Background: an optimization exercise with open tools, aiming at small area. Do not read the settings as production practice. RTL that was checked went through simulation tests only; none was proved equivalent to the original. Not every run is shown, and edits may drop behaviour that the tests do not exercise. For runs 2 to 8, only the layout was checked, not whether the RTL still works.

--- design/flow/run.sh ---
#!/bin/bash
# synth_recipe.tcl (not shown) runs the flow's synth.tcl, then flattens the netlist and writes it again
# the make line also repeats each setting of config.mk as NAME=value (left out here)
make -C /OpenROAD-flow-scripts/flow DESIGN_CONFIG=/design/flow/config.mk WORK_HOME=/design/flow/orfs CLKGATE_MAP_FILE= SYNTH_SCRIPT=/design/flow/synth_recipe.tcl finish
--- design/flow/config.mk ---
export PLATFORM = sky130hd
export DESIGN_NAME = wlan_interleaver_top
export DESIGN_NICKNAME = wlan_interleaver_top
export VERILOG_FILES = /design/flow/design.v
export SDC_FILE = /design/flow/constraint.sdc
export NUM_CORES = 4
export LEC_CHECK = 0
export CAP_MARGIN = 20
export CORE_MARGIN = 2
export CORE_UTILIZATION = 40
export SLEW_MARGIN = 20
--- design/flow/constraint.sdc ---
create_clock -name core_clock -period 25.0 [get_ports {clk}]
set_input_delay 5.0000 -clock core_clock [delete_from_list [all_inputs] [get_ports {clk}]]
set_output_delay 5.0000 -clock core_clock [all_outputs]
set_load 0.01 [all_outputs]
--- design/flow/design.v ---
module ktoi(Ncbps,k,i);
	input wire [6:0]Ncbps;  
	input wire [6:0]k;
	output reg [7:0]i;
	always@(*)
	begin
		if (Ncbps == 7'd48)
		begin
			i = (4'd3)*(k%(5'd16)) + (k >> 4);
		end
		else if (Ncbps == 7'd96)
		begin
			i = (4'd6)*(k%(5'd16)) + (k >> 4);
		end
		else  
			i = 8'b0;
	end
endmodule
module itok(Ncbps,i,k);
	input wire [6:0]Ncbps;  
	input wire [6:0]i;
	output reg [6:0]k;  
	always@(*)
	begin
		if (Ncbps == 7'd48)
		begin
			k = (i<<4) - 47*((i<<4)/48);
		end
		else if (Ncbps == 7'd96)
		begin
			k = (i<<4) - 95*((i<<4)/96);
		end
		else  
			k = 8'b0;
	end
endmodule
`timescale 1ns / 1ps
module interleaver(
    input wire clk,
    input wire reset,
    input wire in,
    output reg out
    );
	reg [6:0]k;
	wire [7:0]i;
	reg [6:0]Ncbps;
ktoi ktoi (
    .Ncbps(Ncbps), 
    .k(k), 
    .i(i)
    );
	reg flag; 
	always@(posedge clk or negedge reset)
	begin
		if (!reset)
		begin
			k <= 0;
			Ncbps <= 7'd48;
			flag <= 0;
		end	
		else if (Ncbps == 7'd48 && k == 7'd47)  
		begin												 
			k <= 0;
			Ncbps <= 7'd96;
			flag <= 1;  
		end	
		else if (k == 7'd95)  
		begin
			k <= 0;
			flag <= ~flag;
		end	
		else
			k <= k+1;  
	end	
	reg [0:47]signal;  
	always@(posedge clk or negedge reset)
	begin
		if (!reset)
			signal <= 0;
		else if(Ncbps == 7'd48)
			signal[i] <= in;
	end
	reg [0:95]a,b;  
	always@(posedge clk or negedge reset)
	begin
		if (!reset)
		begin
			a <= 0; b <= 0;
		end
		else if (Ncbps == 7'd96 && flag == 1)	
			a[i] <= in;
		else if (Ncbps == 7'd96 && flag == 0)	
			b[i] <= in;
	end
	reg [7:0]counter;
	always@(posedge clk or negedge reset)
	begin
		if (!reset)
			counter <= 0;
		else if (counter < 8'd143)
			counter <= counter +1;
		else if (counter == 8'd143)
			counter <= 8'd255;  
	end	
	always@(posedge clk)  
	begin
		if (!reset)
		begin
		end
		else if (counter <= 143)
		begin
			if (counter >= 96)
			begin
				out <= signal[counter - 96];  
			end
		end
		else if (counter == 255 && flag == 0)  
			out <= a[k];
		else if (counter == 255 && flag == 1)
			out <= b[k];	
	end
endmodule
`timescale 1ns / 1ps
module deinterleaver(
    input wire clk,
    input wire reset,
    input wire in,
    output reg out
    );
	reg [6:0]i;
	wire [6:0]k;
	reg [6:0]Ncbps;
itok itok (
    .Ncbps(Ncbps), 
    .i(i), 
    .k(k)
    );
	reg flag;
	always@(posedge clk or negedge reset)
	begin
		if (!reset)
		begin
			i <= 0;
			Ncbps <= 7'd48;
			flag <= 0;
		end	
		else if (Ncbps == 7'd48 && i == 7'd47)
		begin
			i <= 0;
			Ncbps <= 7'd96;
			flag <= 1;
		end	
		else if (i == 7'd95)
		begin
			i <= 0;
			flag <= ~flag;
		end	
		else
			i <= i+1;
	end	
	reg [0:47]signal;
	always@(posedge clk or negedge reset)
	begin
		if (!reset)
			signal <= 0;
		else if(Ncbps == 7'd48)
			signal[k] <= in;
	end
	reg [0:95]a,b;
	always@(posedge clk or negedge reset)
	begin
		if (!reset)
		begin
			a <= 0; b <= 0;
		end
		else if (Ncbps == 7'd96 && flag == 1)	
			a[k] <= in;
		else if (Ncbps == 7'd96 && flag == 0)	
			b[k] <= in;
	end
	reg [7:0]counter;
	always@(posedge clk or negedge reset)
	begin
		if (!reset)
			counter <= 0;
		else if (counter < 8'd143)
			counter <= counter +1;
		else if (counter == 8'd143)
			counter <= 8'd255;  
	end	
	always@(posedge clk)  
	begin
		if (!reset)
		begin
		end
		else if (counter <= 143)
		begin
			if (counter >= 96)
			begin
				out <= signal[counter - 96];
			end
		end
		else if (counter == 255 && flag == 0)
			out <= a[i];
		else if (counter == 255 && flag == 1)
			out <= b[i];	
	end
endmodule
module wlan_interleaver_top(
    input wire clk,
    input wire reset,
    input wire il_in,
    output wire il_out,
    input wire dil_in,
    output wire dil_out
    );
	interleaver u_il (
		.clk(clk),
		.reset(reset),
		.in(il_in),
		.out(il_out)
	);
	deinterleaver u_dil (
		.clk(clk),
		.reset(reset),
		.in(dil_in),
		.out(dil_out)
	);
endmodule
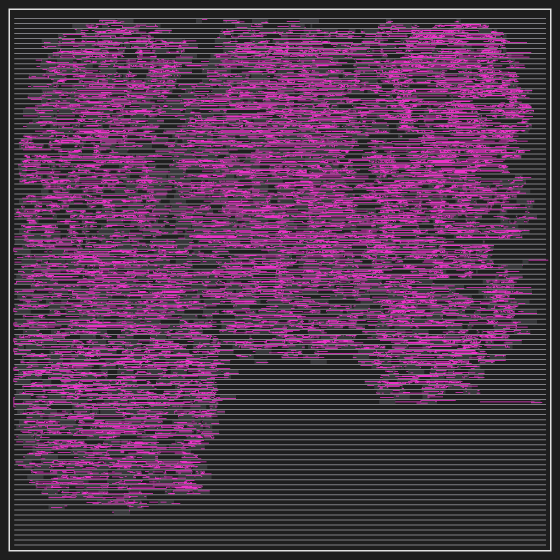
Run 1: signal wires on met1
Supply wires on this layer in grey. Cells faint in the background.
wire length on this layer: 40.0 mm
longest straight run: 64.9 µm
share of all routed wire: 45%

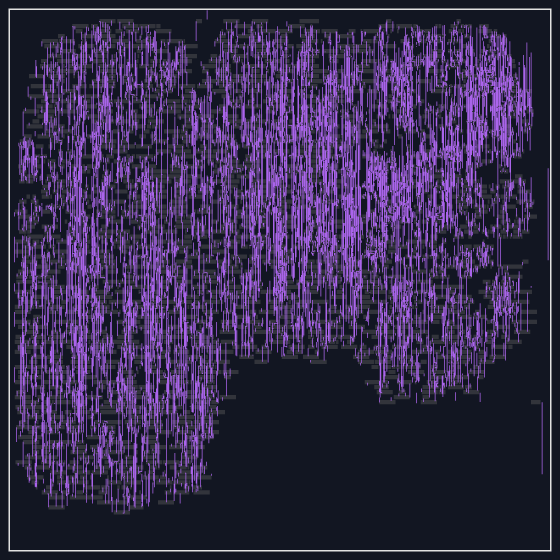
Run 1: signal wires on met2
Cells faint in the background.
share of all routed wire: 48%
main direction: vertical
wire length on this layer: 42.6 mm
nets with wire on the layer: 2696

==> notes.md, run 1 <==
The run finished with no timing, DRC or antenna violations. The clock period minus final worst setup slack was 16.64 ns; the number of H-tree branching levels was 2. After detailed placement, the total cell area comes to 34400 µm². The post-route fraction of the period consumed by the critical path is 0.665. The worst hold path terminates at u_dil.a[18].

The critical path startpoint category is a flop. In this run the post-CTS setup repair buffer count came out at 0. The cell row count was 105. After synthesis, the largest family of logic cells by area is multiplexers. Relative to the synthesized area, the layout overhead comes to 8.86%. Area inside the core boundary: 82400 µm².

The tools report the total clock sinks as 518. After routing, the total negative slack on setup checks comes to 0 ns. The tightest hold margin was 0.487 ns; the sequential area share after synthesis was 0.389. The share of async-settable or async-resettable flops after synthesis came out at 0.996.

The final cell utilization of the core is 0.441. STA classifies the critical path endpoint as a flop. Counting flops with a built-in enable in the synthesized netlist gives 2. Initial cell density of the core: 0.405.

For the pin with the worst max-slew slack, the measured transition is 1.16 ns. The first detailed-routing pass ran for 5 iterations. For the overall routing resource usage, the log shows 0.206. The adder and majority cell fraction of the synthesized area came out at 0.0546. The tools report the last element of the critical path as u_dil.a[80]. The total CTS buffers was 56; the worst reg2reg path depth was 52. The simple-gate portion of the synthesized area works out to 0.161. The logs give 3 for the worst-case clock buffer depth and 17.12 ns for the arrival time at the worst endpoint.

Synthesis produced a netlist with a net count of 3279. The area of the die is 85800 µm², and the number of top-level design ports is 6. The area share of xor/xnor cells in the synthesized design works out to 0.0228. The worst hold path begins at u_dil.a[18]. The cell depth of the worst hold path is 1. The worst setup path is of the flop to flop kind. Clock tree synthesis selected as its root buffer the cell clkbuf_16. The largest fanout of any net on the critical path is 33.

The post-synthesis cell type count was 118; the data required time of the critical path was 25.49 ns.

Derived from the worst setup path, the maximum achievable clock frequency is 0.0601 GHz. The most frequent cell on the critical path is ha_1. The worst register-to-register path begins at u_dil.i[1].

The chip height came out at 293 µm. Dividing the detail-routed via count by the number of cells gives 5.88. The routed layout has 24424 vias. In this design, the stage delay of the slowest critical-path cell is 1.02 ns.

TritonCTS built the clock tree. Tracing the worst setup path back leads to its startpoint at u_dil.i[1]. The worst relative slew slack is 0.224. The count of mapped cells out of synthesis came out at 3142. The share of cell area taken by muxes after synthesis was 0.258.

The clock transition at the registers of the reported paths was 0.07 ns. The final HPWL from detailed placement came out at 58.3 mm. Register-to-register setup slack: 8.36 ns. In the final routed layout, each cell accounts on average for 21.3 µm.
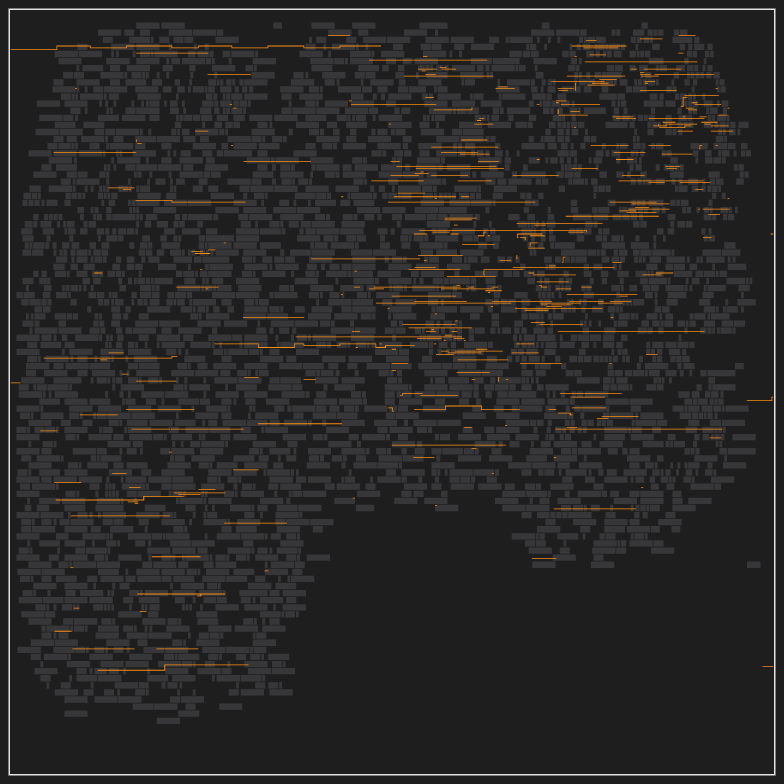
Run 1: met3 routing
Cells faint in the background.
share of all routed wire: 4.1%
main direction: horizontal

==> run 1: sequential cells by signal (all words and copies together) (netlist names), 2 cells and up <==
signal and flops:
u_dil.signal 48, u_il.signal 48, u_dil.a 96, u_il.counter 8
u_dil.Ncbps 2, u_dil.b 96, u_il.a 96, u_il.k 7
u_il.Ncbps 2, u_dil.counter 8, u_il.b 96, u_dil.i 7
==> run 1: final cells by class <==
cell class / count / area (µm²) / area share
clock buffer: 82 / 1650 / 0.0454
clock inverter: 22 / 328 / 0.00902
inverter: 90 / 343 / 0.00943
multi-input combinational: 2326 / 19300 / 0.532
sequential: 518 / 13000 / 0.357
tap: 1070 / 1340 / 0.0368
timing repair buffer: 46 / 390 / 0.0107
==> run 1: routing by layer <==
layer | wire length (µm) | vias to the layer above | part of all wire | global-route usage
met4 | 2130 | 0 | 0.024 | 0.0560
met1 | 40000 | 12468 | 0.45 | 0.281
met2 | 42600 | 566 | 0.48 | 0.345
met5 | 0 | - | 0 | 0
li1 | - | 11246 | - | -
met3 | 3590 | 144 | 0.041 | 0.0252
Run 1, signal wires on met4:
Scale bar: 100 µm. Supply wires on this layer in grey.
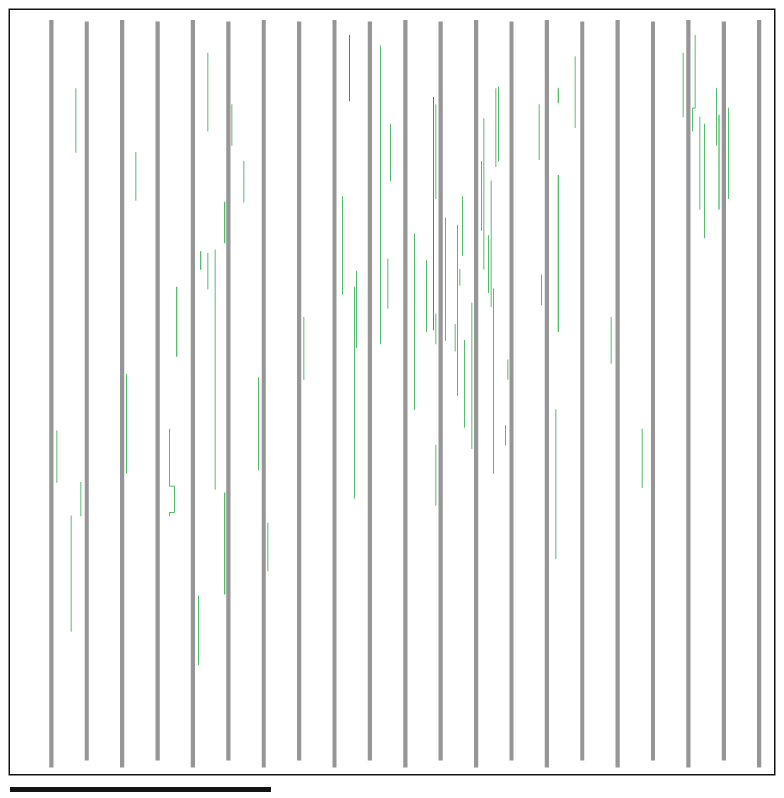

==> run 2: a larger rewrite; changed files in full <==
==> design/flow/design.v <==
module ktoi(Ncbps,k,i);
	input wire [6:0]Ncbps;  
	input wire [6:0]k;
	output reg [7:0]i;
	always@(*)
	begin
		if (Ncbps == 7'd48)
		begin
			i = (4'd3)*(k%(5'd16)) + (k >> 4);
		end
		else if (Ncbps == 7'd96)
		begin
			i = (4'd6)*(k%(5'd16)) + (k >> 4);
		end
		else  
			i = 8'b0;
	end
endmodule
module itok(Ncbps,i,k);
	input wire [6:0]Ncbps;  
	input wire [6:0]i;
	output reg [6:0]k;  
	always@(*)
	begin
		if (Ncbps == 7'd48)
		begin
			k = (i<<4) - 47*((i<<4)/48);
		end
		else if (Ncbps == 7'd96)
		begin
			k = (i<<4) - 95*((i<<4)/96);
		end
		else  
			k = 8'b0;
	end
endmodule
module interleaver(
    input wire clk,
    input wire [4:0] B,
    input wire [1:0] e,
    input wire sig,
    input wire in,
    output reg out
    );
	reg a0;
	always @(*) begin
		case ({e[1], e[0], B[3], B[2], B[1], B[0]})
			6'b000100: a0 = 1'b1;
			6'b100100: a0 = 1'b1;
			6'b010100: a0 = 1'b1;
			6'b001100: a0 = 1'b1;
			6'b101100: a0 = 1'b1;
			6'b011100: a0 = 1'b1;
			6'b001010: a0 = 1'b1;
			6'b101010: a0 = 1'b1;
			6'b011010: a0 = 1'b1;
			6'b000110: a0 = 1'b1;
			6'b010110: a0 = 1'b1;
			6'b001110: a0 = 1'b1;
			6'b011110: a0 = 1'b1;
			6'b101001: a0 = 1'b1;
			6'b011001: a0 = 1'b1;
			6'b000101: a0 = 1'b1;
			6'b100101: a0 = 1'b1;
			6'b010101: a0 = 1'b1;
			6'b001101: a0 = 1'b1;
			6'b101101: a0 = 1'b1;
			6'b011101: a0 = 1'b1;
			6'b001011: a0 = 1'b1;
			6'b101011: a0 = 1'b1;
			6'b011011: a0 = 1'b1;
			default: a0 = 1'b0;
		endcase
	end
	reg b0;
	always @(*) begin
		case ({e[1], e[0], B[3], B[2], B[1], B[0]})
			6'b001000: b0 = 1'b1;
			6'b101000: b0 = 1'b1;
			6'b011000: b0 = 1'b1;
			6'b000010: b0 = 1'b1;
			6'b100010: b0 = 1'b1;
			6'b010010: b0 = 1'b1;
			6'b100110: b0 = 1'b1;
			6'b100001: b0 = 1'b1;
			6'b010001: b0 = 1'b1;
			6'b001001: b0 = 1'b1;
			6'b000011: b0 = 1'b1;
			6'b100011: b0 = 1'b1;
			6'b010011: b0 = 1'b1;
			6'b000111: b0 = 1'b1;
			6'b100111: b0 = 1'b1;
			6'b010111: b0 = 1'b1;
			default: b0 = 1'b0;
		endcase
	end
	reg [7:0] s0_1;
	reg [7:0] s0_2;
	wire s0_o1 = s0_1[7];
	wire s0_o2 = s0_2[7];
	wire s0_i1 = a0 ? in : s0_o1;
	wire s0_i2 = b0 ? in : s0_o2;
	wire s0_y = a0 ? s0_o1 : b0 ? s0_o2 : in;
	always @(posedge clk) s0_1 <= {s0_1[6:0], s0_i1};
	always @(posedge clk) s0_2 <= {s0_2[6:0], s0_i2};
	reg a1;
	always @(*) begin
		case ({e[1], e[0], B[2], B[1], B[0]})
			5'b00100: a1 = 1'b1;
			5'b10100: a1 = 1'b1;
			5'b01100: a1 = 1'b1;
			5'b00010: a1 = 1'b1;
			5'b01010: a1 = 1'b1;
			5'b00110: a1 = 1'b1;
			5'b01110: a1 = 1'b1;
			5'b10001: a1 = 1'b1;
			5'b01001: a1 = 1'b1;
			5'b00101: a1 = 1'b1;
			5'b10101: a1 = 1'b1;
			5'b01101: a1 = 1'b1;
			default: a1 = 1'b0;
		endcase
	end
	reg b1;
	always @(*) begin
		case ({e[1], e[0], B[2], B[1], B[0]})
			5'b00000: b1 = 1'b1;
			5'b10000: b1 = 1'b1;
			5'b01000: b1 = 1'b1;
			5'b10010: b1 = 1'b1;
			5'b00001: b1 = 1'b1;
			5'b00011: b1 = 1'b1;
			5'b10011: b1 = 1'b1;
			5'b01011: b1 = 1'b1;
			default: b1 = 1'b0;
		endcase
	end
	reg [3:0] s1_1;
	reg [3:0] s1_2;
	wire s1_o1 = s1_1[3];
	wire s1_o2 = s1_2[3];
	wire s1_i1 = a1 ? s0_y : s1_o1;
	wire s1_i2 = b1 ? s0_y : s1_o2;
	wire s1_y = a1 ? s1_o1 : b1 ? s1_o2 : s0_y;
	always @(posedge clk) s1_1 <= {s1_1[2:0], s1_i1};
	always @(posedge clk) s1_2 <= {s1_2[2:0], s1_i2};
	reg a2;
	always @(*) begin
		case ({e[1], e[0], B[1], B[0]})
			4'b0000: a2 = 1'b1;
			4'b0100: a2 = 1'b1;
			4'b0010: a2 = 1'b1;
			4'b0110: a2 = 1'b1;
			4'b1001: a2 = 1'b1;
			4'b0101: a2 = 1'b1;
			default: a2 = 1'b0;
		endcase
	end
	reg b2;
	always @(*) begin
		case ({e[1], e[0], B[1], B[0]})
			4'b1000: b2 = 1'b1;
			4'b0001: b2 = 1'b1;
			4'b1011: b2 = 1'b1;
			4'b0111: b2 = 1'b1;
			default: b2 = 1'b0;
		endcase
	end
	reg [1:0] s2_1;
	reg [1:0] s2_2;
	wire s2_o1 = s2_1[1];
	wire s2_o2 = s2_2[1];
	wire s2_i1 = a2 ? s1_y : s2_o1;
	wire s2_i2 = b2 ? s1_y : s2_o2;
	wire s2_y = a2 ? s2_o1 : b2 ? s2_o2 : s1_y;
	always @(posedge clk) s2_1 <= {s2_1[0:0], s2_i1};
	always @(posedge clk) s2_2 <= {s2_2[0:0], s2_i2};
	reg a3;
	always @(*) begin
		case ({e[1], e[0], B[0]})
			3'b000: a3 = 1'b1;
			3'b010: a3 = 1'b1;
			3'b011: a3 = 1'b1;
			default: a3 = 1'b0;
		endcase
	end
	reg b3;
	always @(*) begin
		case ({e[0], B[0]})
			2'b01: b3 = 1'b1;
			default: b3 = 1'b0;
		endcase
	end
	reg [0:0] s3_1;
	reg [0:0] s3_2;
	wire s3_o1 = s3_1[0];
	wire s3_o2 = s3_2[0];
	wire s3_i1 = a3 ? s2_y : s3_o1;
	wire s3_i2 = b3 ? s2_y : s3_o2;
	wire s3_y = a3 ? s3_o1 : b3 ? s3_o2 : s2_y;
	always @(posedge clk) s3_1 <= s3_i1;
	always @(posedge clk) s3_2 <= s3_i2;
	reg w4;
	always @(*) begin
		case ({B[4], B[3], B[2], B[1]})
			4'b0000: w4 = 1'b1;
			4'b0010: w4 = 1'b1;
			4'b0001: w4 = 1'b1;
			4'b1111: w4 = 1'b1;
			default: w4 = 1'b0;
		endcase
	end
	wire g4 = w4 & ~sig;
	reg [23:0] s4_1;
	wire s4_o1 = s4_1[23];
	wire s4_i1 = g4 ? s4_o1 : s3_y;
	wire s4_y = g4 ? s3_y : s4_o1;
	always @(posedge clk) s4_1 <= {s4_1[22:0], s4_i1};
	reg w5;
	always @(*) begin
		case ({B[3], B[2], B[1]})
			3'b000: w5 = 1'b1;
			3'b111: w5 = 1'b1;
			default: w5 = 1'b0;
		endcase
	end
	wire g5 = w5 & ~sig;
	reg [11:0] s5_1;
	wire s5_o1 = s5_1[11];
	wire s5_i1 = g5 ? s5_o1 : s4_y;
	wire s5_y = g5 ? s4_y : s5_o1;
	always @(posedge clk) s5_1 <= {s5_1[10:0], s5_i1};
	reg w6;
	always @(*) begin
		case ({B[2], B[1]})
			2'b11: w6 = 1'b1;
			default: w6 = 1'b0;
		endcase
	end
	wire g6 = w6 & ~sig;
	reg [5:0] s6_1;
	wire s6_o1 = s6_1[5];
	wire s6_i1 = g6 ? s6_o1 : s5_y;
	wire s6_y = g6 ? s5_y : s6_o1;
	always @(posedge clk) s6_1 <= {s6_1[4:0], s6_i1};
	reg w7;
	always @(*) begin
		case ({B[1], B[0]})
			2'b10: w7 = 1'b1;
			default: w7 = 1'b0;
		endcase
	end
	wire g7 = w7 & ~sig;
	reg [2:0] s7_1;
	wire s7_o1 = s7_1[2];
	wire s7_i1 = g7 ? s7_o1 : s6_y;
	wire s7_y = g7 ? s6_y : s7_o1;
	always @(posedge clk) s7_1 <= {s7_1[1:0], s7_i1};
	reg [20:0] p8;
	always @(posedge clk) p8 <= {p8[19:0], s7_y};
	always @(posedge clk) out <= p8[20];
endmodule
module deinterleaver(
    input wire clk,
    input wire [4:0] B,
    input wire [1:0] e,
    input wire sig,
    input wire in,
    output reg out
    );
	reg [20:0] p0;
	always @(posedge clk) p0 <= {p0[19:0], in};
	reg w1;
	always @(*) begin
		case ({B[1], B[0]})
			2'b01: w1 = 1'b1;
			default: w1 = 1'b0;
		endcase
	end
	wire g1 = w1 & ~sig;
	reg [2:0] s1_1;
	wire s1_o1 = s1_1[2];
	wire s1_i1 = g1 ? s1_o1 : p0[20];
	wire s1_y = g1 ? p0[20] : s1_o1;
	always @(posedge clk) s1_1 <= {s1_1[1:0], s1_i1};
	reg w2;
	always @(*) begin
		case ({B[2], B[1]})
			2'b00: w2 = 1'b1;
			default: w2 = 1'b0;
		endcase
	end
	wire g2 = w2 & ~sig;
	reg [5:0] s2_1;
	wire s2_o1 = s2_1[5];
	wire s2_i1 = g2 ? s2_o1 : s1_y;
	wire s2_y = g2 ? s1_y : s2_o1;
	always @(posedge clk) s2_1 <= {s2_1[4:0], s2_i1};
	reg w3;
	always @(*) begin
		case ({B[3], B[2], B[1]})
			3'b100: w3 = 1'b1;
			3'b011: w3 = 1'b1;
			default: w3 = 1'b0;
		endcase
	end
	wire g3 = w3 & ~sig;
	reg [11:0] s3_1;
	wire s3_o1 = s3_1[11];
	wire s3_i1 = g3 ? s3_o1 : s2_y;
	wire s3_y = g3 ? s2_y : s3_o1;
	always @(posedge clk) s3_1 <= {s3_1[10:0], s3_i1};
	reg w4;
	always @(*) begin
		case ({B[4], B[3], B[2], B[1]})
			4'b0100: w4 = 1'b1;
			4'b0010: w4 = 1'b1;
			4'b0001: w4 = 1'b1;
			4'b0011: w4 = 1'b1;
			default: w4 = 1'b0;
		endcase
	end
	wire g4 = w4 & ~sig;
	reg [23:0] s4_1;
	wire s4_o1 = s4_1[23];
	wire s4_i1 = g4 ? s4_o1 : s3_y;
	wire s4_y = g4 ? s3_y : s4_o1;
	always @(posedge clk) s4_1 <= {s4_1[22:0], s4_i1};
	reg a5;
	always @(*) begin
		case ({e[0], B[0]})
			2'b00: a5 = 1'b1;
			default: a5 = 1'b0;
		endcase
	end
	reg b5;
	always @(*) begin
		case ({e[1], e[0], B[0]})
			3'b010: b5 = 1'b1;
			3'b101: b5 = 1'b1;
			3'b011: b5 = 1'b1;
			default: b5 = 1'b0;
		endcase
	end
	reg [0:0] s5_1;
	reg [0:0] s5_2;
	wire s5_o1 = s5_1[0];
	wire s5_o2 = s5_2[0];
	wire s5_i1 = a5 ? s4_y : s5_o1;
	wire s5_i2 = b5 ? s4_y : s5_o2;
	wire s5_y = a5 ? s5_o1 : b5 ? s5_o2 : s4_y;
	always @(posedge clk) s5_1 <= s5_i1;
	always @(posedge clk) s5_2 <= s5_i2;
	reg a6;
	always @(*) begin
		case ({e[1], e[0], B[1], B[0]})
			4'b0000: a6 = 1'b1;
			4'b0100: a6 = 1'b1;
			4'b1010: a6 = 1'b1;
			4'b0011: a6 = 1'b1;
			default: a6 = 1'b0;
		endcase
	end
	reg b6;
	always @(*) begin
		case ({e[1], e[0], B[1], B[0]})
			4'b0010: b6 = 1'b1;
			4'b0110: b6 = 1'b1;
			4'b1001: b6 = 1'b1;
			4'b0101: b6 = 1'b1;
			4'b1011: b6 = 1'b1;
			4'b0111: b6 = 1'b1;
			default: b6 = 1'b0;
		endcase
	end
	reg [1:0] s6_1;
	reg [1:0] s6_2;
	wire s6_o1 = s6_1[1];
	wire s6_o2 = s6_2[1];
	wire s6_i1 = a6 ? s5_y : s6_o1;
	wire s6_i2 = b6 ? s5_y : s6_o2;
	wire s6_y = a6 ? s6_o1 : b6 ? s6_o2 : s5_y;
	always @(posedge clk) s6_1 <= {s6_1[0:0], s6_i1};
	always @(posedge clk) s6_2 <= {s6_2[0:0], s6_i2};
	reg a7;
	always @(*) begin
		case ({e[1], e[0], B[2], B[1], B[0]})
			5'b00100: a7 = 1'b1;
			5'b10100: a7 = 1'b1;
			5'b01100: a7 = 1'b1;
			5'b10110: a7 = 1'b1;
			5'b00101: a7 = 1'b1;
			5'b00111: a7 = 1'b1;
			5'b10111: a7 = 1'b1;
			5'b01111: a7 = 1'b1;
			default: a7 = 1'b0;
		endcase
	end
	reg b7;
	always @(*) begin
		case ({e[1], e[0], B[2], B[1], B[0]})
			5'b00010: b7 = 1'b1;
			5'b10010: b7 = 1'b1;
			5'b01010: b7 = 1'b1;
			5'b00110: b7 = 1'b1;
			5'b01110: b7 = 1'b1;
			5'b10001: b7 = 1'b1;
			5'b01001: b7 = 1'b1;
			5'b10101: b7 = 1'b1;
			5'b01101: b7 = 1'b1;
			5'b00011: b7 = 1'b1;
			5'b10011: b7 = 1'b1;
			5'b01011: b7 = 1'b1;
			default: b7 = 1'b0;
		endcase
	end
	reg [3:0] s7_1;
	reg [3:0] s7_2;
	wire s7_o1 = s7_1[3];
	wire s7_o2 = s7_2[3];
	wire s7_i1 = a7 ? s6_y : s7_o1;
	wire s7_i2 = b7 ? s6_y : s7_o2;
	wire s7_y = a7 ? s7_o1 : b7 ? s7_o2 : s6_y;
	always @(posedge clk) s7_1 <= {s7_1[2:0], s7_i1};
	always @(posedge clk) s7_2 <= {s7_2[2:0], s7_i2};
	reg a8;
	always @(*) begin
		case ({e[1], e[0], B[3], B[2], B[1], B[0]})
			6'b000000: a8 = 1'b1;
			6'b100000: a8 = 1'b1;
			6'b010000: a8 = 1'b1;
			6'b000100: a8 = 1'b1;
			6'b100100: a8 = 1'b1;
			6'b010100: a8 = 1'b1;
			6'b000110: a8 = 1'b1;
			6'b010110: a8 = 1'b1;
			6'b101110: a8 = 1'b1;
			6'b000001: a8 = 1'b1;
			6'b000101: a8 = 1'b1;
			6'b100101: a8 = 1'b1;
			6'b010101: a8 = 1'b1;
			6'b001111: a8 = 1'b1;
			6'b101111: a8 = 1'b1;
			6'b011111: a8 = 1'b1;
			default: a8 = 1'b0;
		endcase
	end
	reg b8;
	always @(*) begin
		case ({e[1], e[0], B[3], B[2], B[1], B[0]})
			6'b001100: b8 = 1'b1;
			6'b101100: b8 = 1'b1;
			6'b011100: b8 = 1'b1;
			6'b000010: b8 = 1'b1;
			6'b100010: b8 = 1'b1;
			6'b010010: b8 = 1'b1;
			6'b001010: b8 = 1'b1;
			6'b101010: b8 = 1'b1;
			6'b011010: b8 = 1'b1;
			6'b001110: b8 = 1'b1;
			6'b011110: b8 = 1'b1;
			6'b100001: b8 = 1'b1;
			6'b010001: b8 = 1'b1;
			6'b101001: b8 = 1'b1;
			6'b011001: b8 = 1'b1;
			6'b001101: b8 = 1'b1;
			6'b101101: b8 = 1'b1;
			6'b011101: b8 = 1'b1;
			6'b000011: b8 = 1'b1;
			6'b100011: b8 = 1'b1;
			6'b010011: b8 = 1'b1;
			6'b001011: b8 = 1'b1;
			6'b101011: b8 = 1'b1;
			6'b011011: b8 = 1'b1;
			default: b8 = 1'b0;
		endcase
	end
	reg [7:0] s8_1;
	reg [7:0] s8_2;
	wire s8_o1 = s8_1[7];
	wire s8_o2 = s8_2[7];
	wire s8_i1 = a8 ? s7_y : s8_o1;
	wire s8_i2 = b8 ? s7_y : s8_o2;
	wire s8_y = a8 ? s8_o1 : b8 ? s8_o2 : s7_y;
	always @(posedge clk) s8_1 <= {s8_1[6:0], s8_i1};
	always @(posedge clk) s8_2 <= {s8_2[6:0], s8_i2};
	always @(posedge clk) out <= s8_y;
endmodule
module wlan_interleaver_top(
    input wire clk,
    input wire reset,
    input wire il_in,
    output wire il_out,
    input wire dil_in,
    output wire dil_out
    );
	reg [4:0] B;
	reg [1:0] e;
	always @(posedge clk or negedge reset)
	begin
		if (!reset)
		begin
			B <= 5'd20;
			e <= 2'd0;
		end
		else if (e == 2'd2)
		begin
			B <= B + 5'd1;
			e <= 2'd0;
		end
		else
			e <= e + 2'd1;
	end
	reg sig_dl, sig_il;
	always @(posedge clk or negedge reset)
	begin
		if (!reset)
		begin
			sig_dl <= 1'b1;
			sig_il <= 1'b1;
		end
		else
		begin
			if ({B, e} == {5'd9, 2'd2})
				sig_dl <= 1'b0;
			if (!sig_dl && {B, e} == {5'd26, 2'd2})
				sig_il <= 1'b0;
		end
	end
	interleaver u_il (
		.clk(clk),
		.B(B),
		.e(e),
		.sig(sig_il),
		.in(il_in),
		.out(il_out)
	);
	deinterleaver u_dil (
		.clk(clk),
		.B(B),
		.e(e),
		.sig(sig_dl),
		.in(dil_in),
		.out(dil_out)
	);
endmodule
==> design/flow/config.mk <==
export PLATFORM = sky130hd
export DESIGN_NAME = wlan_interleaver_top
export DESIGN_NICKNAME = wlan_interleaver_top
export VERILOG_FILES = /design/flow/design.v
export SDC_FILE = /design/flow/constraint.sdc
export NUM_CORES = 4
export LEC_CHECK = 0
export ABC_AREA = 1
export CAP_MARGIN = 20
export CORE_MARGIN = 2
export CORE_UTILIZATION = 40
export SLEW_MARGIN = 20
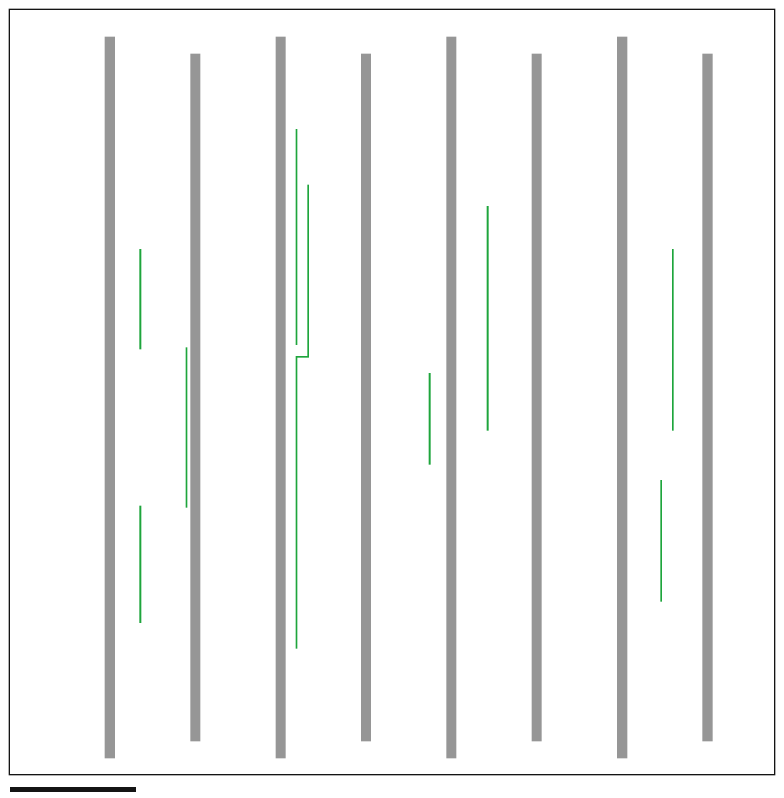
Run 2: signal wires on met4
Scale bar: 20 µm. Supply wires on this layer in grey.
longest straight run: 46.2 µm
nets with wire on the layer: 4
share of all routed wire: 3.2%
wire length on this layer: 266 µm

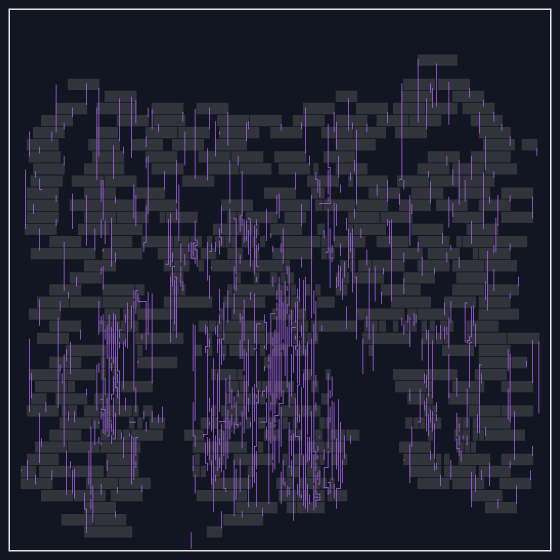
Run 2: signal wires on met2
Cells faint in the background.
longest straight run: 35.7 µm
share of all routed wire: 42%
wire length on this layer: 3450 µm
nets with wire on the layer: 399

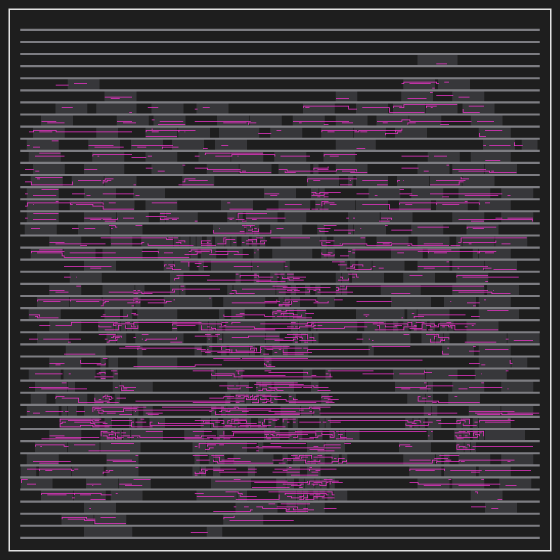
Run 2: signal wires on met1
Supply wires on this layer in grey. Cells faint in the background.
nets with wire on the layer: 465
main direction: horizontal
longest straight run: 44.6 µm

==> run 2 against run 1 <==
  * Still clean
  * Maximum frequency grew to 2.6 times the previous value
  * Flip-flop and latch count shrank 315
  * Highest routed layer unchanged
==> notes.md, run 2 <==
The run gives 0.413 as the initial cell density of the core. The run gives 1 as the number of H-tree branching levels. The share of async-settable or async-resettable flops after synthesis works out to 0.0443.

Final HPWL from detailed placement: 5.18 mm. The largest registers in the layout are u_dil.s4_1: 24 flops, u_il.s4_1: 24 flops. For the overall routing resource usage, the log shows 0.120. The clock network contribution to total cell area was 0.0989; the met2 routing resource usage after global routing was 0.182.

The area of the die was 14700 µm²; the number of iterations in the first detailed-routing pass was 4. During tapcell insertion the tool placed 176 well taps. By area, the combinational part of the netlist is dominated by simple AND/OR/NAND/NOR gates. Chip height: 121 µm. The routing usage on met1 is 0.167, and the area share of xor/xnor cells in the synthesized design is 0.00476. The count of plain and timing-repair buffers in the layout is 5.

TritonCTS built the clock tree. STA puts the critical path data arrival time at 1.28 ns. The simple-gate portion of the synthesized area is 0.118. Clock tree synthesis selected as its root buffer the cell clkbuf_16. For the post-CTS setup buffer count, the log shows 0.

Row generation in the floorplan step produced 42 rows. met2 is the most crowded layer. Area inside the core boundary: 13300 µm².

The run finished with no timing, DRC or antenna violations. The proportion of cell area occupied by registers works out to 0.656. After detailed routing, the wire length on met1 is 4.04 mm.

The largest single stage delay on the critical path is 0.52 ns. The via count is 2875, and the share of cell area taken by muxes after synthesis is 0.00204. The layout has 26 clock buffers. The adder and majority cell fraction of the synthesized area was 0.0136. The run gives 42 as the post-synthesis cell type count. Number of top-level design ports: 6.

The multi-input gate share of total cell area is 0.175, and the worst relative slew slack is 0.625. Area of the multi-input gates: 1110 µm². Subtracting the final worst setup slack from the clock period gives 6.28 ns.

The run gives 203 as the count of sequential standard cells. The non-clock inverter instance count of the final layout came out at 43.
run 2: metrics by stage:
| stage | hold WS [ns] | cell area [µm²] | utilization |
|---|---|---|---|
| finish | 0.321 | 6330 | 0.474 |
| global route | 0.327 | 6330 | 0.474 |
| CTS | 0.321 | 6330 | 0.474 |
| detailed placement | 0.312 | 5700 | 0.427 |
| global placement | 0.310 | 5700 | 0.427 |
| floorplan | 0.310 | 5520 | - |
run 2: final timing paths:
| path | from | end | slack, ns | depth (start not counted) |
|---|---|---|---|---|
| setup / recovery | u_il.out | il_out | 18.72 | 1 |
| hold / removal | u_dil.s7_1[0] | u_dil.s7_1[1] | 0.32 | 0 |
| setup reg to reg | B[1] | u_il.s7_1[0] | 22.06 | 20 |
| hold reg to reg | u_dil.s7_1[0] | u_dil.s7_1[1] | 0.32 | 0 |
| max in group asynchronous | reset | sig_il | 19.82 | 1 |
| min in group asynchronous | reset | B[0] | 4.83 | 1 |
Run 2, met3 routing:
Cells faint in the background.
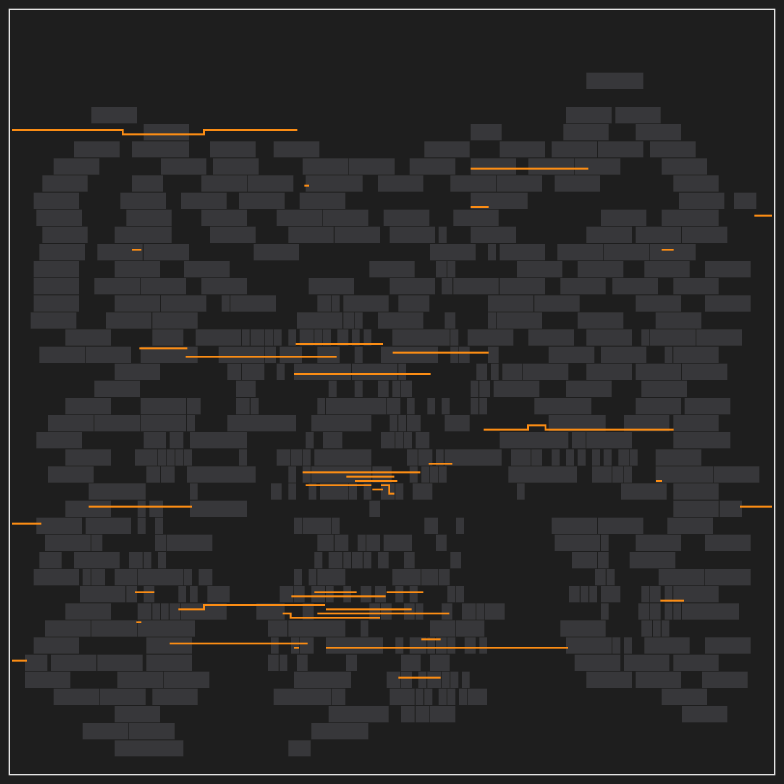

==> run 3, diff against run 2 <==
--- a/design/flow/config.mk
+++ b/design/flow/config.mk
@@ -9,4 +9,5 @@
 export CAP_MARGIN = 20
 export CORE_MARGIN = 2
 export CORE_UTILIZATION = 40
+export CTS_BUF_LIST = sky130_fd_sc_hd__clkbuf_4
 export SLEW_MARGIN = 20
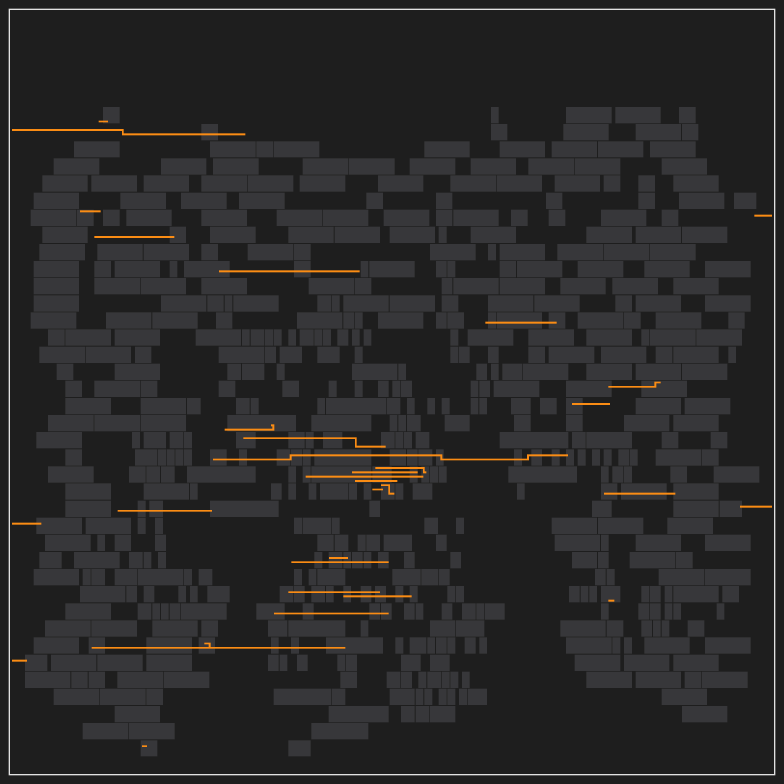
Run 3: met3 routing
Cells faint in the background.
wire length on this layer: 383 µm
nets with wire on the layer: 21
longest straight run: 40.0 µm

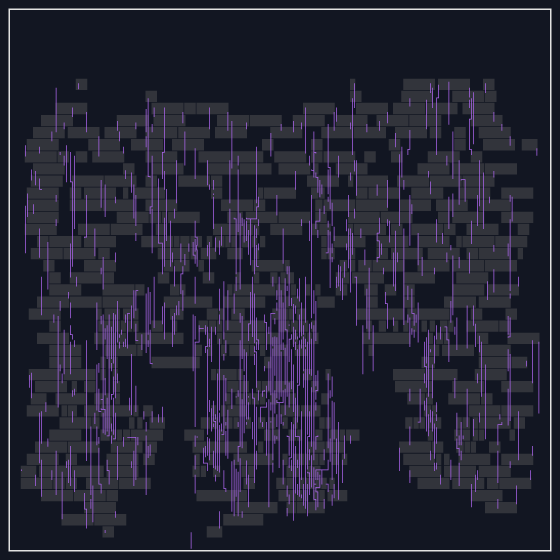
Run 3: signal wires on met2
Cells faint in the background.
main direction: vertical
wire length on this layer: 3690 µm
longest straight run: 35.7 µm
share of all routed wire: 44%
nets with wire on the layer: 427

==> run 3 against run 2 <==
  * Critical path type unchanged
  * Hold slack better by 0.0010 ns
  * Largest cell class unchanged
  * Setup slack worse by 0.098 ns
  * Via count up 6.2%
  * Sequential share of layout area up 0.34 points
  * Highest routed layer unchanged
  * Register-to-register slack about the same
==> notes.md, run 3 <==
The run finished with no timing, DRC or antenna violations. Counting every sink on the clock net gives 203. For the weighted congestion at the end of routability-driven global placement, the log shows 0.849. TritonCTS built the clock tree. Final cell utilization of the core: 0.472. The post-placement worst setup slack was 18.45 ns; the post-route fraction of the period consumed by the critical path was 0.255. The repair_antennas step left the layout with diodes totalling 0. The sequential area share after synthesis is 0.753. The measured slew at the worst slew-check pin works out to 0.564 ns.

The share of async-settable or async-resettable flops after synthesis is 0.0443. After synthesis, the mean cell area works out to 12.2 µm².

In the layout the commonest cells are dfxtp_1, clkbuf_4, nand2_1. dfxtp_1 is the most common cell in the netlist.

After detailed placement, the design holds a cell count of 627. The number of top-level design ports came out at 6. The vias per cell is 4.31.

Grouping stages by cell kind, the critical path spends the most delay in buffers and inverters. Area share of the leading cell type in the synthesized netlist: 0.690. Fill cells in the final layout number 1234. In this run, post-CTS hold repair placed 0 buffers. For this run, the slowest stage of the critical path takes 0.52 ns. The data required time of the critical path came out at 20.00 ns. The area inside the core boundary was 13300 µm²; the chip height was 121 µm. In this run, CTS created clock tree buffers numbering 46. The clock transition at the registers of the reported paths is 0.06 ns, and the maximum operating frequency is 0.157 GHz.

Entering global routing, the biggest net connects 14 pins. Input and output buffers added on the ports amount to 5. The tree is rooted in a clkbuf_4.

From synthesis to final layout, the design area changed by 14.2%. The remaining antenna violation count after routing is 0, and the final design instance area without fill is 6300 µm². The buffers plus inverters on the worst setup path is 1, and the post-cts resize count is 0.

The run gives 42 as the cell row count. The largest registers in the layout are u_dil.s4_1: 24 flops, u_il.s4_1: 24 flops.

The H-tree generated during clock tree synthesis spans 2 levels. The largest individual stage delay along the critical path comes from the cell clkdlybuf4s50_1.

Hold timing on the final database bottoms out at a slack of 0.322 ns. Overall routing resource usage: 0.124. The floorplan step defined a die boundary enclosing 14700 µm². Setup repair after global routing left no endpoint under its margin. The synthesized design contains 203 register bits.

The tools report the setup slack of the critical path after layout as 18.62 ns. The source of the critical timing path was u_il.out. STA classifies the critical path endpoint as a primary output. Post-CTS timing repair inserted 0 buffers for setup. Detailed routing inserted a total of 3053 vias.

The largest area contributor in the netlist was dfxtp_1. For the via count of the first global-routing pass, the log shows 3211. The clock period minus final worst setup slack was 6.38 ns. In the synthesized netlist, the number of instances is 453.

The count of flip-flops with a built-in enable after synthesis works out to 4. The tools report the critical path startpoint category as a flop. Once layout is complete, the cells apart from fillers number 708. The tools report the Yosys warning count as 3. The worst relative slew slack is 0.624.

From left edge to right edge, the die measures 121 µm. Synthesis instantiated 42 different standard cells from the library. The largest fanout of any net on the critical path came out at 1. Average wire per cell in the routed design: 11.8 µm. The clock passes through at most 3 buffers.

Counting instances in the post-synthesis netlist gives the leading cell types as dfxtp_1, nand2_1, inv_1. Leaving out fill and tap cells, the most frequent cell in the layout is dfxtp_1. The run gives 5700 µm² as the cell area after placement. In the synthesized netlist the dominant register cell turns out to be dfxtp_1.

For the worst-skew pair, the clock arrives at the later sink with an insertion delay of 0.56 ns. The tools report the start point of the worst hold path as u_dil.s3_1[0]. For this run, design rule violations remaining after detail routing come to 0.

For the worst setup path, the data arrival time is 1.38 ns. The tools report the initial cell density of the core as 0.413.

The number of max-capacitance violations reported was 0. The source of the worst register-to-register timing path is B[1]. The mapped netlist covers 5520 µm². The first global-routing pass estimated 14.6 mm of wire. Setup violations remaining at the end of the flow were counted as 0. Summed over all nets, the half-perimeter wirelength after detailed placement is 5.18 mm. The run gives 0 ns as the summed negative setup slack over all endpoints. The tightest min-delay check is of the flop to flop type. The first TritonRoute pass finished after 4 iterations. The critical path goes through clkdlybuf4s50_1. The synthesized netlist net count was 463. Ranked by total cell area, the synthesized netlist is headed by dfxtp_1, nand2_1, inv_1. The critical path is of the flop to primary output type.

The share of final-layout standard cells stronger than drive strength 1 was 0.226. The total wirelength of the detailed-routed design came out at 8.36 mm.
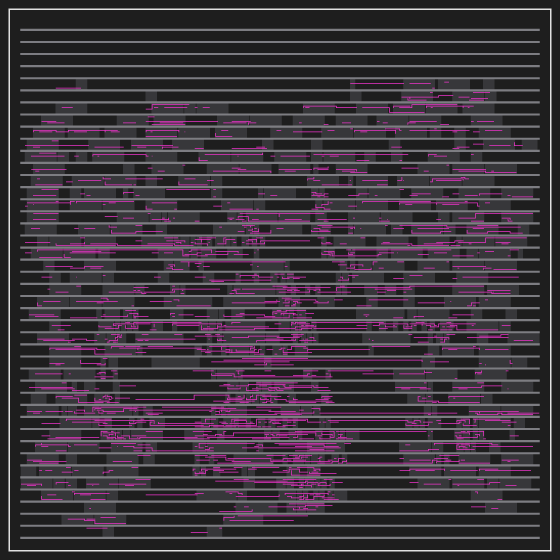
Run 3: signal wires on met1
Supply wires on this layer in grey. Cells faint in the background.
wire length on this layer: 4180 µm
longest straight run: 44.6 µm
main direction: horizontal

-- run 3: worst paths after layout --
check,end,slack (ns),depth (start not counted)
min,u_dil.s3_1[1],0.32,0
max reg2reg,u_il.s7_1[0],22.06,20
min in group asynchronous,B[3],4.73,1
min reg2reg,u_dil.s3_1[1],0.32,0
max in group asynchronous,B[2],19.95,1
max,il_out,18.62,1
-- run 3: per-layer routing --
metal | track usage | wire (µm) | up-vias
met5 | 0 | 0 | -
met4 | 0.0532 | 112 | 0
met3 | 0.0423 | 382 | 10
met2 | 0.186 | 3690 | 56
met1 | 0.164 | 4180 | 1424
li1 | - | - | 1563
-- run 3: area by class of cell --
class / instances / area, µm² / area share
multi-input combinational: 200 / 1110 / 0.176
timing repair buffer: 5 / 50.0 / 0.00795
inverter: 43 / 170 / 0.0270
sequential: 203 / 4150 / 0.660
tap: 176 / 220 / 0.0350
clock buffer: 69 / 518 / 0.0823
clock inverter: 12 / 75.1 / 0.0119
-- run 3: cells by family after synthesis --
kind of cell	share of synthesized area
DFF	0.753
adders and majority gates	0.0136
xor gates and xnor gates	0.00476
buffers and inverters	0.0458
muxes	0.00204
and+or+nand+nor	0.118
AOI/OAI and AO/OA	0.0622
Run 3, routing congestion:
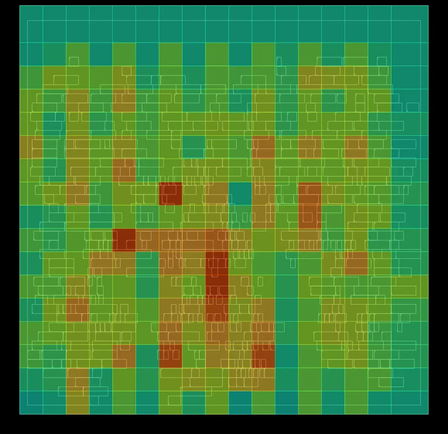

==> run 4, diff against run 3 <==
--- a/design/flow/config.mk
+++ b/design/flow/config.mk
@@ -10,4 +10,6 @@
 export CORE_MARGIN = 2
 export CORE_UTILIZATION = 40
 export CTS_BUF_LIST = sky130_fd_sc_hd__clkbuf_4
+export CTS_CLUSTER_DIAMETER = 50
+export CTS_CLUSTER_SIZE = 10
 export SLEW_MARGIN = 20
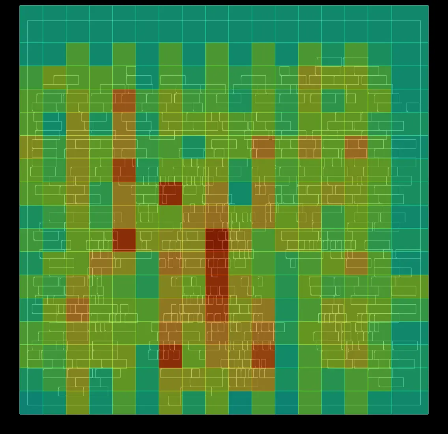
Run 4: routing congestion
core utilization of the finished layout: 0.444
drt wl/cell: 12.2 µm
global-route track usage on met2: 0.178
fraction of met3 tracks used by global routing: 0.0334

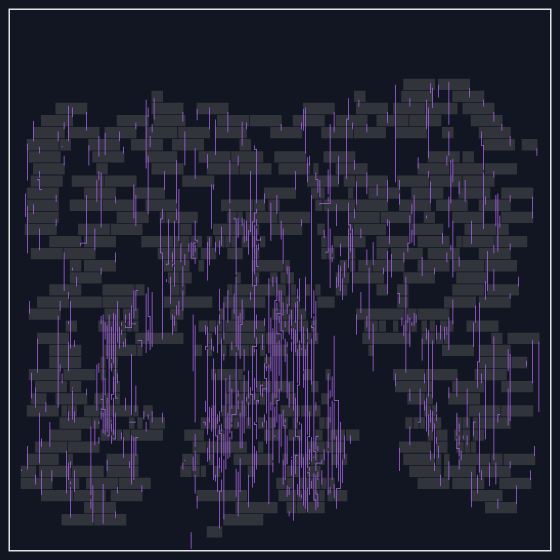
Run 4: signal wires on met2
Cells faint in the background.
main direction: vertical
nets with wire on the layer: 403
longest straight run: 35.7 µm
share of all routed wire: 42%

==> run 4 against run 3 <==
  * Sequential share of layout area increased by 4.0 points
  * Cell count shrank 7.1%
  * Still clean on timing, DRC and antenna
  * Flip-flop and latch count unchanged
  * Critical path type unchanged
  * First-iteration DRC count down 2.3%
  * Setup slack got worse by 0.0090 ns
  * Synthesized area unchanged
  * Die area did not move
  * Wire length is 4.2% lower
==> notes.md, run 4 <==
0 antenna diodes ended up in the layout. The first detailed-routing pass took 4 iterations. The class of the worst hold path was flop to flop.

The clock period minus final worst setup slack came out at 6.39 ns. Kind of critical path: flop to primary output. The initial cell density of the core is 0.413. After clock tree synthesis, the repair step resized 0 gates. The routing usage on met1 is 0.162. The library cells used most frequently in the layout, excluding fill and tap cells, are dfxtp_1, nand2_1, inv_1.

TritonCTS built the clock tree. For the post-placement worst setup slack, the log shows 18.45 ns. The buffers plus inverters on the worst setup path works out to 1. After clock tree synthesis, the setup repair step added 0 buffers.

The largest fanout of any net on the critical path is 1. The tools report the synthesized netlist net count as 463. The count of nets left with antenna violations once routing finished came out at 0. The tools report the total wirelength of the detailed-routed design as 8.01 mm.

The slowest stage of the critical path is the clkdlybuf4s50_1 cell. In the detailed route, the total length drawn on met3 is 435 µm. The category of the worst setup path capture point was a primary output.

The run finished with no timing, DRC or antenna violations. Share of final-layout standard cells stronger than drive strength 1: 0.164. The most used routing layer is met2.

Setup repair after global routing left no endpoint under its margin. The worst-case clock buffer depth was 3; the count of flip-flops with a built-in enable after synthesis was 4. The sequential area share after synthesis was 0.753; the worst stage delay on the critical path was 0.52 ns.

The run gives 0.59 ns as the clock insertion delay at the later pin of the skew report. In this run the worst setup path terminates at il_out. The final HPWL from detailed placement was 5.18 mm.

The run gives 0.118 as the overall routing resource usage. For the final standard cell count with taps included and fillers excluded, the log shows 658. The run gives 42 as the cell row count.

The logs give 5930 µm² for the final design instance area without fill and 4.05 mm for the wire length on met1. The mean instance size in the synthesized netlist works out to 12.2 µm². The tree built by TritonCTS fans out to 203 sinks. Horizontal die dimension: 121 µm. Entering global routing, the biggest net connects 14 pins. Source of the critical timing path: u_il.out. For the worst flop-to-flop path, the logic depth is 20. In the routed design, unresolved DRC markers number 0. The root buffer cell chosen for the clock tree is clkbuf_4.

Clock-pin slew was measured on the worst setup and hold paths at 0.10 ns. Traced cell by cell, the critical path runs through clkdlybuf4s50_1. The number of H-tree branching levels is 1. Routability-driven placement finished with a final weighted congestion of 0.849.
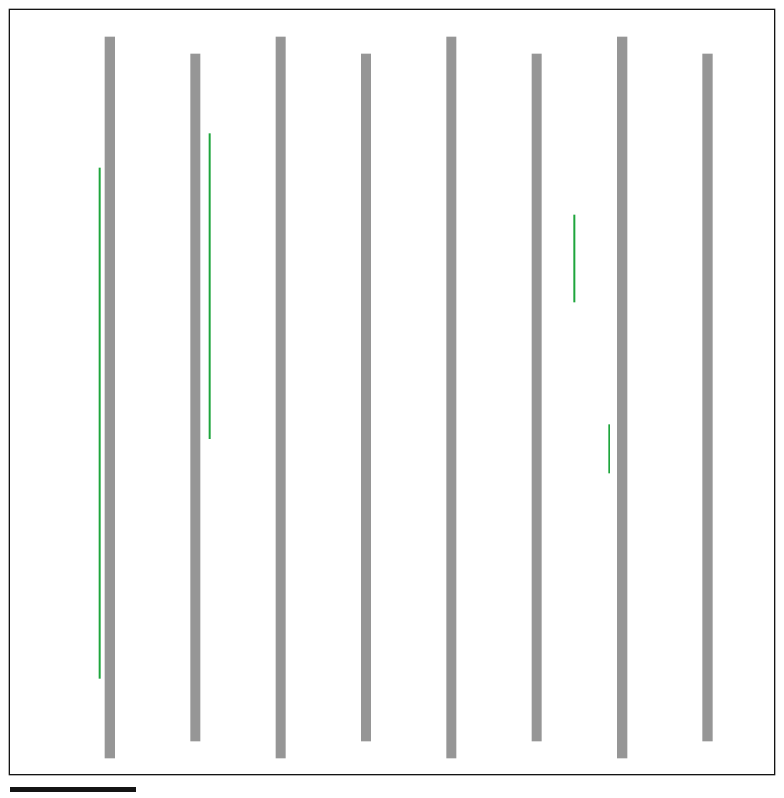
Run 4: signal wires on met4
Scale bar: 20 µm. Supply wires on this layer in grey.
longest straight run: 80.9 µm
share of all routed wire: 1.9%
nets with wire on the layer: 3
main direction: vertical

==> run 4: cells by family (layout without fill, tap and decap cells) <==
kind of cell | Yosys count | in the layout | synth area share
AOI/OAI and AO/OA | 57 | 57 | 0.0622
xor gates and xnor gates | 3 | 3 | 0.00476
adders and majority gates | 6 | 6 | 0.0136
muxes | 1 | 1 | 0.00204
buffers and inverters | 50 | 79 | 0.0458
and+or+nand+nor | 133 | 133 | 0.118
DFF | 203 | 203 | 0.753
==> run 4: area by class of cell <==
class | instances | area, µm²
repair buffers | 5 | 50.0
clock buffers | 29 | 218
fillers | 1255 | 7420
well taps | 176 | 220
clock inverters | 2 | 11.3
multi-input cells | 200 | 1110
flip-flops and latches | 203 | 4150
inverters | 43 | 170
Run 4, met3 routing:
Cells faint in the background.
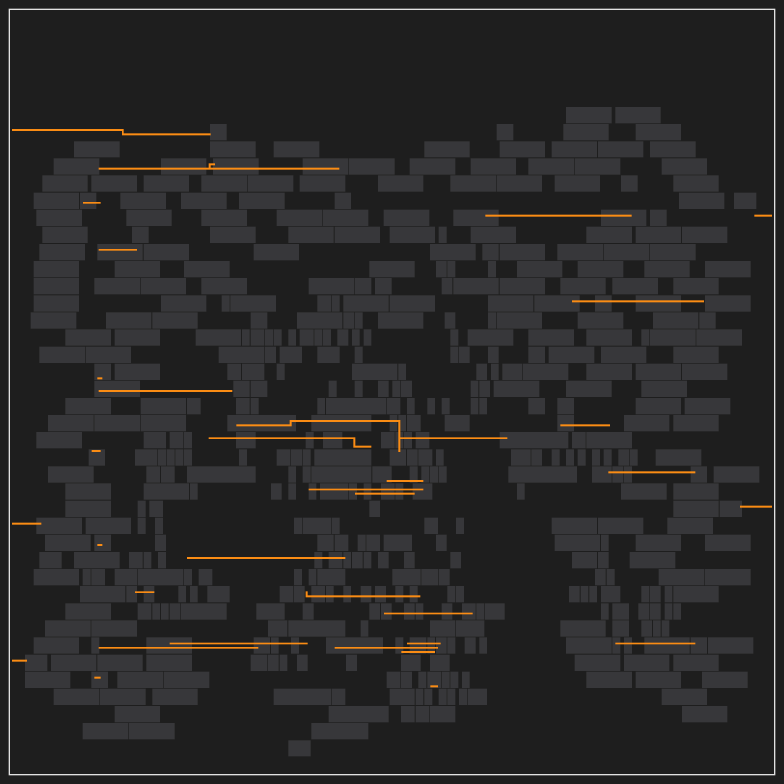

==> run 5, diff against run 4 <==
--- a/design/flow/config.mk
+++ b/design/flow/config.mk
@@ -9,7 +9,7 @@
 export CAP_MARGIN = 20
 export CORE_MARGIN = 2
 export CORE_UTILIZATION = 40
-export CTS_BUF_LIST = sky130_fd_sc_hd__clkbuf_4
-export CTS_CLUSTER_DIAMETER = 50
-export CTS_CLUSTER_SIZE = 10
+export CTS_BUF_LIST = sky130_fd_sc_hd__clkbuf_16
+export CTS_CLUSTER_DIAMETER = 60
+export CTS_CLUSTER_SIZE = 16
 export SLEW_MARGIN = 20
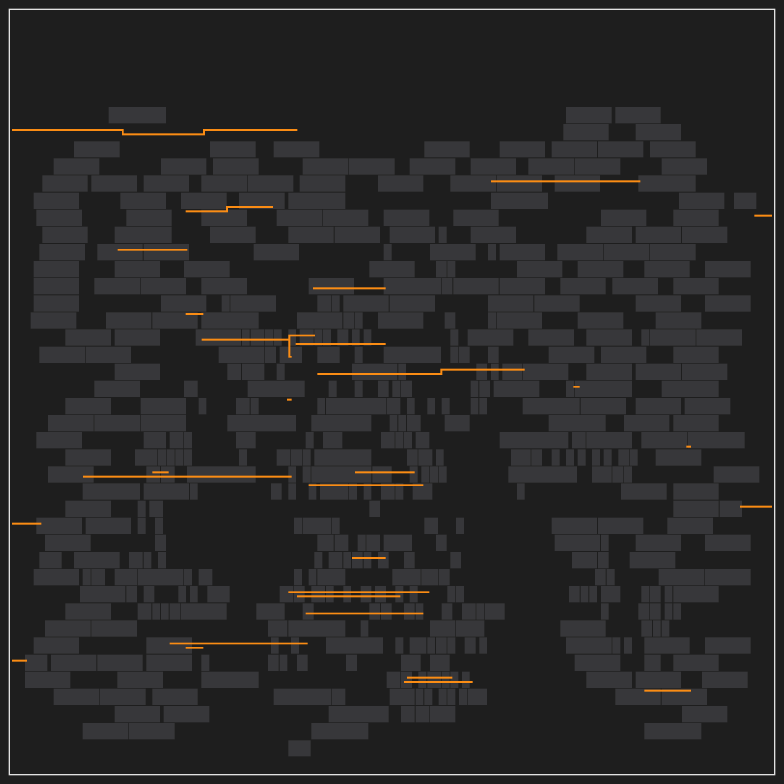
Run 5: met3 routing
Cells faint in the background.
longest straight run: 32.9 µm
main direction: horizontal

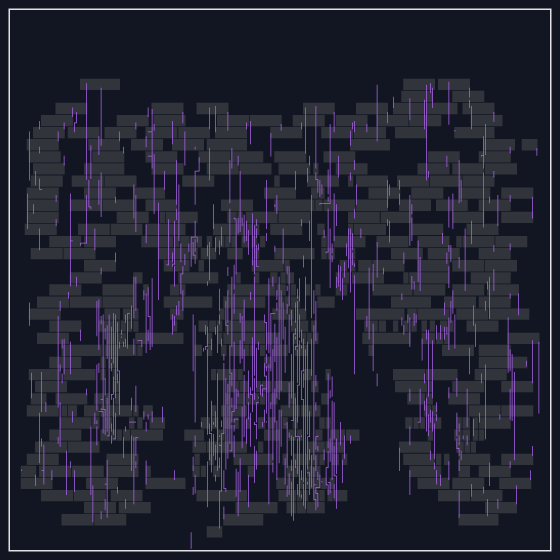
Run 5: signal wires on met2
Cells faint in the background.
nets with wire on the layer: 392
share of all routed wire: 42%
longest straight run: 35.7 µm

==> run 5 against run 4 <==
  * Still clean
  * Maximum frequency increased by 1.9%
  * Hold slack improved by 0.0024 ns
  * Cell count decreased by 1.4%
  * Setup slack improved by 0.12 ns
  * Synthesized cell count unchanged
  * Sequential share of layout area decreased by 2.5 points
  * Cell area increased by 3.7%
  * Die area unchanged
  * Critical path type unchanged
==> notes.md, run 5 <==
TritonCTS built the clock tree. Source of the worst register-to-register timing path: B[1]. STA classifies the critical path endpoint as a primary output. Among all flip-flop cells after synthesis, the most frequent one is dfxtp_1. The tools report the setup slack of the critical path after layout as 18.73 ns. In the final layout, the registers with the most flip-flops are u_dil.s4_1: 24 flops, u_il.s4_1: 24 flops. For the number of hold buffers added after CTS, the log shows 0.

The number of iterations in the first detailed-routing pass was 4. The floorplan step set the die width to 121 µm. The finished cells cover 6150 µm².

Broken down by cell family, the worst path's largest delay share belongs to buffers and inverters. The path with the worst hold slack has its endpoint at u_dil.s4_1[6]. The clock insertion delay at the later pin of the skew report is 0.47 ns.

After layout, the minimum clock period comes to 6.27 ns. The proportion of cell area occupied by registers is 0.675. After layout, the inverter instance count without clock inverters stands at 43.

In this run, distinct cell masters in the synthesized netlist total 42. Final-layout fill cell count: 1232. For the pin with the worst max-slew slack, the measured transition is 0.554 ns. The run finished with no timing, DRC or antenna violations. The largest fanout of any net on the critical path was 1.

The antenna diode count is 0, and the weighted congestion at the end of routability-driven global placement is 0.849. The multi-input gate share of total cell area was 0.180. For this run, the top clock speed supported by timing is 0.159 GHz. The root buffer cell chosen for the clock tree is clkbuf_16. Entering global routing, the biggest net connects 18 pins. The class of the worst hold path was flop to flop. After layout, the clock buffer instance count stands at 17.

The post-CTS setup buffer count was 0; the post-route DRC violation count was 0. The final-layout non-clock buffer area share was 0.00814; the vias per cell was 4.40. Sequential area share after synthesis: 0.753. Data arrives at the worst endpoint at 1.27 ns. Synthesis produced a netlist whose cell count is 453. The tools report the synthesized netlist net count as 463. For the worst relative slew slack, the log shows 0.631. In this run the cell area of the synthesized design comes to 5520 µm².

The commonest cells after synthesis are dfxtp_1, nand2_1, inv_1. The tools report the initial cell density of the core as 0.413. In the final layout, the multi-input gates occupy 1110 µm².

By area the synthesized netlist is led by dfxtp_1, nand2_1, inv_1. In this run the register-to-register setup slack is 22.07 ns. Setup violations remaining at the end of the flow were counted as 0. In the final timing run, aggregate negative setup slack is 0 ns. The count of port buffers added during placement works out to 5.

In this run the remaining antenna-violating nets after routing total 0. Overall routing resource usage: 0.116. The adder and majority cell fraction of the synthesized area came out at 0.0136.

The clock transition at the registers of the reported paths was 0.07 ns. The most common cell after layout, fill and taps aside was dfxtp_1. The multi-input gate count is 200. For this run, the number of standard cells in the final layout without fillers is 649. The tightest hold path in the finished design has a slack of 0.316 ns. The tools report the final cell utilization of the core as 0.461. The share of cell area taken by muxes after synthesis was 0.00204; the count of plain and timing-repair buffers in the layout was 5. The wire-length estimate of the detail-placed layout is 5.18 mm. The Yosys warning count is 3, and the cell area after placement is 5700 µm². The complex-gate fraction of the synthesized area is 0.0622. The share of async-settable or async-resettable flops after synthesis is 0.0443. The number of top-level design ports is 6. The logs give 18.45 ns for the post-placement worst setup slack and 8.00 mm for the total wirelength of the detailed-routed design. The chip height works out to 121 µm.

The simple-gate portion of the synthesized area works out to 0.118. In this run, placement finished with an instance count of 627. Setup repair after global routing left no endpoint under its margin. The clock network contribution to total cell area is 0.0728, and the post-route fraction of the period consumed by the critical path is 0.251. Endpoint of the lowest-slack register-to-register path: u_il.s7_1[0]. The total CTS buffers was 16.

Traced cell by cell, the critical path runs through clkdlybuf4s50_1. The cell group occupying the most layout area was flip-flops and latches.

The count of flip-flops with a built-in enable after synthesis works out to 4. The worst register-to-register path has a depth of 20. Across the run, the number of max-cap violations was 0. The first global-routing pass estimated 13.8 mm of wire.
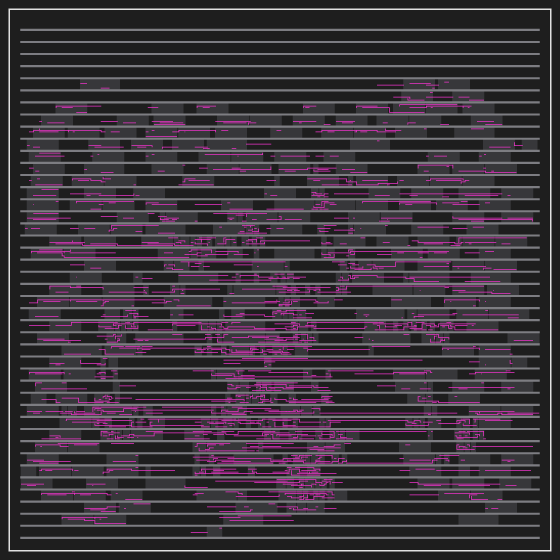
Run 5: signal wires on met1
Supply wires on this layer in grey. Cells faint in the background.
main direction: horizontal
longest straight run: 44.6 µm
share of all routed wire: 51%
nets with wire on the layer: 462
wire length on this layer: 4070 µm

## run 5: cell counts after synthesis
Identical to the previous run, type by type.
## run 5: worst max path at each step
stage | start | endpoint | slack [ns] | depth (start not counted)
after floorplan | il_in | u_il.p8[0] | 19.02 | 14
after global placement | il_in | u_il.s7_1[0] | 18.52 | 15
after detailed placement | il_in | u_il.s7_1[0] | 18.45 | 15
after CTS | u_dil.out | dil_out | 18.70 | 1
after global routing | u_dil.out | dil_out | 18.66 | 1
final | u_dil.out | dil_out | 18.73 | 1
## run 5: metal layers
layer	vias up	wire, µm	GRT usage
li1	1470	-	-
met1	1321	4070	0.162
met2	47	3390	0.179
met3	16	365	0.0296
met4	0	175	0.0338
met5	-	0	0
Run 5, routing congestion:
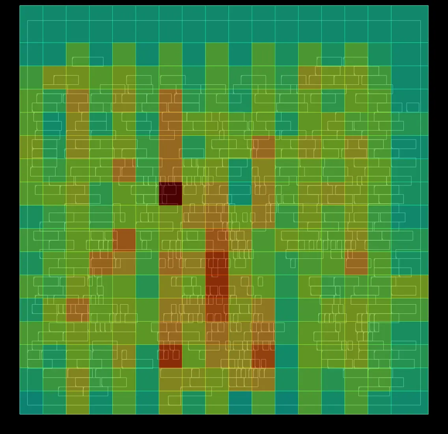

==> run 6, diff against run 5 <==
--- a/design/flow/config.mk
+++ b/design/flow/config.mk
@@ -9,7 +9,7 @@
 export CAP_MARGIN = 20
 export CORE_MARGIN = 2
 export CORE_UTILIZATION = 40
-export CTS_BUF_LIST = sky130_fd_sc_hd__clkbuf_16
+export CTS_BUF_LIST = sky130_fd_sc_hd__clkbuf_8
 export CTS_CLUSTER_DIAMETER = 60
 export CTS_CLUSTER_SIZE = 16
 export SLEW_MARGIN = 20
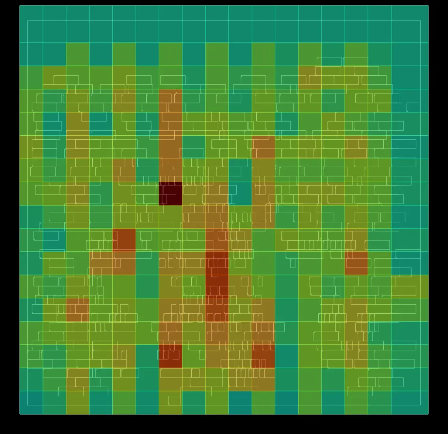
Run 6: routing congestion
core utilization of the finished layout: 0.446
global-route track usage on met2: 0.177
total track usage: 0.115
grt peak-use layer: met2

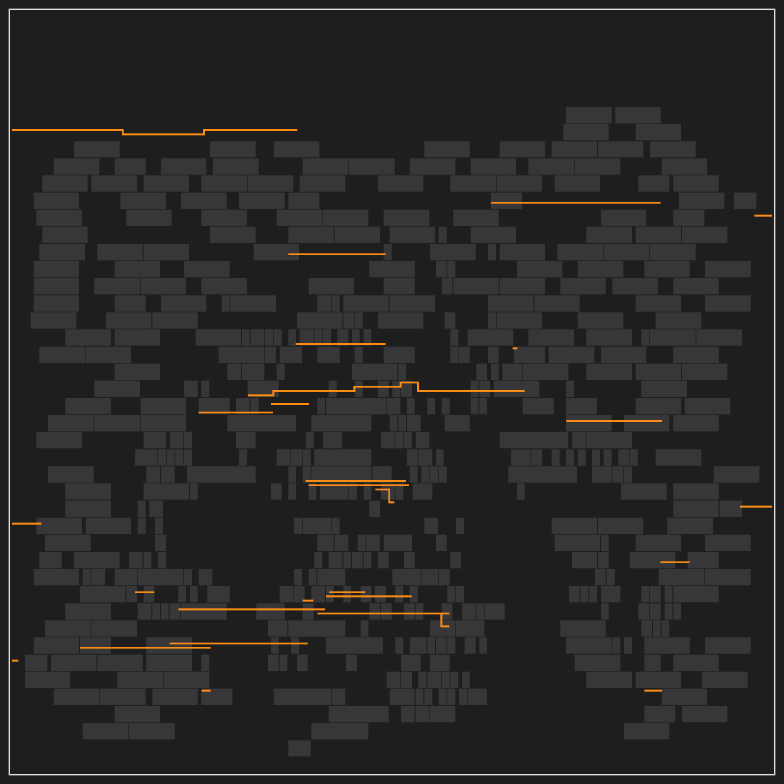
Run 6: met3 routing
Cells faint in the background.
share of all routed wire: 4.4%
longest straight run: 26.7 µm
wire length on this layer: 350 µm
nets with wire on the layer: 17

==> run 6 against run 5 <==
  * Still clean on timing, DRC and antenna
  * Sequential share of layout area rose by 2.2 points
  * Global-route usage down 0.090 points
  * First-iteration DRC count fell by 1.4%
  * Via count increased by 0.11%
  * Cell area is 3.1% lower
==> notes.md, run 6 <==
The flow ran to the end and the layout has no timing, DRC or antenna violations. Synthesis instantiated 42 different standard cells from the library. The measured slew at the worst slew-check pin was 0.551 ns. TritonCTS created 16 clock buffers. The cell family contributing the most delay on the critical path is buffers and inverters.

The synthesized netlist net count was 463. The largest area contributor in the netlist is dfxtp_1. For this run, the number of Yosys warnings is 3.

The critical path goes through clkdlybuf4s50_1. Category of the worst setup path capture point: a primary output. Tracing the worst setup path back leads to its startpoint at u_dil.out. For the worst-skew pair, the clock arrives at the later sink with an insertion delay of 0.48 ns. After clock tree synthesis, the clock-pin slew on the worst setup and hold paths is 0.10 ns. The die covers 14700 µm².

The worst setup path is of the flop to primary output kind. Setup violations remaining at the end of the flow were counted as 0. In this run the critical register-to-register path is launched from B[1]. The share of async-settable or async-resettable flops after synthesis is 0.0443, and the area of the multi-input gates is 1110 µm².

The remaining antenna violation count after routing is 0. Counting I/O delays and the setup requirement, the final critical path takes 6.30 ns. The number of hold buffers added after CTS was 0. The via count of the first global-routing pass was 2883. The initial cell density of the core came out at 0.413. Setup slack on the critical path of the routed design comes to 18.70 ns. Measured along the y axis, the die boundary spans 121 µm.

The worst relative slew slack is 0.632, and the average wire per cell in the routed design is 12.3 µm. The area share of the leading cell type in the synthesized netlist works out to 0.690. Setup repair after global routing left no endpoint under its margin. For the final HPWL from detailed placement, the log shows 5.18 mm. The antenna diode count is 0.

Yosys instantiated no cell more often than dfxtp_1. Along the worst hold path, the cell count comes to 0. The root buffer cell is clkbuf_8. The post-route fraction of the period consumed by the critical path works out to 0.252. Most common cell after layout, fill and taps aside: dfxtp_1. The netlist area before placement was 5520 µm²; the number of iterations in the first detailed-routing pass was 4. Leaving out filler cells and counting taps, the final layout contains 649. The finished cells cover 5960 µm². Synthesis produced 453 cells. In the synthesized netlist the dominant register cell turns out to be dfxtp_1.
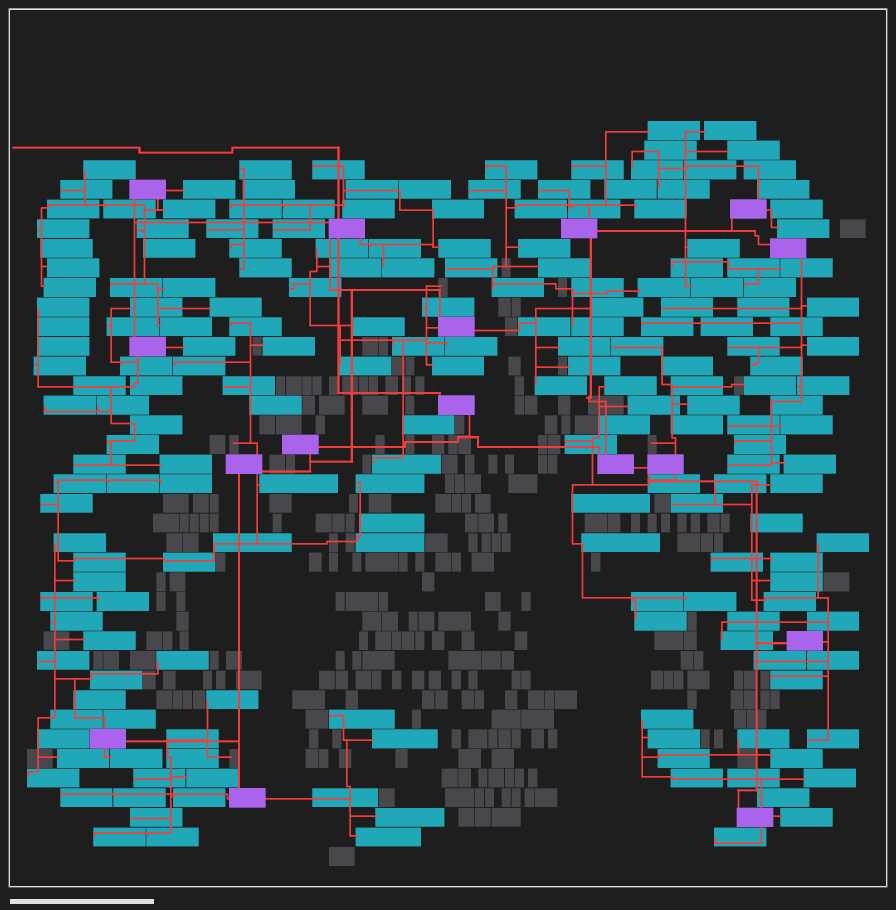
Run 6: routed clock nets over the placement
Scale bar: 20 µm.
legend:
  flip-flops:
    colour: cyan
    count: 203
  cells driving clock nets:
    colour: purple
    count: 16
  clock wires:
    colour: red
    length: 1860 µm
flops lie: spread over the die
routed clock nets: 17

## run 6: metal layers
metal / GRT usage / wire length (µm) / up-vias / share of wire
met2: 0.177 / 3390 / 45 / 0.43
met1: 0.161 / 4070 / 1333 / 0.51
met3: 0.0291 / 350 / 12 / 0.044
met5: 0 / 0 / - / 0
met4: 0.0352 / 167 / 0 / 0.021
li1: - / - / 1467 / -
## run 6: layout make-up
type                    instances  share of cell area
flip-flops and latches        203               0.697
multi-input cells             200               0.186
clock buffers                  17              0.0393
well taps                     176              0.0370
inverters                      43              0.0286
repair buffers                  5             0.00840
clock inverters                 5             0.00378
## run 6: logic make-up after synthesis
family,share of synthesized area
flip-flops,0.753
AO/OA/AOI/OAI,0.0622
multiplexers,0.00204
AND/OR/NAND/NOR,0.118
XOR/XNOR,0.00476
adder cells (fa/ha/maj),0.0136
buffers and inverters,0.0458
Run 6, signal wires on met2:
Cells faint in the background.
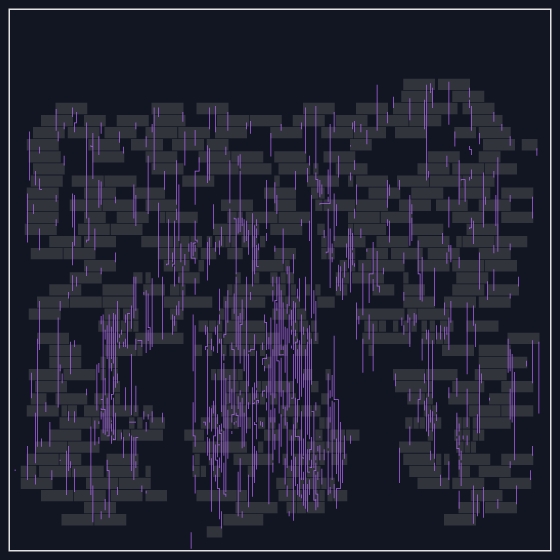

==> run 7, diff against run 6 <==
--- a/design/flow/config.mk
+++ b/design/flow/config.mk
@@ -9,7 +9,7 @@
 export CAP_MARGIN = 20
 export CORE_MARGIN = 2
 export CORE_UTILIZATION = 40
-export CTS_BUF_LIST = sky130_fd_sc_hd__clkbuf_8
-export CTS_CLUSTER_DIAMETER = 60
-export CTS_CLUSTER_SIZE = 16
+export CTS_BUF_LIST = sky130_fd_sc_hd__clkbuf_16
+export CTS_CLUSTER_DIAMETER = 80
+export CTS_CLUSTER_SIZE = 25
 export SLEW_MARGIN = 20
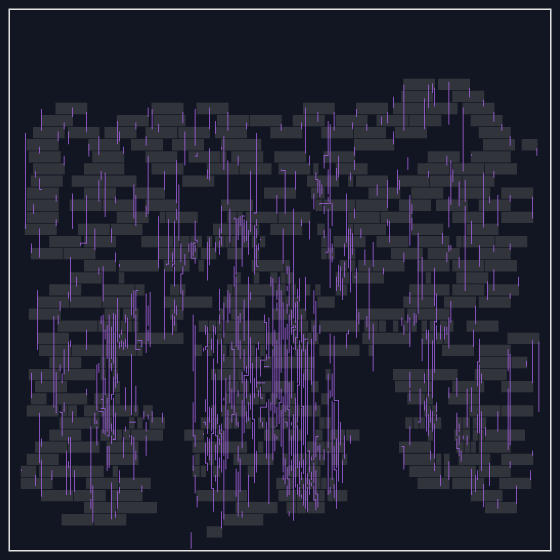
Run 7: signal wires on met2
Cells faint in the background.
wire length on this layer: 3370 µm
nets with wire on the layer: 394
longest straight run: 35.7 µm
main direction: vertical
share of all routed wire: 42%

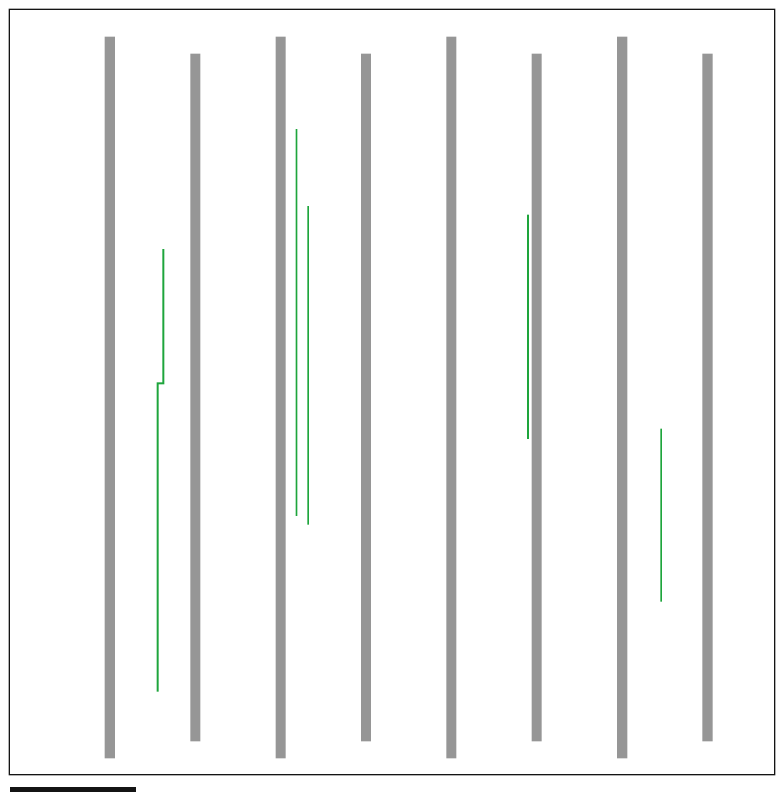
Run 7: signal wires on met4
Scale bar: 20 µm. Supply wires on this layer in grey.
longest straight run: 61.2 µm
nets with wire on the layer: 3

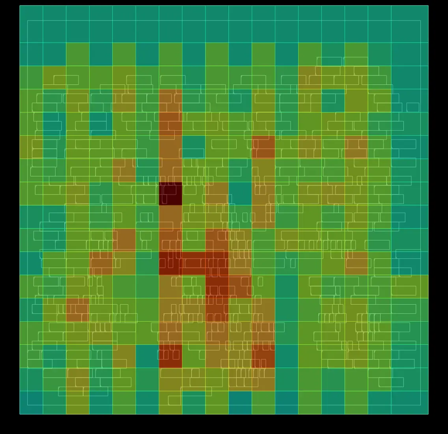
Run 7: routing congestion
fraction of met3 tracks used by global routing: 0.0258
drt wl/cell: 12.3 µm
total track usage: 0.116
global-route track usage on met2: 0.177
core utilization of the finished layout: 0.455

==> run 7 against run 6 <==
  * Sequential share of layout area down 1.3 points
  * First-iteration DRC count is 13% higher
  * Clock skew fell by 0.016 ns
  * Synthesized cell count stayed put
  * Global-route usage about the same
  * Clock-buffer cell count is 4 lower
  * Utilization is 0.82 points higher
  * Wire length decreased by 0.20%
  * Critical path type unchanged
  * Via count about the same
==> notes.md, run 7 <==
In this design, the largest share of critical-path delay is due to buffers and inverters. The end point of the worst hold path is u_dil.p0[11]. The run finished with no timing, DRC or antenna violations.

Area share of the leading cell type in the synthesized netlist: 0.690. Leaving out filler cells and counting taps, the final layout contains 646. The buffers plus inverters on the worst setup path came out at 1.

The core region is 13300 µm². The largest fanout of any net on the critical path is 1, and the mean instance size in the synthesized netlist is 12.2 µm².

The first global-routing pass estimated 13.6 mm of wire. The final layout contains routed wiring with a total length of 7.97 mm. Clock-pin slew was measured on the worst setup and hold paths at 0.09 ns. TritonCTS created 12 clock buffers. The worst setup path is of the flop to primary output kind.

Summed over all nets, wire length on met2 after detailed routing comes to 3.37 mm. The post-route fraction of the period consumed by the critical path is 0.251. The number of max-capacitance violations reported came out at 0. The area growth from synthesis to layout was 10.0%.

The die is 121 µm wide. The largest registers in the layout are u_dil.s4_1: 24 flops, u_il.s4_1: 24 flops. The most used routing layer was met2. The cell depth of the worst hold path is 0, and the synthesized netlist net count is 463. TritonCTS built the clock tree. The number of iterations in the first detailed-routing pass was 4; the wire length on met1 was 3.94 mm. The non-clock inverter instance count of the final layout was 43. The share of final-layout standard cells stronger than drive strength 1 is 0.136, and the antenna diode count is 0. The most common cell after layout, fill and taps aside is dfxtp_1.

During placement, the flow inserted port buffers numbering 5. The worst-case clock buffer depth was 3; the vias per cell was 4.42. Counting plain and timing-repair buffers in the layout gives 5. The final-layout non-clock buffer area share works out to 0.00825.

The synthesized design contains 203 register bits. The clock network contribution to total cell area is 0.0602. The data required time of the critical path is 20.00 ns. Post-CTS repair changed the size of 0 cells. The count of flip-flops with a built-in enable after synthesis works out to 4.

Measured along the y axis, the die boundary spans 121 µm. The summed negative setup slack over all endpoints is 0 ns. The logs give 1110 µm² for the area of the multi-input gates and 1 for the number of H-tree branching levels. The clock period minus final worst setup slack came out at 6.28 ns.

After technology mapping, the gate count stands at 453. Among all cell classes, the greatest summed area belongs to flip-flops and latches. The arrival time at the worst endpoint is 1.28 ns.

Counting the fill cells in the layout gives 1239. The measured slew at the worst slew-check pin came out at 0.545 ns. Registers take 4150 µm². By area the synthesized netlist is led by dfxtp_1, nand2_1, inv_1.

The count of sequential standard cells came out at 203. The cell row count was 42. In the routed design, unresolved DRC markers number 0. The logs give 6 for the number of top-level design ports and 0 for the remaining antenna violation count after routing. The run gives 176 as the tap cell count. The worst reg2reg path depth came out at 20. The maximum operating frequency was 0.159 GHz; the share of async-settable or async-resettable flops after synthesis was 0.0443. For the post-synthesis cell type count, the log shows 42.

The routing usage on met1 is 0.161. The run gives 0 as the total of endpoints with negative setup slack in the final report.

After detailed routing, no signal wire sits above met4. The proportion of cell area occupied by registers is 0.685, and the initial cell density of the core is 0.413. The clock reaches the later pin of the worst-skew pair after 0.46 ns. Once detailed placement completed, the half-perimeter wirelength came to 5.18 mm. The multi-input gate share of total cell area is 0.183. After clock tree synthesis, the setup repair step added 0 buffers.

The via count of the first global-routing pass is 2847. The library cell contributing the largest single delay on the critical path is clkdlybuf4s50_1. The multi-input gate count was 200. The most frequently used flop master after synthesis was dfxtp_1.
run 7: stage by stage:
stage / cell area [µm²] / worst slack [ns] / util
finish: 6070 / 18.72 / 0.455
global route: 6070 / 18.65 / 0.455
CTS: 6070 / 18.70 / 0.455
detailed placement: 5700 / 18.45 / 0.427
global placement: 5700 / 18.52 / 0.427
floorplan: 5520 / 19.02 / -
run 7: logic make-up (layout without fill, tap and decap cells):
group	Yosys count	after routing	share of synthesized area
xor+xnor	3	3	0.00476
simple gates	133	133	0.118
compound gates	57	57	0.0622
fa+ha+maj	6	6	0.0136
flops	203	203	0.753
buf+inv	50	67	0.0458
mux	1	1	0.00204
run 7: how the worst max path moves through the flow:
stage | from | to | slack (ns) | cells past startpoint
3_3_place_gp | il_in | u_il.s7_1[0] | 18.52 | 15
3_5_place_dp | il_in | u_il.s7_1[0] | 18.45 | 15
2_1_floorplan | il_in | u_il.p8[0] | 19.02 | 14
4_1_cts | u_il.out | il_out | 18.70 | 1
5_1_grt | u_dil.out | dil_out | 18.65 | 1
6_report | u_il.out | il_out | 18.72 | 1
Run 7, signal wires on met1:
Supply wires on this layer in grey. Cells faint in the background.
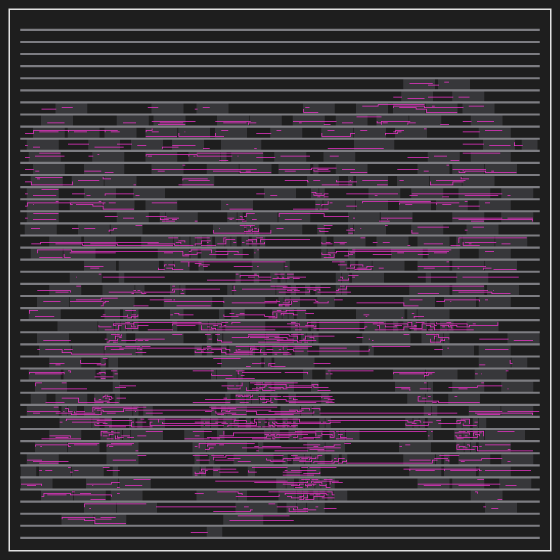

==> run 8, diff against run 7 <==
--- a/design/flow/config.mk
+++ b/design/flow/config.mk
@@ -9,7 +9,7 @@
 export CAP_MARGIN = 20
 export CORE_MARGIN = 2
 export CORE_UTILIZATION = 40
-export CTS_BUF_LIST = sky130_fd_sc_hd__clkbuf_16
-export CTS_CLUSTER_DIAMETER = 80
-export CTS_CLUSTER_SIZE = 25
+export CTS_BUF_LIST = sky130_fd_sc_hd__clkbuf_2 sky130_fd_sc_hd__clkbuf_4
+export CTS_CLUSTER_DIAMETER = 40
+export CTS_CLUSTER_SIZE = 8
 export SLEW_MARGIN = 20
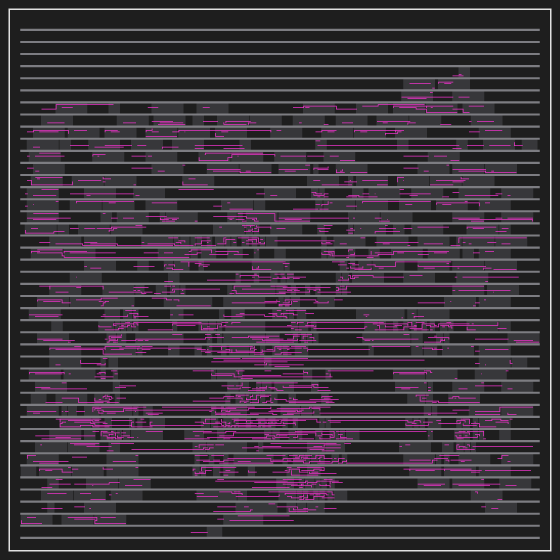
Run 8: signal wires on met1
Supply wires on this layer in grey. Cells faint in the background.
nets with wire on the layer: 474
share of all routed wire: 50%
longest straight run: 45.1 µm

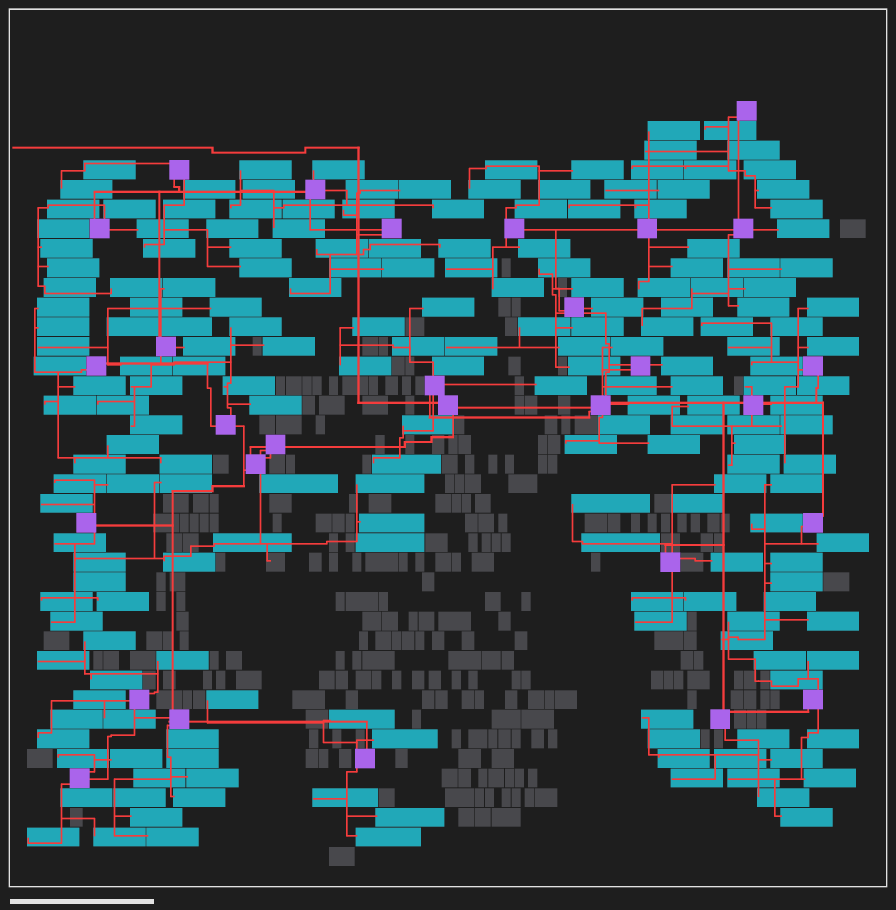
Run 8: routed clock nets over the placement
Scale bar: 20 µm.
legend:
  clock wires:
    colour: red
    length: 1940 µm
  flip-flops:
    colour: cyan
    count: 203
  cells driving clock nets:
    colour: purple
    count: 29
routed clock nets: 30
flops lie: spread over the die

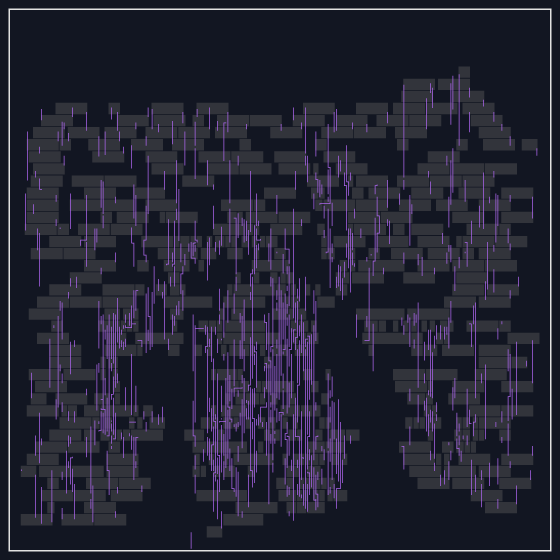
Run 8: signal wires on met2
Cells faint in the background.
main direction: vertical
wire length on this layer: 3420 µm
share of all routed wire: 43%
longest straight run: 35.7 µm
nets with wire on the layer: 408

==> run 8 against run 7 <==
  * Global-route usage grew 0.32 points
  * Clock-buffer cell count grew 19
  * Non-clock buffer count is the same
  * Critical path depth is the same
  * Cell count grew 2.3%
  * Synthesized cell count is the same
  * Critical path type unchanged
  * Critical endpoint unchanged
  * Highest routed layer unchanged
==> notes.md, run 8 <==
The run gives 14.0 mm as the wire length of the first global-routing pass. The tightest min-delay check is of the flop to flop type. Detailed routing placed a total of 425 µm of wire on met3. Averaged over all synthesized cells, the footprint is 12.2 µm². For the worst flop-to-flop path, the logic depth is 20. During I/O placement, the number of pins put on the boundary was 6. The run gives 0.59 ns as the clock insertion delay at the later pin of the skew report.

Setup slack of the critical path after layout: 18.59 ns. In this run the deepest clock path goes through 3 buffers. The logs give 1271 for the final-layout fill cell count and 14700 µm² for the area of the die. The measured slew at the worst slew-check pin was 0.555 ns; the post-synthesis cell type count was 42. The initialized floorplan defines 42 standard-cell rows. STA classifies the critical path startpoint as a flop. The most frequently used flop master after synthesis was dfxtp_1. The post-placement worst setup slack came out at 18.45 ns. The worst setup path is captured at a primary output. The logs give 453 for the count of mapped cells out of synthesis and 5.18 mm for the final HPWL from detailed placement. For this run, the number of standard cells in the final layout without fillers is 661. Gates resized during post-CTS repair numbered 0. The congestion estimate from routability-driven global placement came to 0.849.

In this run the most used layer during global routing was met2. The largest single stage delay on the critical path is 0.52 ns. For the antenna diode count, the log shows 0.

The library cells used most frequently in the layout, excluding fill and tap cells, are dfxtp_1, nand2_1, inv_1. For this design, the slowest cell found on the critical path is clkdlybuf4s50_1. Setup repair after global routing left no endpoint under its margin.

By count the netlist is led by dfxtp_1, nand2_1, inv_1. Post-CTS setup buffer count: 0. The largest registers in the layout are u_dil.s4_1: 24 flops, u_il.s4_1: 24 flops. In this run the most critical hold path is launched from u_il.s2_2[0]. The routing usage on met1 came out at 0.164. The routed layout has 2941 vias. The run gives 3 as the Yosys warning count. Post-route fraction of the period consumed by the critical path: 0.256. dfxtp_1 takes more of the synthesized area than any other cell. Sorting the synthesized cells by area gives the leading types as dfxtp_1, nand2_1, inv_1. The count of flip-flops with a built-in enable after synthesis was 4. The flow ran to the end and the layout has no timing, DRC or antenna violations. The kind of critical path was flop to primary output.

STA puts the critical path data arrival time at 1.41 ns. The cell area after placement is 5700 µm².

Counting instances, the worst hold path has a depth of 0. The area share of the leading cell type in the synthesized netlist is 0.690. Leaving out fill and tap cells, the most frequent cell in the layout is dfxtp_1. The clock period minus final worst setup slack came out at 6.41 ns. The number of max-capacitance violations reported is 0. Across all register-to-register paths, the minimum setup slack is 22.08 ns. The initial cell density of the core is 0.413. The run gives 1 as the number of H-tree branching levels. Clock-pin slew was measured on the worst setup and hold paths at 0.10 ns.

Walking the worst path, the cells encountered are clkdlybuf4s50_1. The number of hold buffers added after CTS was 0. After detailed routing, the wire length on met1 is 4.06 mm.

For hold timing, the worst endpoint is u_il.s2_2[1]. CTS placed an instance of clkbuf_4 at the clock tree root. The die is 121 µm wide. Largest fanout of any net on the critical path: 1.
## run 8: cell types whose count changed in the layout (fill, tap and decap cells not counted), sizes merged
cell	before	now
clkbuf	13	32
inv	47	42
clkinv	2	3
## run 8: layout make-up
class | instances | area [µm²] | share of cell area
timing repair buffer | 5 | 50.0 | 0.00841
sequential | 203 | 4150 | 0.698
clock inverter | 2 | 8.76 | 0.00147
inverter | 43 | 170 | 0.0286
clock buffer | 32 | 240 | 0.0404
multi-input combinational | 200 | 1110 | 0.186
tap | 176 | 220 | 0.0370
## run 8: how the worst max path moves through the flow
stage | startpoint | end | slack, ns | cells past startpoint
floorplan | il_in | u_il.p8[0] | 19.02 | 14
global placement | il_in | u_il.s7_1[0] | 18.52 | 15
detailed placement | il_in | u_il.s7_1[0] | 18.45 | 15
CTS | u_dil.out | dil_out | 18.52 | 1
global route | u_dil.out | dil_out | 18.46 | 1
finish | u_il.out | il_out | 18.59 | 1
## run 8: cell families after synthesis
family / share of synthesized area
AO/OA/AOI/OAI: 0.0622
adder cells (fa/ha/maj): 0.0136
AND/OR/NAND/NOR: 0.118
multiplexers: 0.00204
XOR/XNOR: 0.00476
buffers and inverters: 0.0458
flip-flops: 0.753
Run 8, met3 routing:
Cells faint in the background.
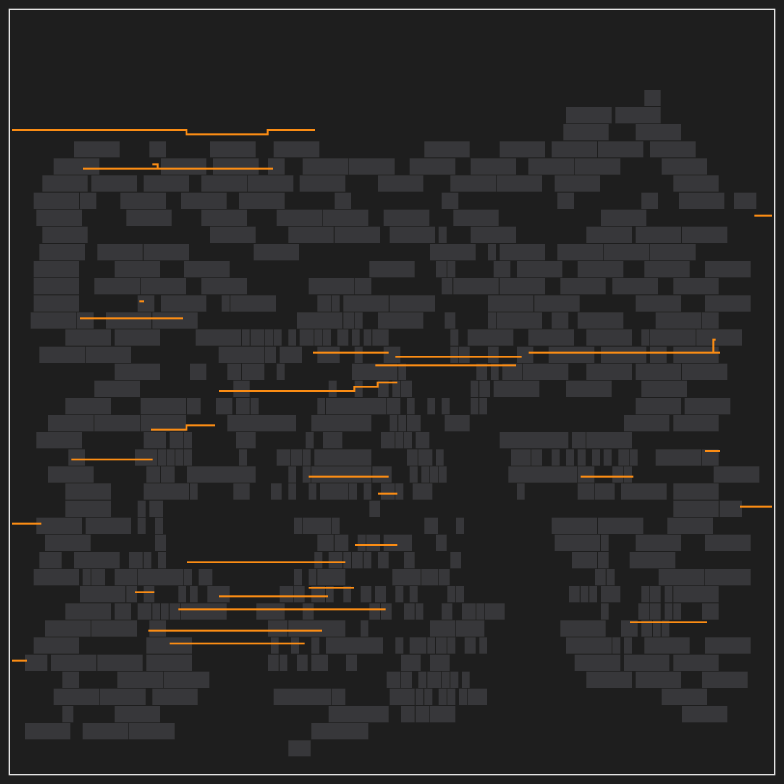

==> run 9: too many edits to list; what changed since run 8 <==
design/flow/design.v: 546 -> 270 lines; modules unchanged: 2
  interleaver: edited, 226 -> 86 lines
  deinterleaver: edited, 226 -> 88 lines
  wlan_interleaver_top: edited, 58 -> 60 lines
==> module wlan_interleaver_top as of run 9 <==
module wlan_interleaver_top(
    input wire clk,
    input wire reset,
    input wire il_in,
    output wire il_out,
    input wire dil_in,
    output wire dil_out
    );
	reg [4:0] B;
	reg [1:0] e;
	always @(posedge clk or negedge reset)
	begin
		if (!reset)
		begin
			B <= 5'd8;
			e <= 2'd0;
		end
		else if (e == 2'd3)
		begin
			B <= B + 5'd1;
			e <= 2'd0;
		end
		else if (e == 2'd0)
			e <= 2'd2;
		else
			e <= 2'd3;
	end
	reg sig_dl, sig_il;
	always @(posedge clk or negedge reset)
	begin
		if (!reset)
		begin
			sig_dl <= 1'b1;
			sig_il <= 1'b1;
		end
		else
		begin
			if (B[3] && B[4])
				sig_dl <= 1'b0;
			if (!sig_dl && B[0] && B[2] && !B[3] && B[4])
				sig_il <= 1'b0;
		end
	end
	interleaver u_il (
		.clk(clk),
		.B(B),
		.e(e),
		.sig(sig_il),
		.in(il_in),
		.out(il_out)
	);
	deinterleaver u_dil (
		.clk(clk),
		.B(B),
		.e(e),
		.sig(sig_dl),
		.in(dil_in),
		.out(dil_out)
	);
endmodule
--- a/design/flow/config.mk
+++ b/design/flow/config.mk
@@ -10,6 +10,6 @@
 export CORE_MARGIN = 2
 export CORE_UTILIZATION = 40
-export CTS_BUF_LIST = sky130_fd_sc_hd__clkbuf_2 sky130_fd_sc_hd__clkbuf_4
-export CTS_CLUSTER_DIAMETER = 40
-export CTS_CLUSTER_SIZE = 8
+export CTS_BUF_LIST = sky130_fd_sc_hd__clkbuf_4
+export CTS_CLUSTER_DIAMETER = 50
+export CTS_CLUSTER_SIZE = 10
 export SLEW_MARGIN = 20
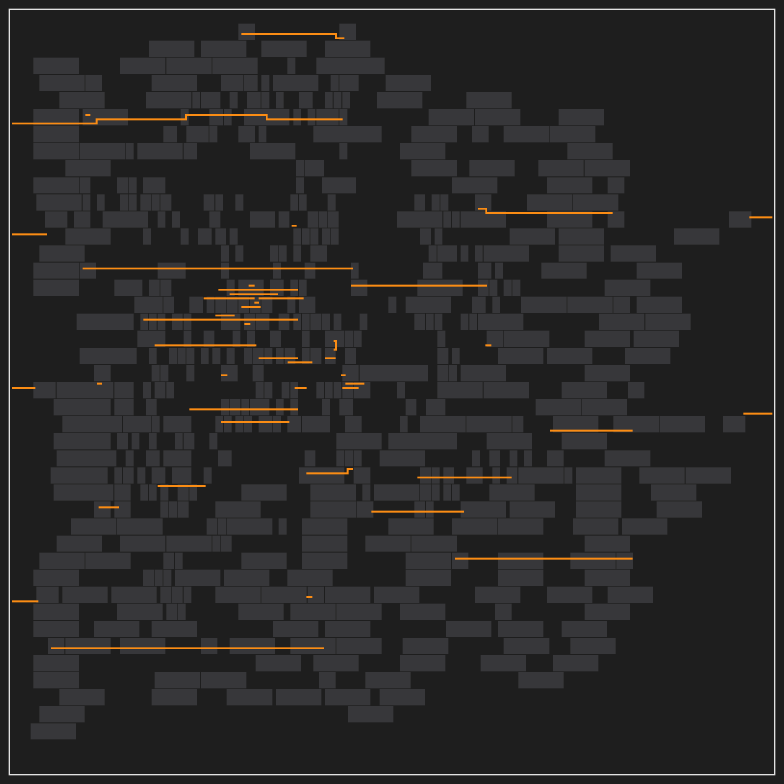
Run 9: met3 routing
Cells faint in the background.
wire length on this layer: 441 µm
longest straight run: 43.2 µm

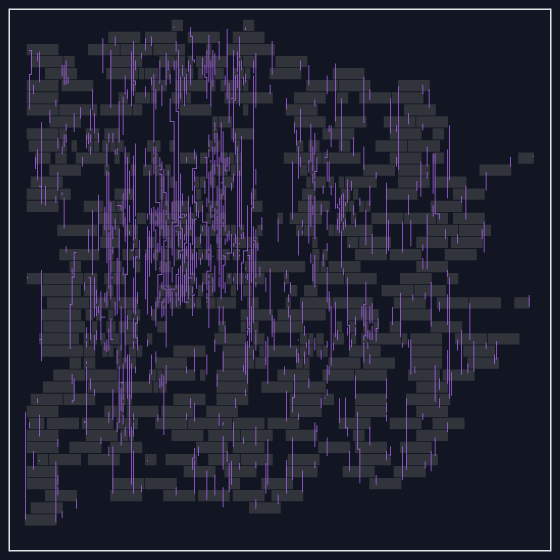
Run 9: signal wires on met2
Cells faint in the background.
main direction: vertical
share of all routed wire: 41%
nets with wire on the layer: 445
longest straight run: 32.3 µm

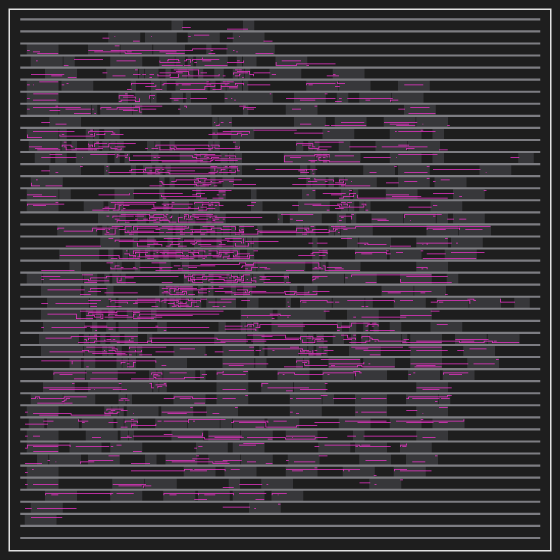
Run 9: signal wires on met1
Supply wires on this layer in grey. Cells faint in the background.
wire length on this layer: 4030 µm
share of all routed wire: 50%
main direction: horizontal

==> run 9 against run 8 <==
  * Still clean on timing, DRC and antenna
  * Cell area is 1.0% higher
  * Via count increased by 5.4%
  * Critical path type unchanged
==> notes.md, run 9 <==
The most critical setup path has its endpoint at il_out. The run gives 6 as the number of top-level design ports. Synthesis produced a netlist with a net count of 496. After filler insertion, the fill cell instance count of the layout stands at 1345. Setup repair after global routing left no endpoint under its margin.

The buffers plus inverters on the worst setup path works out to 1. Traced cell by cell, the critical path runs through clkdlybuf4s50_1. The post-route fraction of the period consumed by the critical path came out at 0.257.

The via count of the first global-routing pass came out at 2952. The logs give 43 for the cell row count and 17 for the pin count of the biggest net entering global routing. The library cell contributing the largest single delay on the critical path is clkdlybuf4s50_1. For the sequential area share after synthesis, the log shows 0.748.

For the worst relative slew slack, the log shows 0.580. The share of final-layout standard cells stronger than drive strength 1 is 0.115.

The synthesized netlist contains 35 unique library cells. The initial cell density of the core is 0.405. Clock period minus final worst setup slack: 6.43 ns. The largest delay contributor family on the critical path is buffers and inverters. After clock tree synthesis, the clock-pin slew on the worst setup and hold paths is 0.10 ns.

The endpoint of the lowest-slack register-to-register path was u_il.p9[0]. The chip height came out at 122 µm. The run gives 5 as the number of iterations in the first detailed-routing pass. STA classifies the critical path endpoint as a primary output. For the final routed database, the setup TNS stands at 0 ns. Leaving out fill and tap cells, the most frequent cell in the layout is dfxtp_1. For the netlist area before placement, the log shows 5550 µm². The kind of critical path was flop to primary output. The highest metal layer carrying signal wires in the routed design is met4. In this run the horizontal extent of the chip is 122 µm.

In this run the worst hold path is classified as flop to flop. The share of async-settable or async-resettable flops after synthesis was 0.0443. The flow ran to the end and the layout has no timing, DRC or antenna violations. The run gives 0.156 GHz as the maximum operating frequency. Sorting the synthesized cells by how often they occur yields dfxtp_1, nand2_1, inv_1, nor2_1, o21ai_0. The final standard cell count with taps included and fillers excluded is 694, and the setup slack of the critical path after layout is 18.57 ns.

The depth of the critical timing path with buffers and inverters included is 1. Number of max-capacitance violations reported: 0.
[run 9: changes by cell type after synthesis, moves of 5 or more]
cell     change
inv_1        +5
nand2_1     +21
nand2_2      -9
nand3_1      +7
nor2_1      +15
[run 9: layout make-up]
| class | count | area share |
|---|---|---|
| clock buffers | 30 | 0.0375 |
| clock inverters | 3 | 0.00354 |
| inverters | 45 | 0.0289 |
| multi-input cells | 228 | 0.194 |
| flip-flops and latches | 203 | 0.691 |
| well taps | 180 | 0.0375 |
| repair buffers | 5 | 0.00832 |
[run 9: cell families after synthesis]
family | count (synthesis)
compound gates | 61
xor+xnor | 3
fa+ha+maj | 8
buf+inv | 53
flops | 203
simple gates | 156
Run 9, routing congestion:
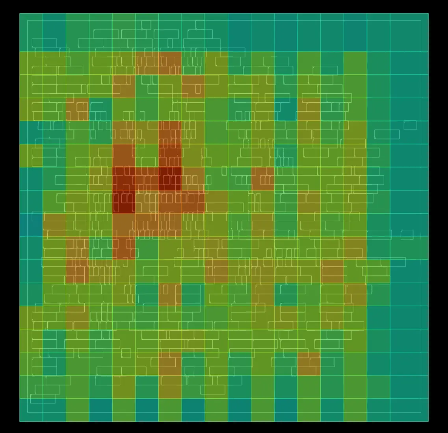

==> run 10, diff against run 9 <==
==> design/flow/flow/run.sh (new file) <==
#!/bin/bash
# Own layout flow: the standard layout (standard.sh), run with a copy of
# the ORFS scripts in which only the ABC area script differs (pure area
# mapping, no buffering or gate upsizing for ABC's picosecond-read clock
# period); port buffers are the smallest buffer, and CTS uses clkbuf_4 and
# no dummy loads. Each step's full output goes to a log file here.
set -euo pipefail
W=$(pwd)
rm -rf "$W/own_scripts"
cp -r "$FLOW_HOME/scripts" "$W/own_scripts"
cp "$W/flow/abc_area.script" "$W/own_scripts/abc_area.script"
ARGS=(
  "SCRIPTS_DIR=$W/own_scripts"
  "BUFFER_PORTS_ARGS=-buffer_cell sky130_fd_sc_hd__buf_1"
  "CTS_ARGS=-sink_clustering_enable -repair_clock_nets -sink_clustering_size 10 -sink_clustering_max_diameter 50 -buf_list sky130_fd_sc_hd__clkbuf_4 -dont_use_dummy_load"
)
bash standard.sh "${ARGS[@]}" synth > "$W/log_synth.txt" 2>&1
bash standard.sh "${ARGS[@]}" finish > "$W/log_layout.txt" 2>&1
test -f "$W/out/final.def"
==> design/flow/flow/abc_area.script (new file) <==
strash
ifraig
scorr
dc2
strash
dch -f
amap
topo
==> design/flow/standard.sh (new file) <==
#!/bin/bash
# synth_recipe.tcl (not shown) runs the flow's synth.tcl, then flattens the netlist and writes it again
# the make line also repeats each setting of config.mk as NAME=value (left out here)
make -C /OpenROAD-flow-scripts/flow DESIGN_CONFIG=/design/flow/config.mk WORK_HOME=/design/flow/orfs CLKGATE_MAP_FILE= SYNTH_SCRIPT=/design/flow/synth_recipe.tcl "${@:-finish}"
removed: design/flow/run.sh
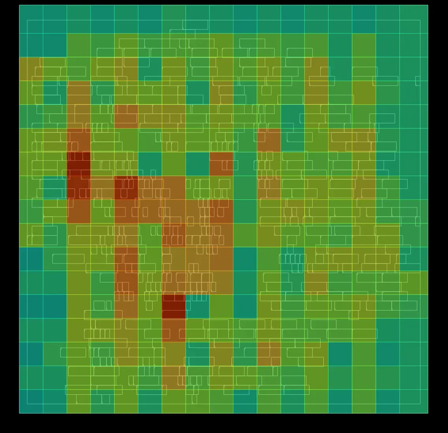
Run 10: routing congestion
GR Util met1: 0.162
total track usage: 0.118
core utilization of the finished layout: 0.446
fraction of met3 tracks used by global routing: 0.0347

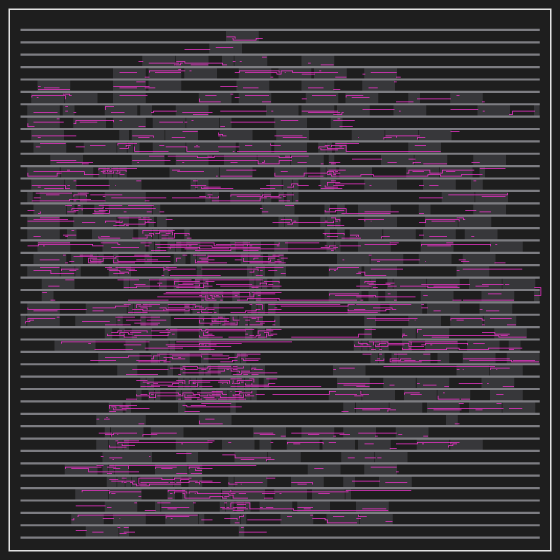
Run 10: signal wires on met1
Supply wires on this layer in grey. Cells faint in the background.
wire length on this layer: 3910 µm
main direction: horizontal
longest straight run: 32.2 µm
nets with wire on the layer: 441

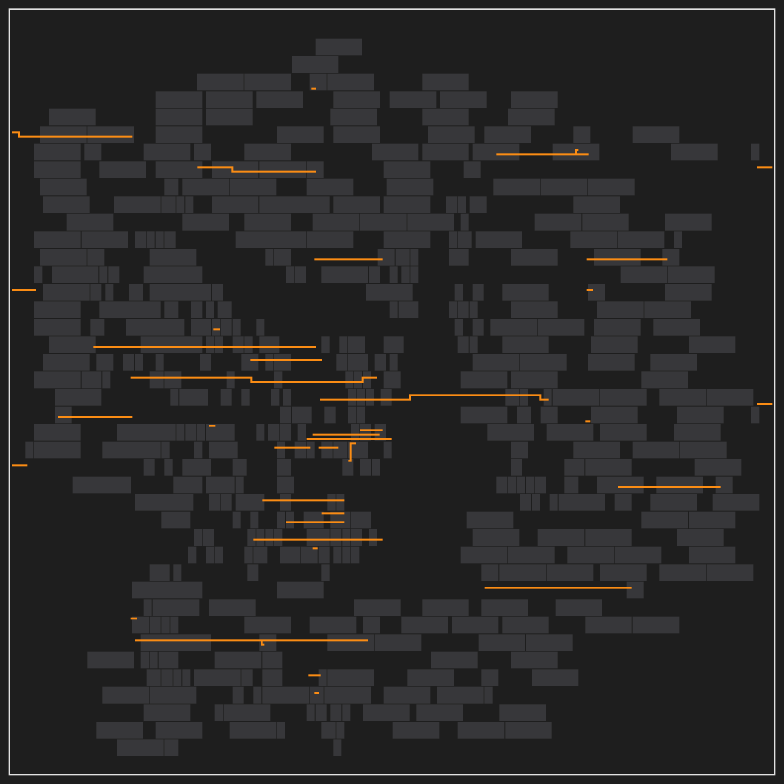
Run 10: met3 routing
Cells faint in the background.
longest straight run: 35.9 µm
nets with wire on the layer: 20

==> run 10 against run 9 <==
  * Clock skew up 0.040 ns
  * Wire length down 3.5%
  * Maximum frequency up 5.4%
  * Sequential share of layout area up 4.2 points
  * Die area down 5.1%
  * Global-route usage up 0.37 points
  * Setup slack better by 0.33 ns
  * Cell area down 5.7%
  * Synthesized cell count down 14%
  * Highest routed layer unchanged
  * Synthesized area down 5.3%
  * Largest cell class unchanged
  * Still clean on timing, DRC and antenna
  * Hold slack worse by 0.043 ns
==> notes.md, run 10 <==
The setup check on the worst reg-to-reg path leaves a slack of 21.26 ns. The average instance in the mapped netlist occupies 12.7 µm². The final-layout fill cell count is 1222. The vias per cell is 4.59, and the count of flip-flops with a built-in enable after synthesis is 4. The commonest cells after synthesis are dfxtp_1, nor2_1, clkinv_1. The library cell contributing the largest single delay on the critical path is o32ai_1. The first global-routing pass estimated 13.5 mm of wire.

Before CTS, the worst setup slack after placement is 18.29 ns. The area share of xor/xnor cells in the synthesized design was 0; the count of mapped cells out of synthesis was 415. Synthesis inferred 203 register bits. Synthesized netlist net count: 427. dfxtp_1 takes more of the synthesized area than any other cell. The largest delay contributor family on the critical path is compound AO/OA/AOI/OAI gates. The worst setup path is launched from a primary input. The end point of the worst hold path is u_dil.p0[1]. The run gives 0.173 as the met2 routing resource usage after global routing.

Post-CTS repair changed the size of 0 cells. The cell area after placement is 5490 µm². At the later pin of the worst-skew pair, clock insertion delay measures 0.59 ns. The die is 119 µm tall.

The logs give 24 for the total CTS buffers and 0 for the antenna diode count. The share of cell area taken by muxes after synthesis works out to 0. After routing, the total negative slack on setup checks comes to 0 ns.

For the worst flop-to-flop path, the logic depth is 14. The worst-case clock buffer depth is 3, and the post-route fraction of the period consumed by the critical path is 0.244.

Post-route DRC violation count: 0. The share of async-settable or async-resettable flops after synthesis works out to 0.0443. Traced cell by cell, the critical path runs through buf_1 -> clkinv_1 -> nor2_1 -> a21oi_1 -> o22ai_1 -> o221ai_1 -> o21ai_0 -> nor2_1 -> o32ai_1 -> o221ai_1 -> o21ai_0. The cell depth of the worst hold path is 0. The post-synthesis cell type count is 27. Data on the critical path arrives at its endpoint at 6.62 ns. The final design instance area without fill was 5670 µm²; the count of final hold-check violations was 0. Leaving out filler cells and counting taps, the final layout contains 616. Compared with the post-synthesis result, the final layout area differs by 7.88%.

The complex-gate fraction of the synthesized area came out at 0.100. Wires add up to 7.79 mm. For the worst relative slew slack, the log shows 0.478. The largest fanout of any net on the critical path was 3; the total grt overflow was 0. The simple-gate portion of the synthesized area came out at 0.0590.

Netlist area before placement: 5260 µm². The tools report the weighted congestion at the end of routability-driven global placement as 0.907. After synthesis, the cell types taking the most area are dfxtp_1, nor2_1, clkinv_1. The measured slew at the worst slew-check pin came out at 0.774 ns.

Area share of the leading cell type in the synthesized netlist: 0.724. After clock tree synthesis, the flow added hold-fix buffers numbering 0. For this run, the top clock speed supported by timing is 0.164 GHz.

The logs give 1 for the number of H-tree branching levels and 0 for the post-CTS setup buffer count. Entering global routing, the biggest net connects 14 pins. Clock-pin slew was measured on the worst setup and hold paths at 0.10 ns. For the sequential area share after synthesis, the log shows 0.790.

The run finished with no timing, DRC or antenna violations. The count of nets left with antenna violations once routing finished came out at 0. The share of final-layout standard cells stronger than drive strength 1 works out to 0.0608. Once placement completed, the tool counted placed cells totaling 592. The area inside the core boundary is 12700 µm², and the horizontal die dimension is 119 µm. The largest single stage delay on the critical path is 0.37 ns. Endpoint of the lowest-slack register-to-register path: u_il.p4[0]. The tools report the via count as 2830. CTS placed an instance of clkbuf_4 at the clock tree root.

The number of top-level design ports is 6. Once detailed placement completed, the half-perimeter wirelength came to 5.15 mm. The worst hold path begins at u_dil.p0[0]. Leaving out fill and tap cells, the most frequent cell in the layout is dfxtp_1. The first detailed-routing pass took 4 iterations. Across all hold checks on the routed design, the worst slack comes to 0.279 ns.

The floorplan has 41 rows. For the worst setup path, the data required time is 25.52 ns. After global routing, the most crowded layer is met2. The critical path contains buffers and inverters numbering 2 combined. After synthesis, the largest family of logic cells by area is compound AO/OA/AOI/OAI gates. The setup slack of the critical path after layout is 18.90 ns, and the average wire per cell in the routed design is 12.6 µm. Buffers placed on the I/O ports in this run total 5.

The initial cell density of the core came out at 0.413. The area of the die is 14100 µm². TritonCTS built the clock tree.

The most frequently used flop master after synthesis is dfxtp_1. The startpoint identified for the worst register-to-register timing path is B[2]. The tools report the total clock sinks as 203. The via count of the first global-routing pass is 2836. In the final layout, the registers with the most flip-flops are u_dil.s4_1: 24 flops, u_il.s5_1: 24 flops, u_il.p4: 18 flops. Category of the worst setup path capture point: a flop. The Yosys step of the flow raised 3 warnings.
-- run 10: worst max-delay path by stage --
stage                   start    endpoint  slack, ns  cells after the start
floorplan               il_in  u_il.p4[0]      18.67                     10
global placement        il_in  u_il.p4[0]      18.42                     11
detailed placement      il_in  u_il.p4[0]      18.29                     11
CTS                 u_dil.out     dil_out      18.93                      1
global route            il_in  u_il.p4[0]      18.78                     11
finish                  il_in  u_il.p4[0]      18.90                     11
-- run 10: per-layer routing --
metal / share of wire / routed length (µm)
met4: 0.029 / 229
met1: 0.50 / 3910
met2: 0.42 / 3260
met5: 0 / 0
met3: 0.049 / 379
-- run 10: final cells by class --
class | instances | area, µm² | area share
Clock buffer | 24 | 180 | 0.0318
Inverter | 44 | 165 | 0.0291
Multi-Input combinational cell | 168 | 937 | 0.165
Sequential cell | 203 | 4150 | 0.733
Tap cell | 172 | 215 | 0.0380
Timing Repair Buffer | 5 | 18.8 | 0.00331

==> layout pictures side by side <==
Routing congestion.
picture 1
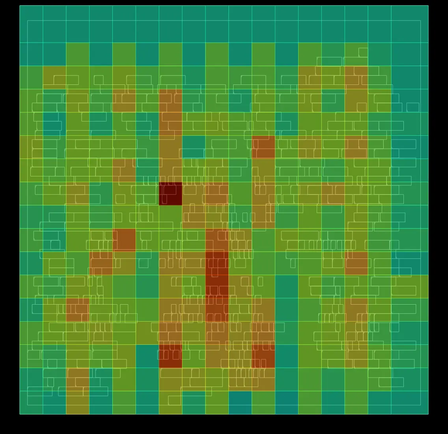
picture 2
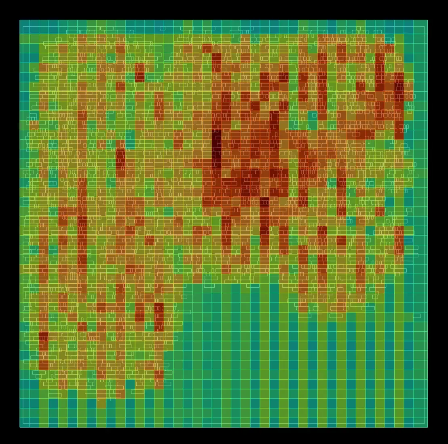
The one with the highest track usage is picture 2.
The one with the most wire per cell is picture 2.
Picture 1 comes from run 8.
Picture 2 comes from run 1.

## port drivers added, routing unchanged
No port has a modelled driver above. Below, the same layouts with a new extraction and two added sets of constraints.
Step 1, drivers: a clkbuf_16 drives clk and a buf_2 each remaining input, both assumed.
Step 2 times the ports against the registers' clock, not the clock port: input delays grow and output delays shrink by t, the midpoint of the rising clock arrivals with the driver on.
a / b / c = no drivers / after step 1 / after step 2; a / b = the first two.
| run | t, ns | setup WS [ns] | latest minus earliest clock arrival (ns) | worst slew at a driven data input, ns | pins driven straight from the clock port |
|---|---|---|---|---|---|
| run 1 | 0.697 | 8.363 / 8.363 / 8.363 | 0.077 / 0.076 | 0.07 | 1 |
| run 2 | 0.500 | 18.719 / 18.683 / 18.457 | 0.016 / 0.016 | 0.03 | 1 |
| run 3 | 0.587 | 18.621 / 18.588 / 18.462 | 0.018 / 0.018 | 0.03 | 1 |
| run 4 | 0.604 | 18.612 / 18.578 / 18.490 | 0.043 / 0.044 | 0.03 | 1 |
| run 5 | 0.489 | 18.728 / 18.692 / 18.468 | 0.027 / 0.027 | 0.03 | 1 |
| run 6 | 0.499 | 18.704 / 18.673 / 18.477 | 0.033 / 0.033 | 0.03 | 1 |
| run 7 | 0.493 | 18.716 / 18.675 / 18.471 | 0.016 / 0.016 | 0.03 | 1 |
| run 8 | 0.610 | 18.592 / 18.563 / 18.465 | 0.017 / 0.018 | 0.03 | 1 |
| run 9 | 0.612 | 18.572 / 18.541 / 18.680 | 0.018 / 0.018 | 0.03 | 1 |
| run 10 | 0.599 | 18.904 / 18.911 / 18.312 | 0.055 / 0.054 | 0.03 | 1 |
After both steps setup and hold are still met in every run listed. For run 10, which loses most, drivers alone change the setup slack by +0.007 ns; drivers and shift together by -0.592 ns.
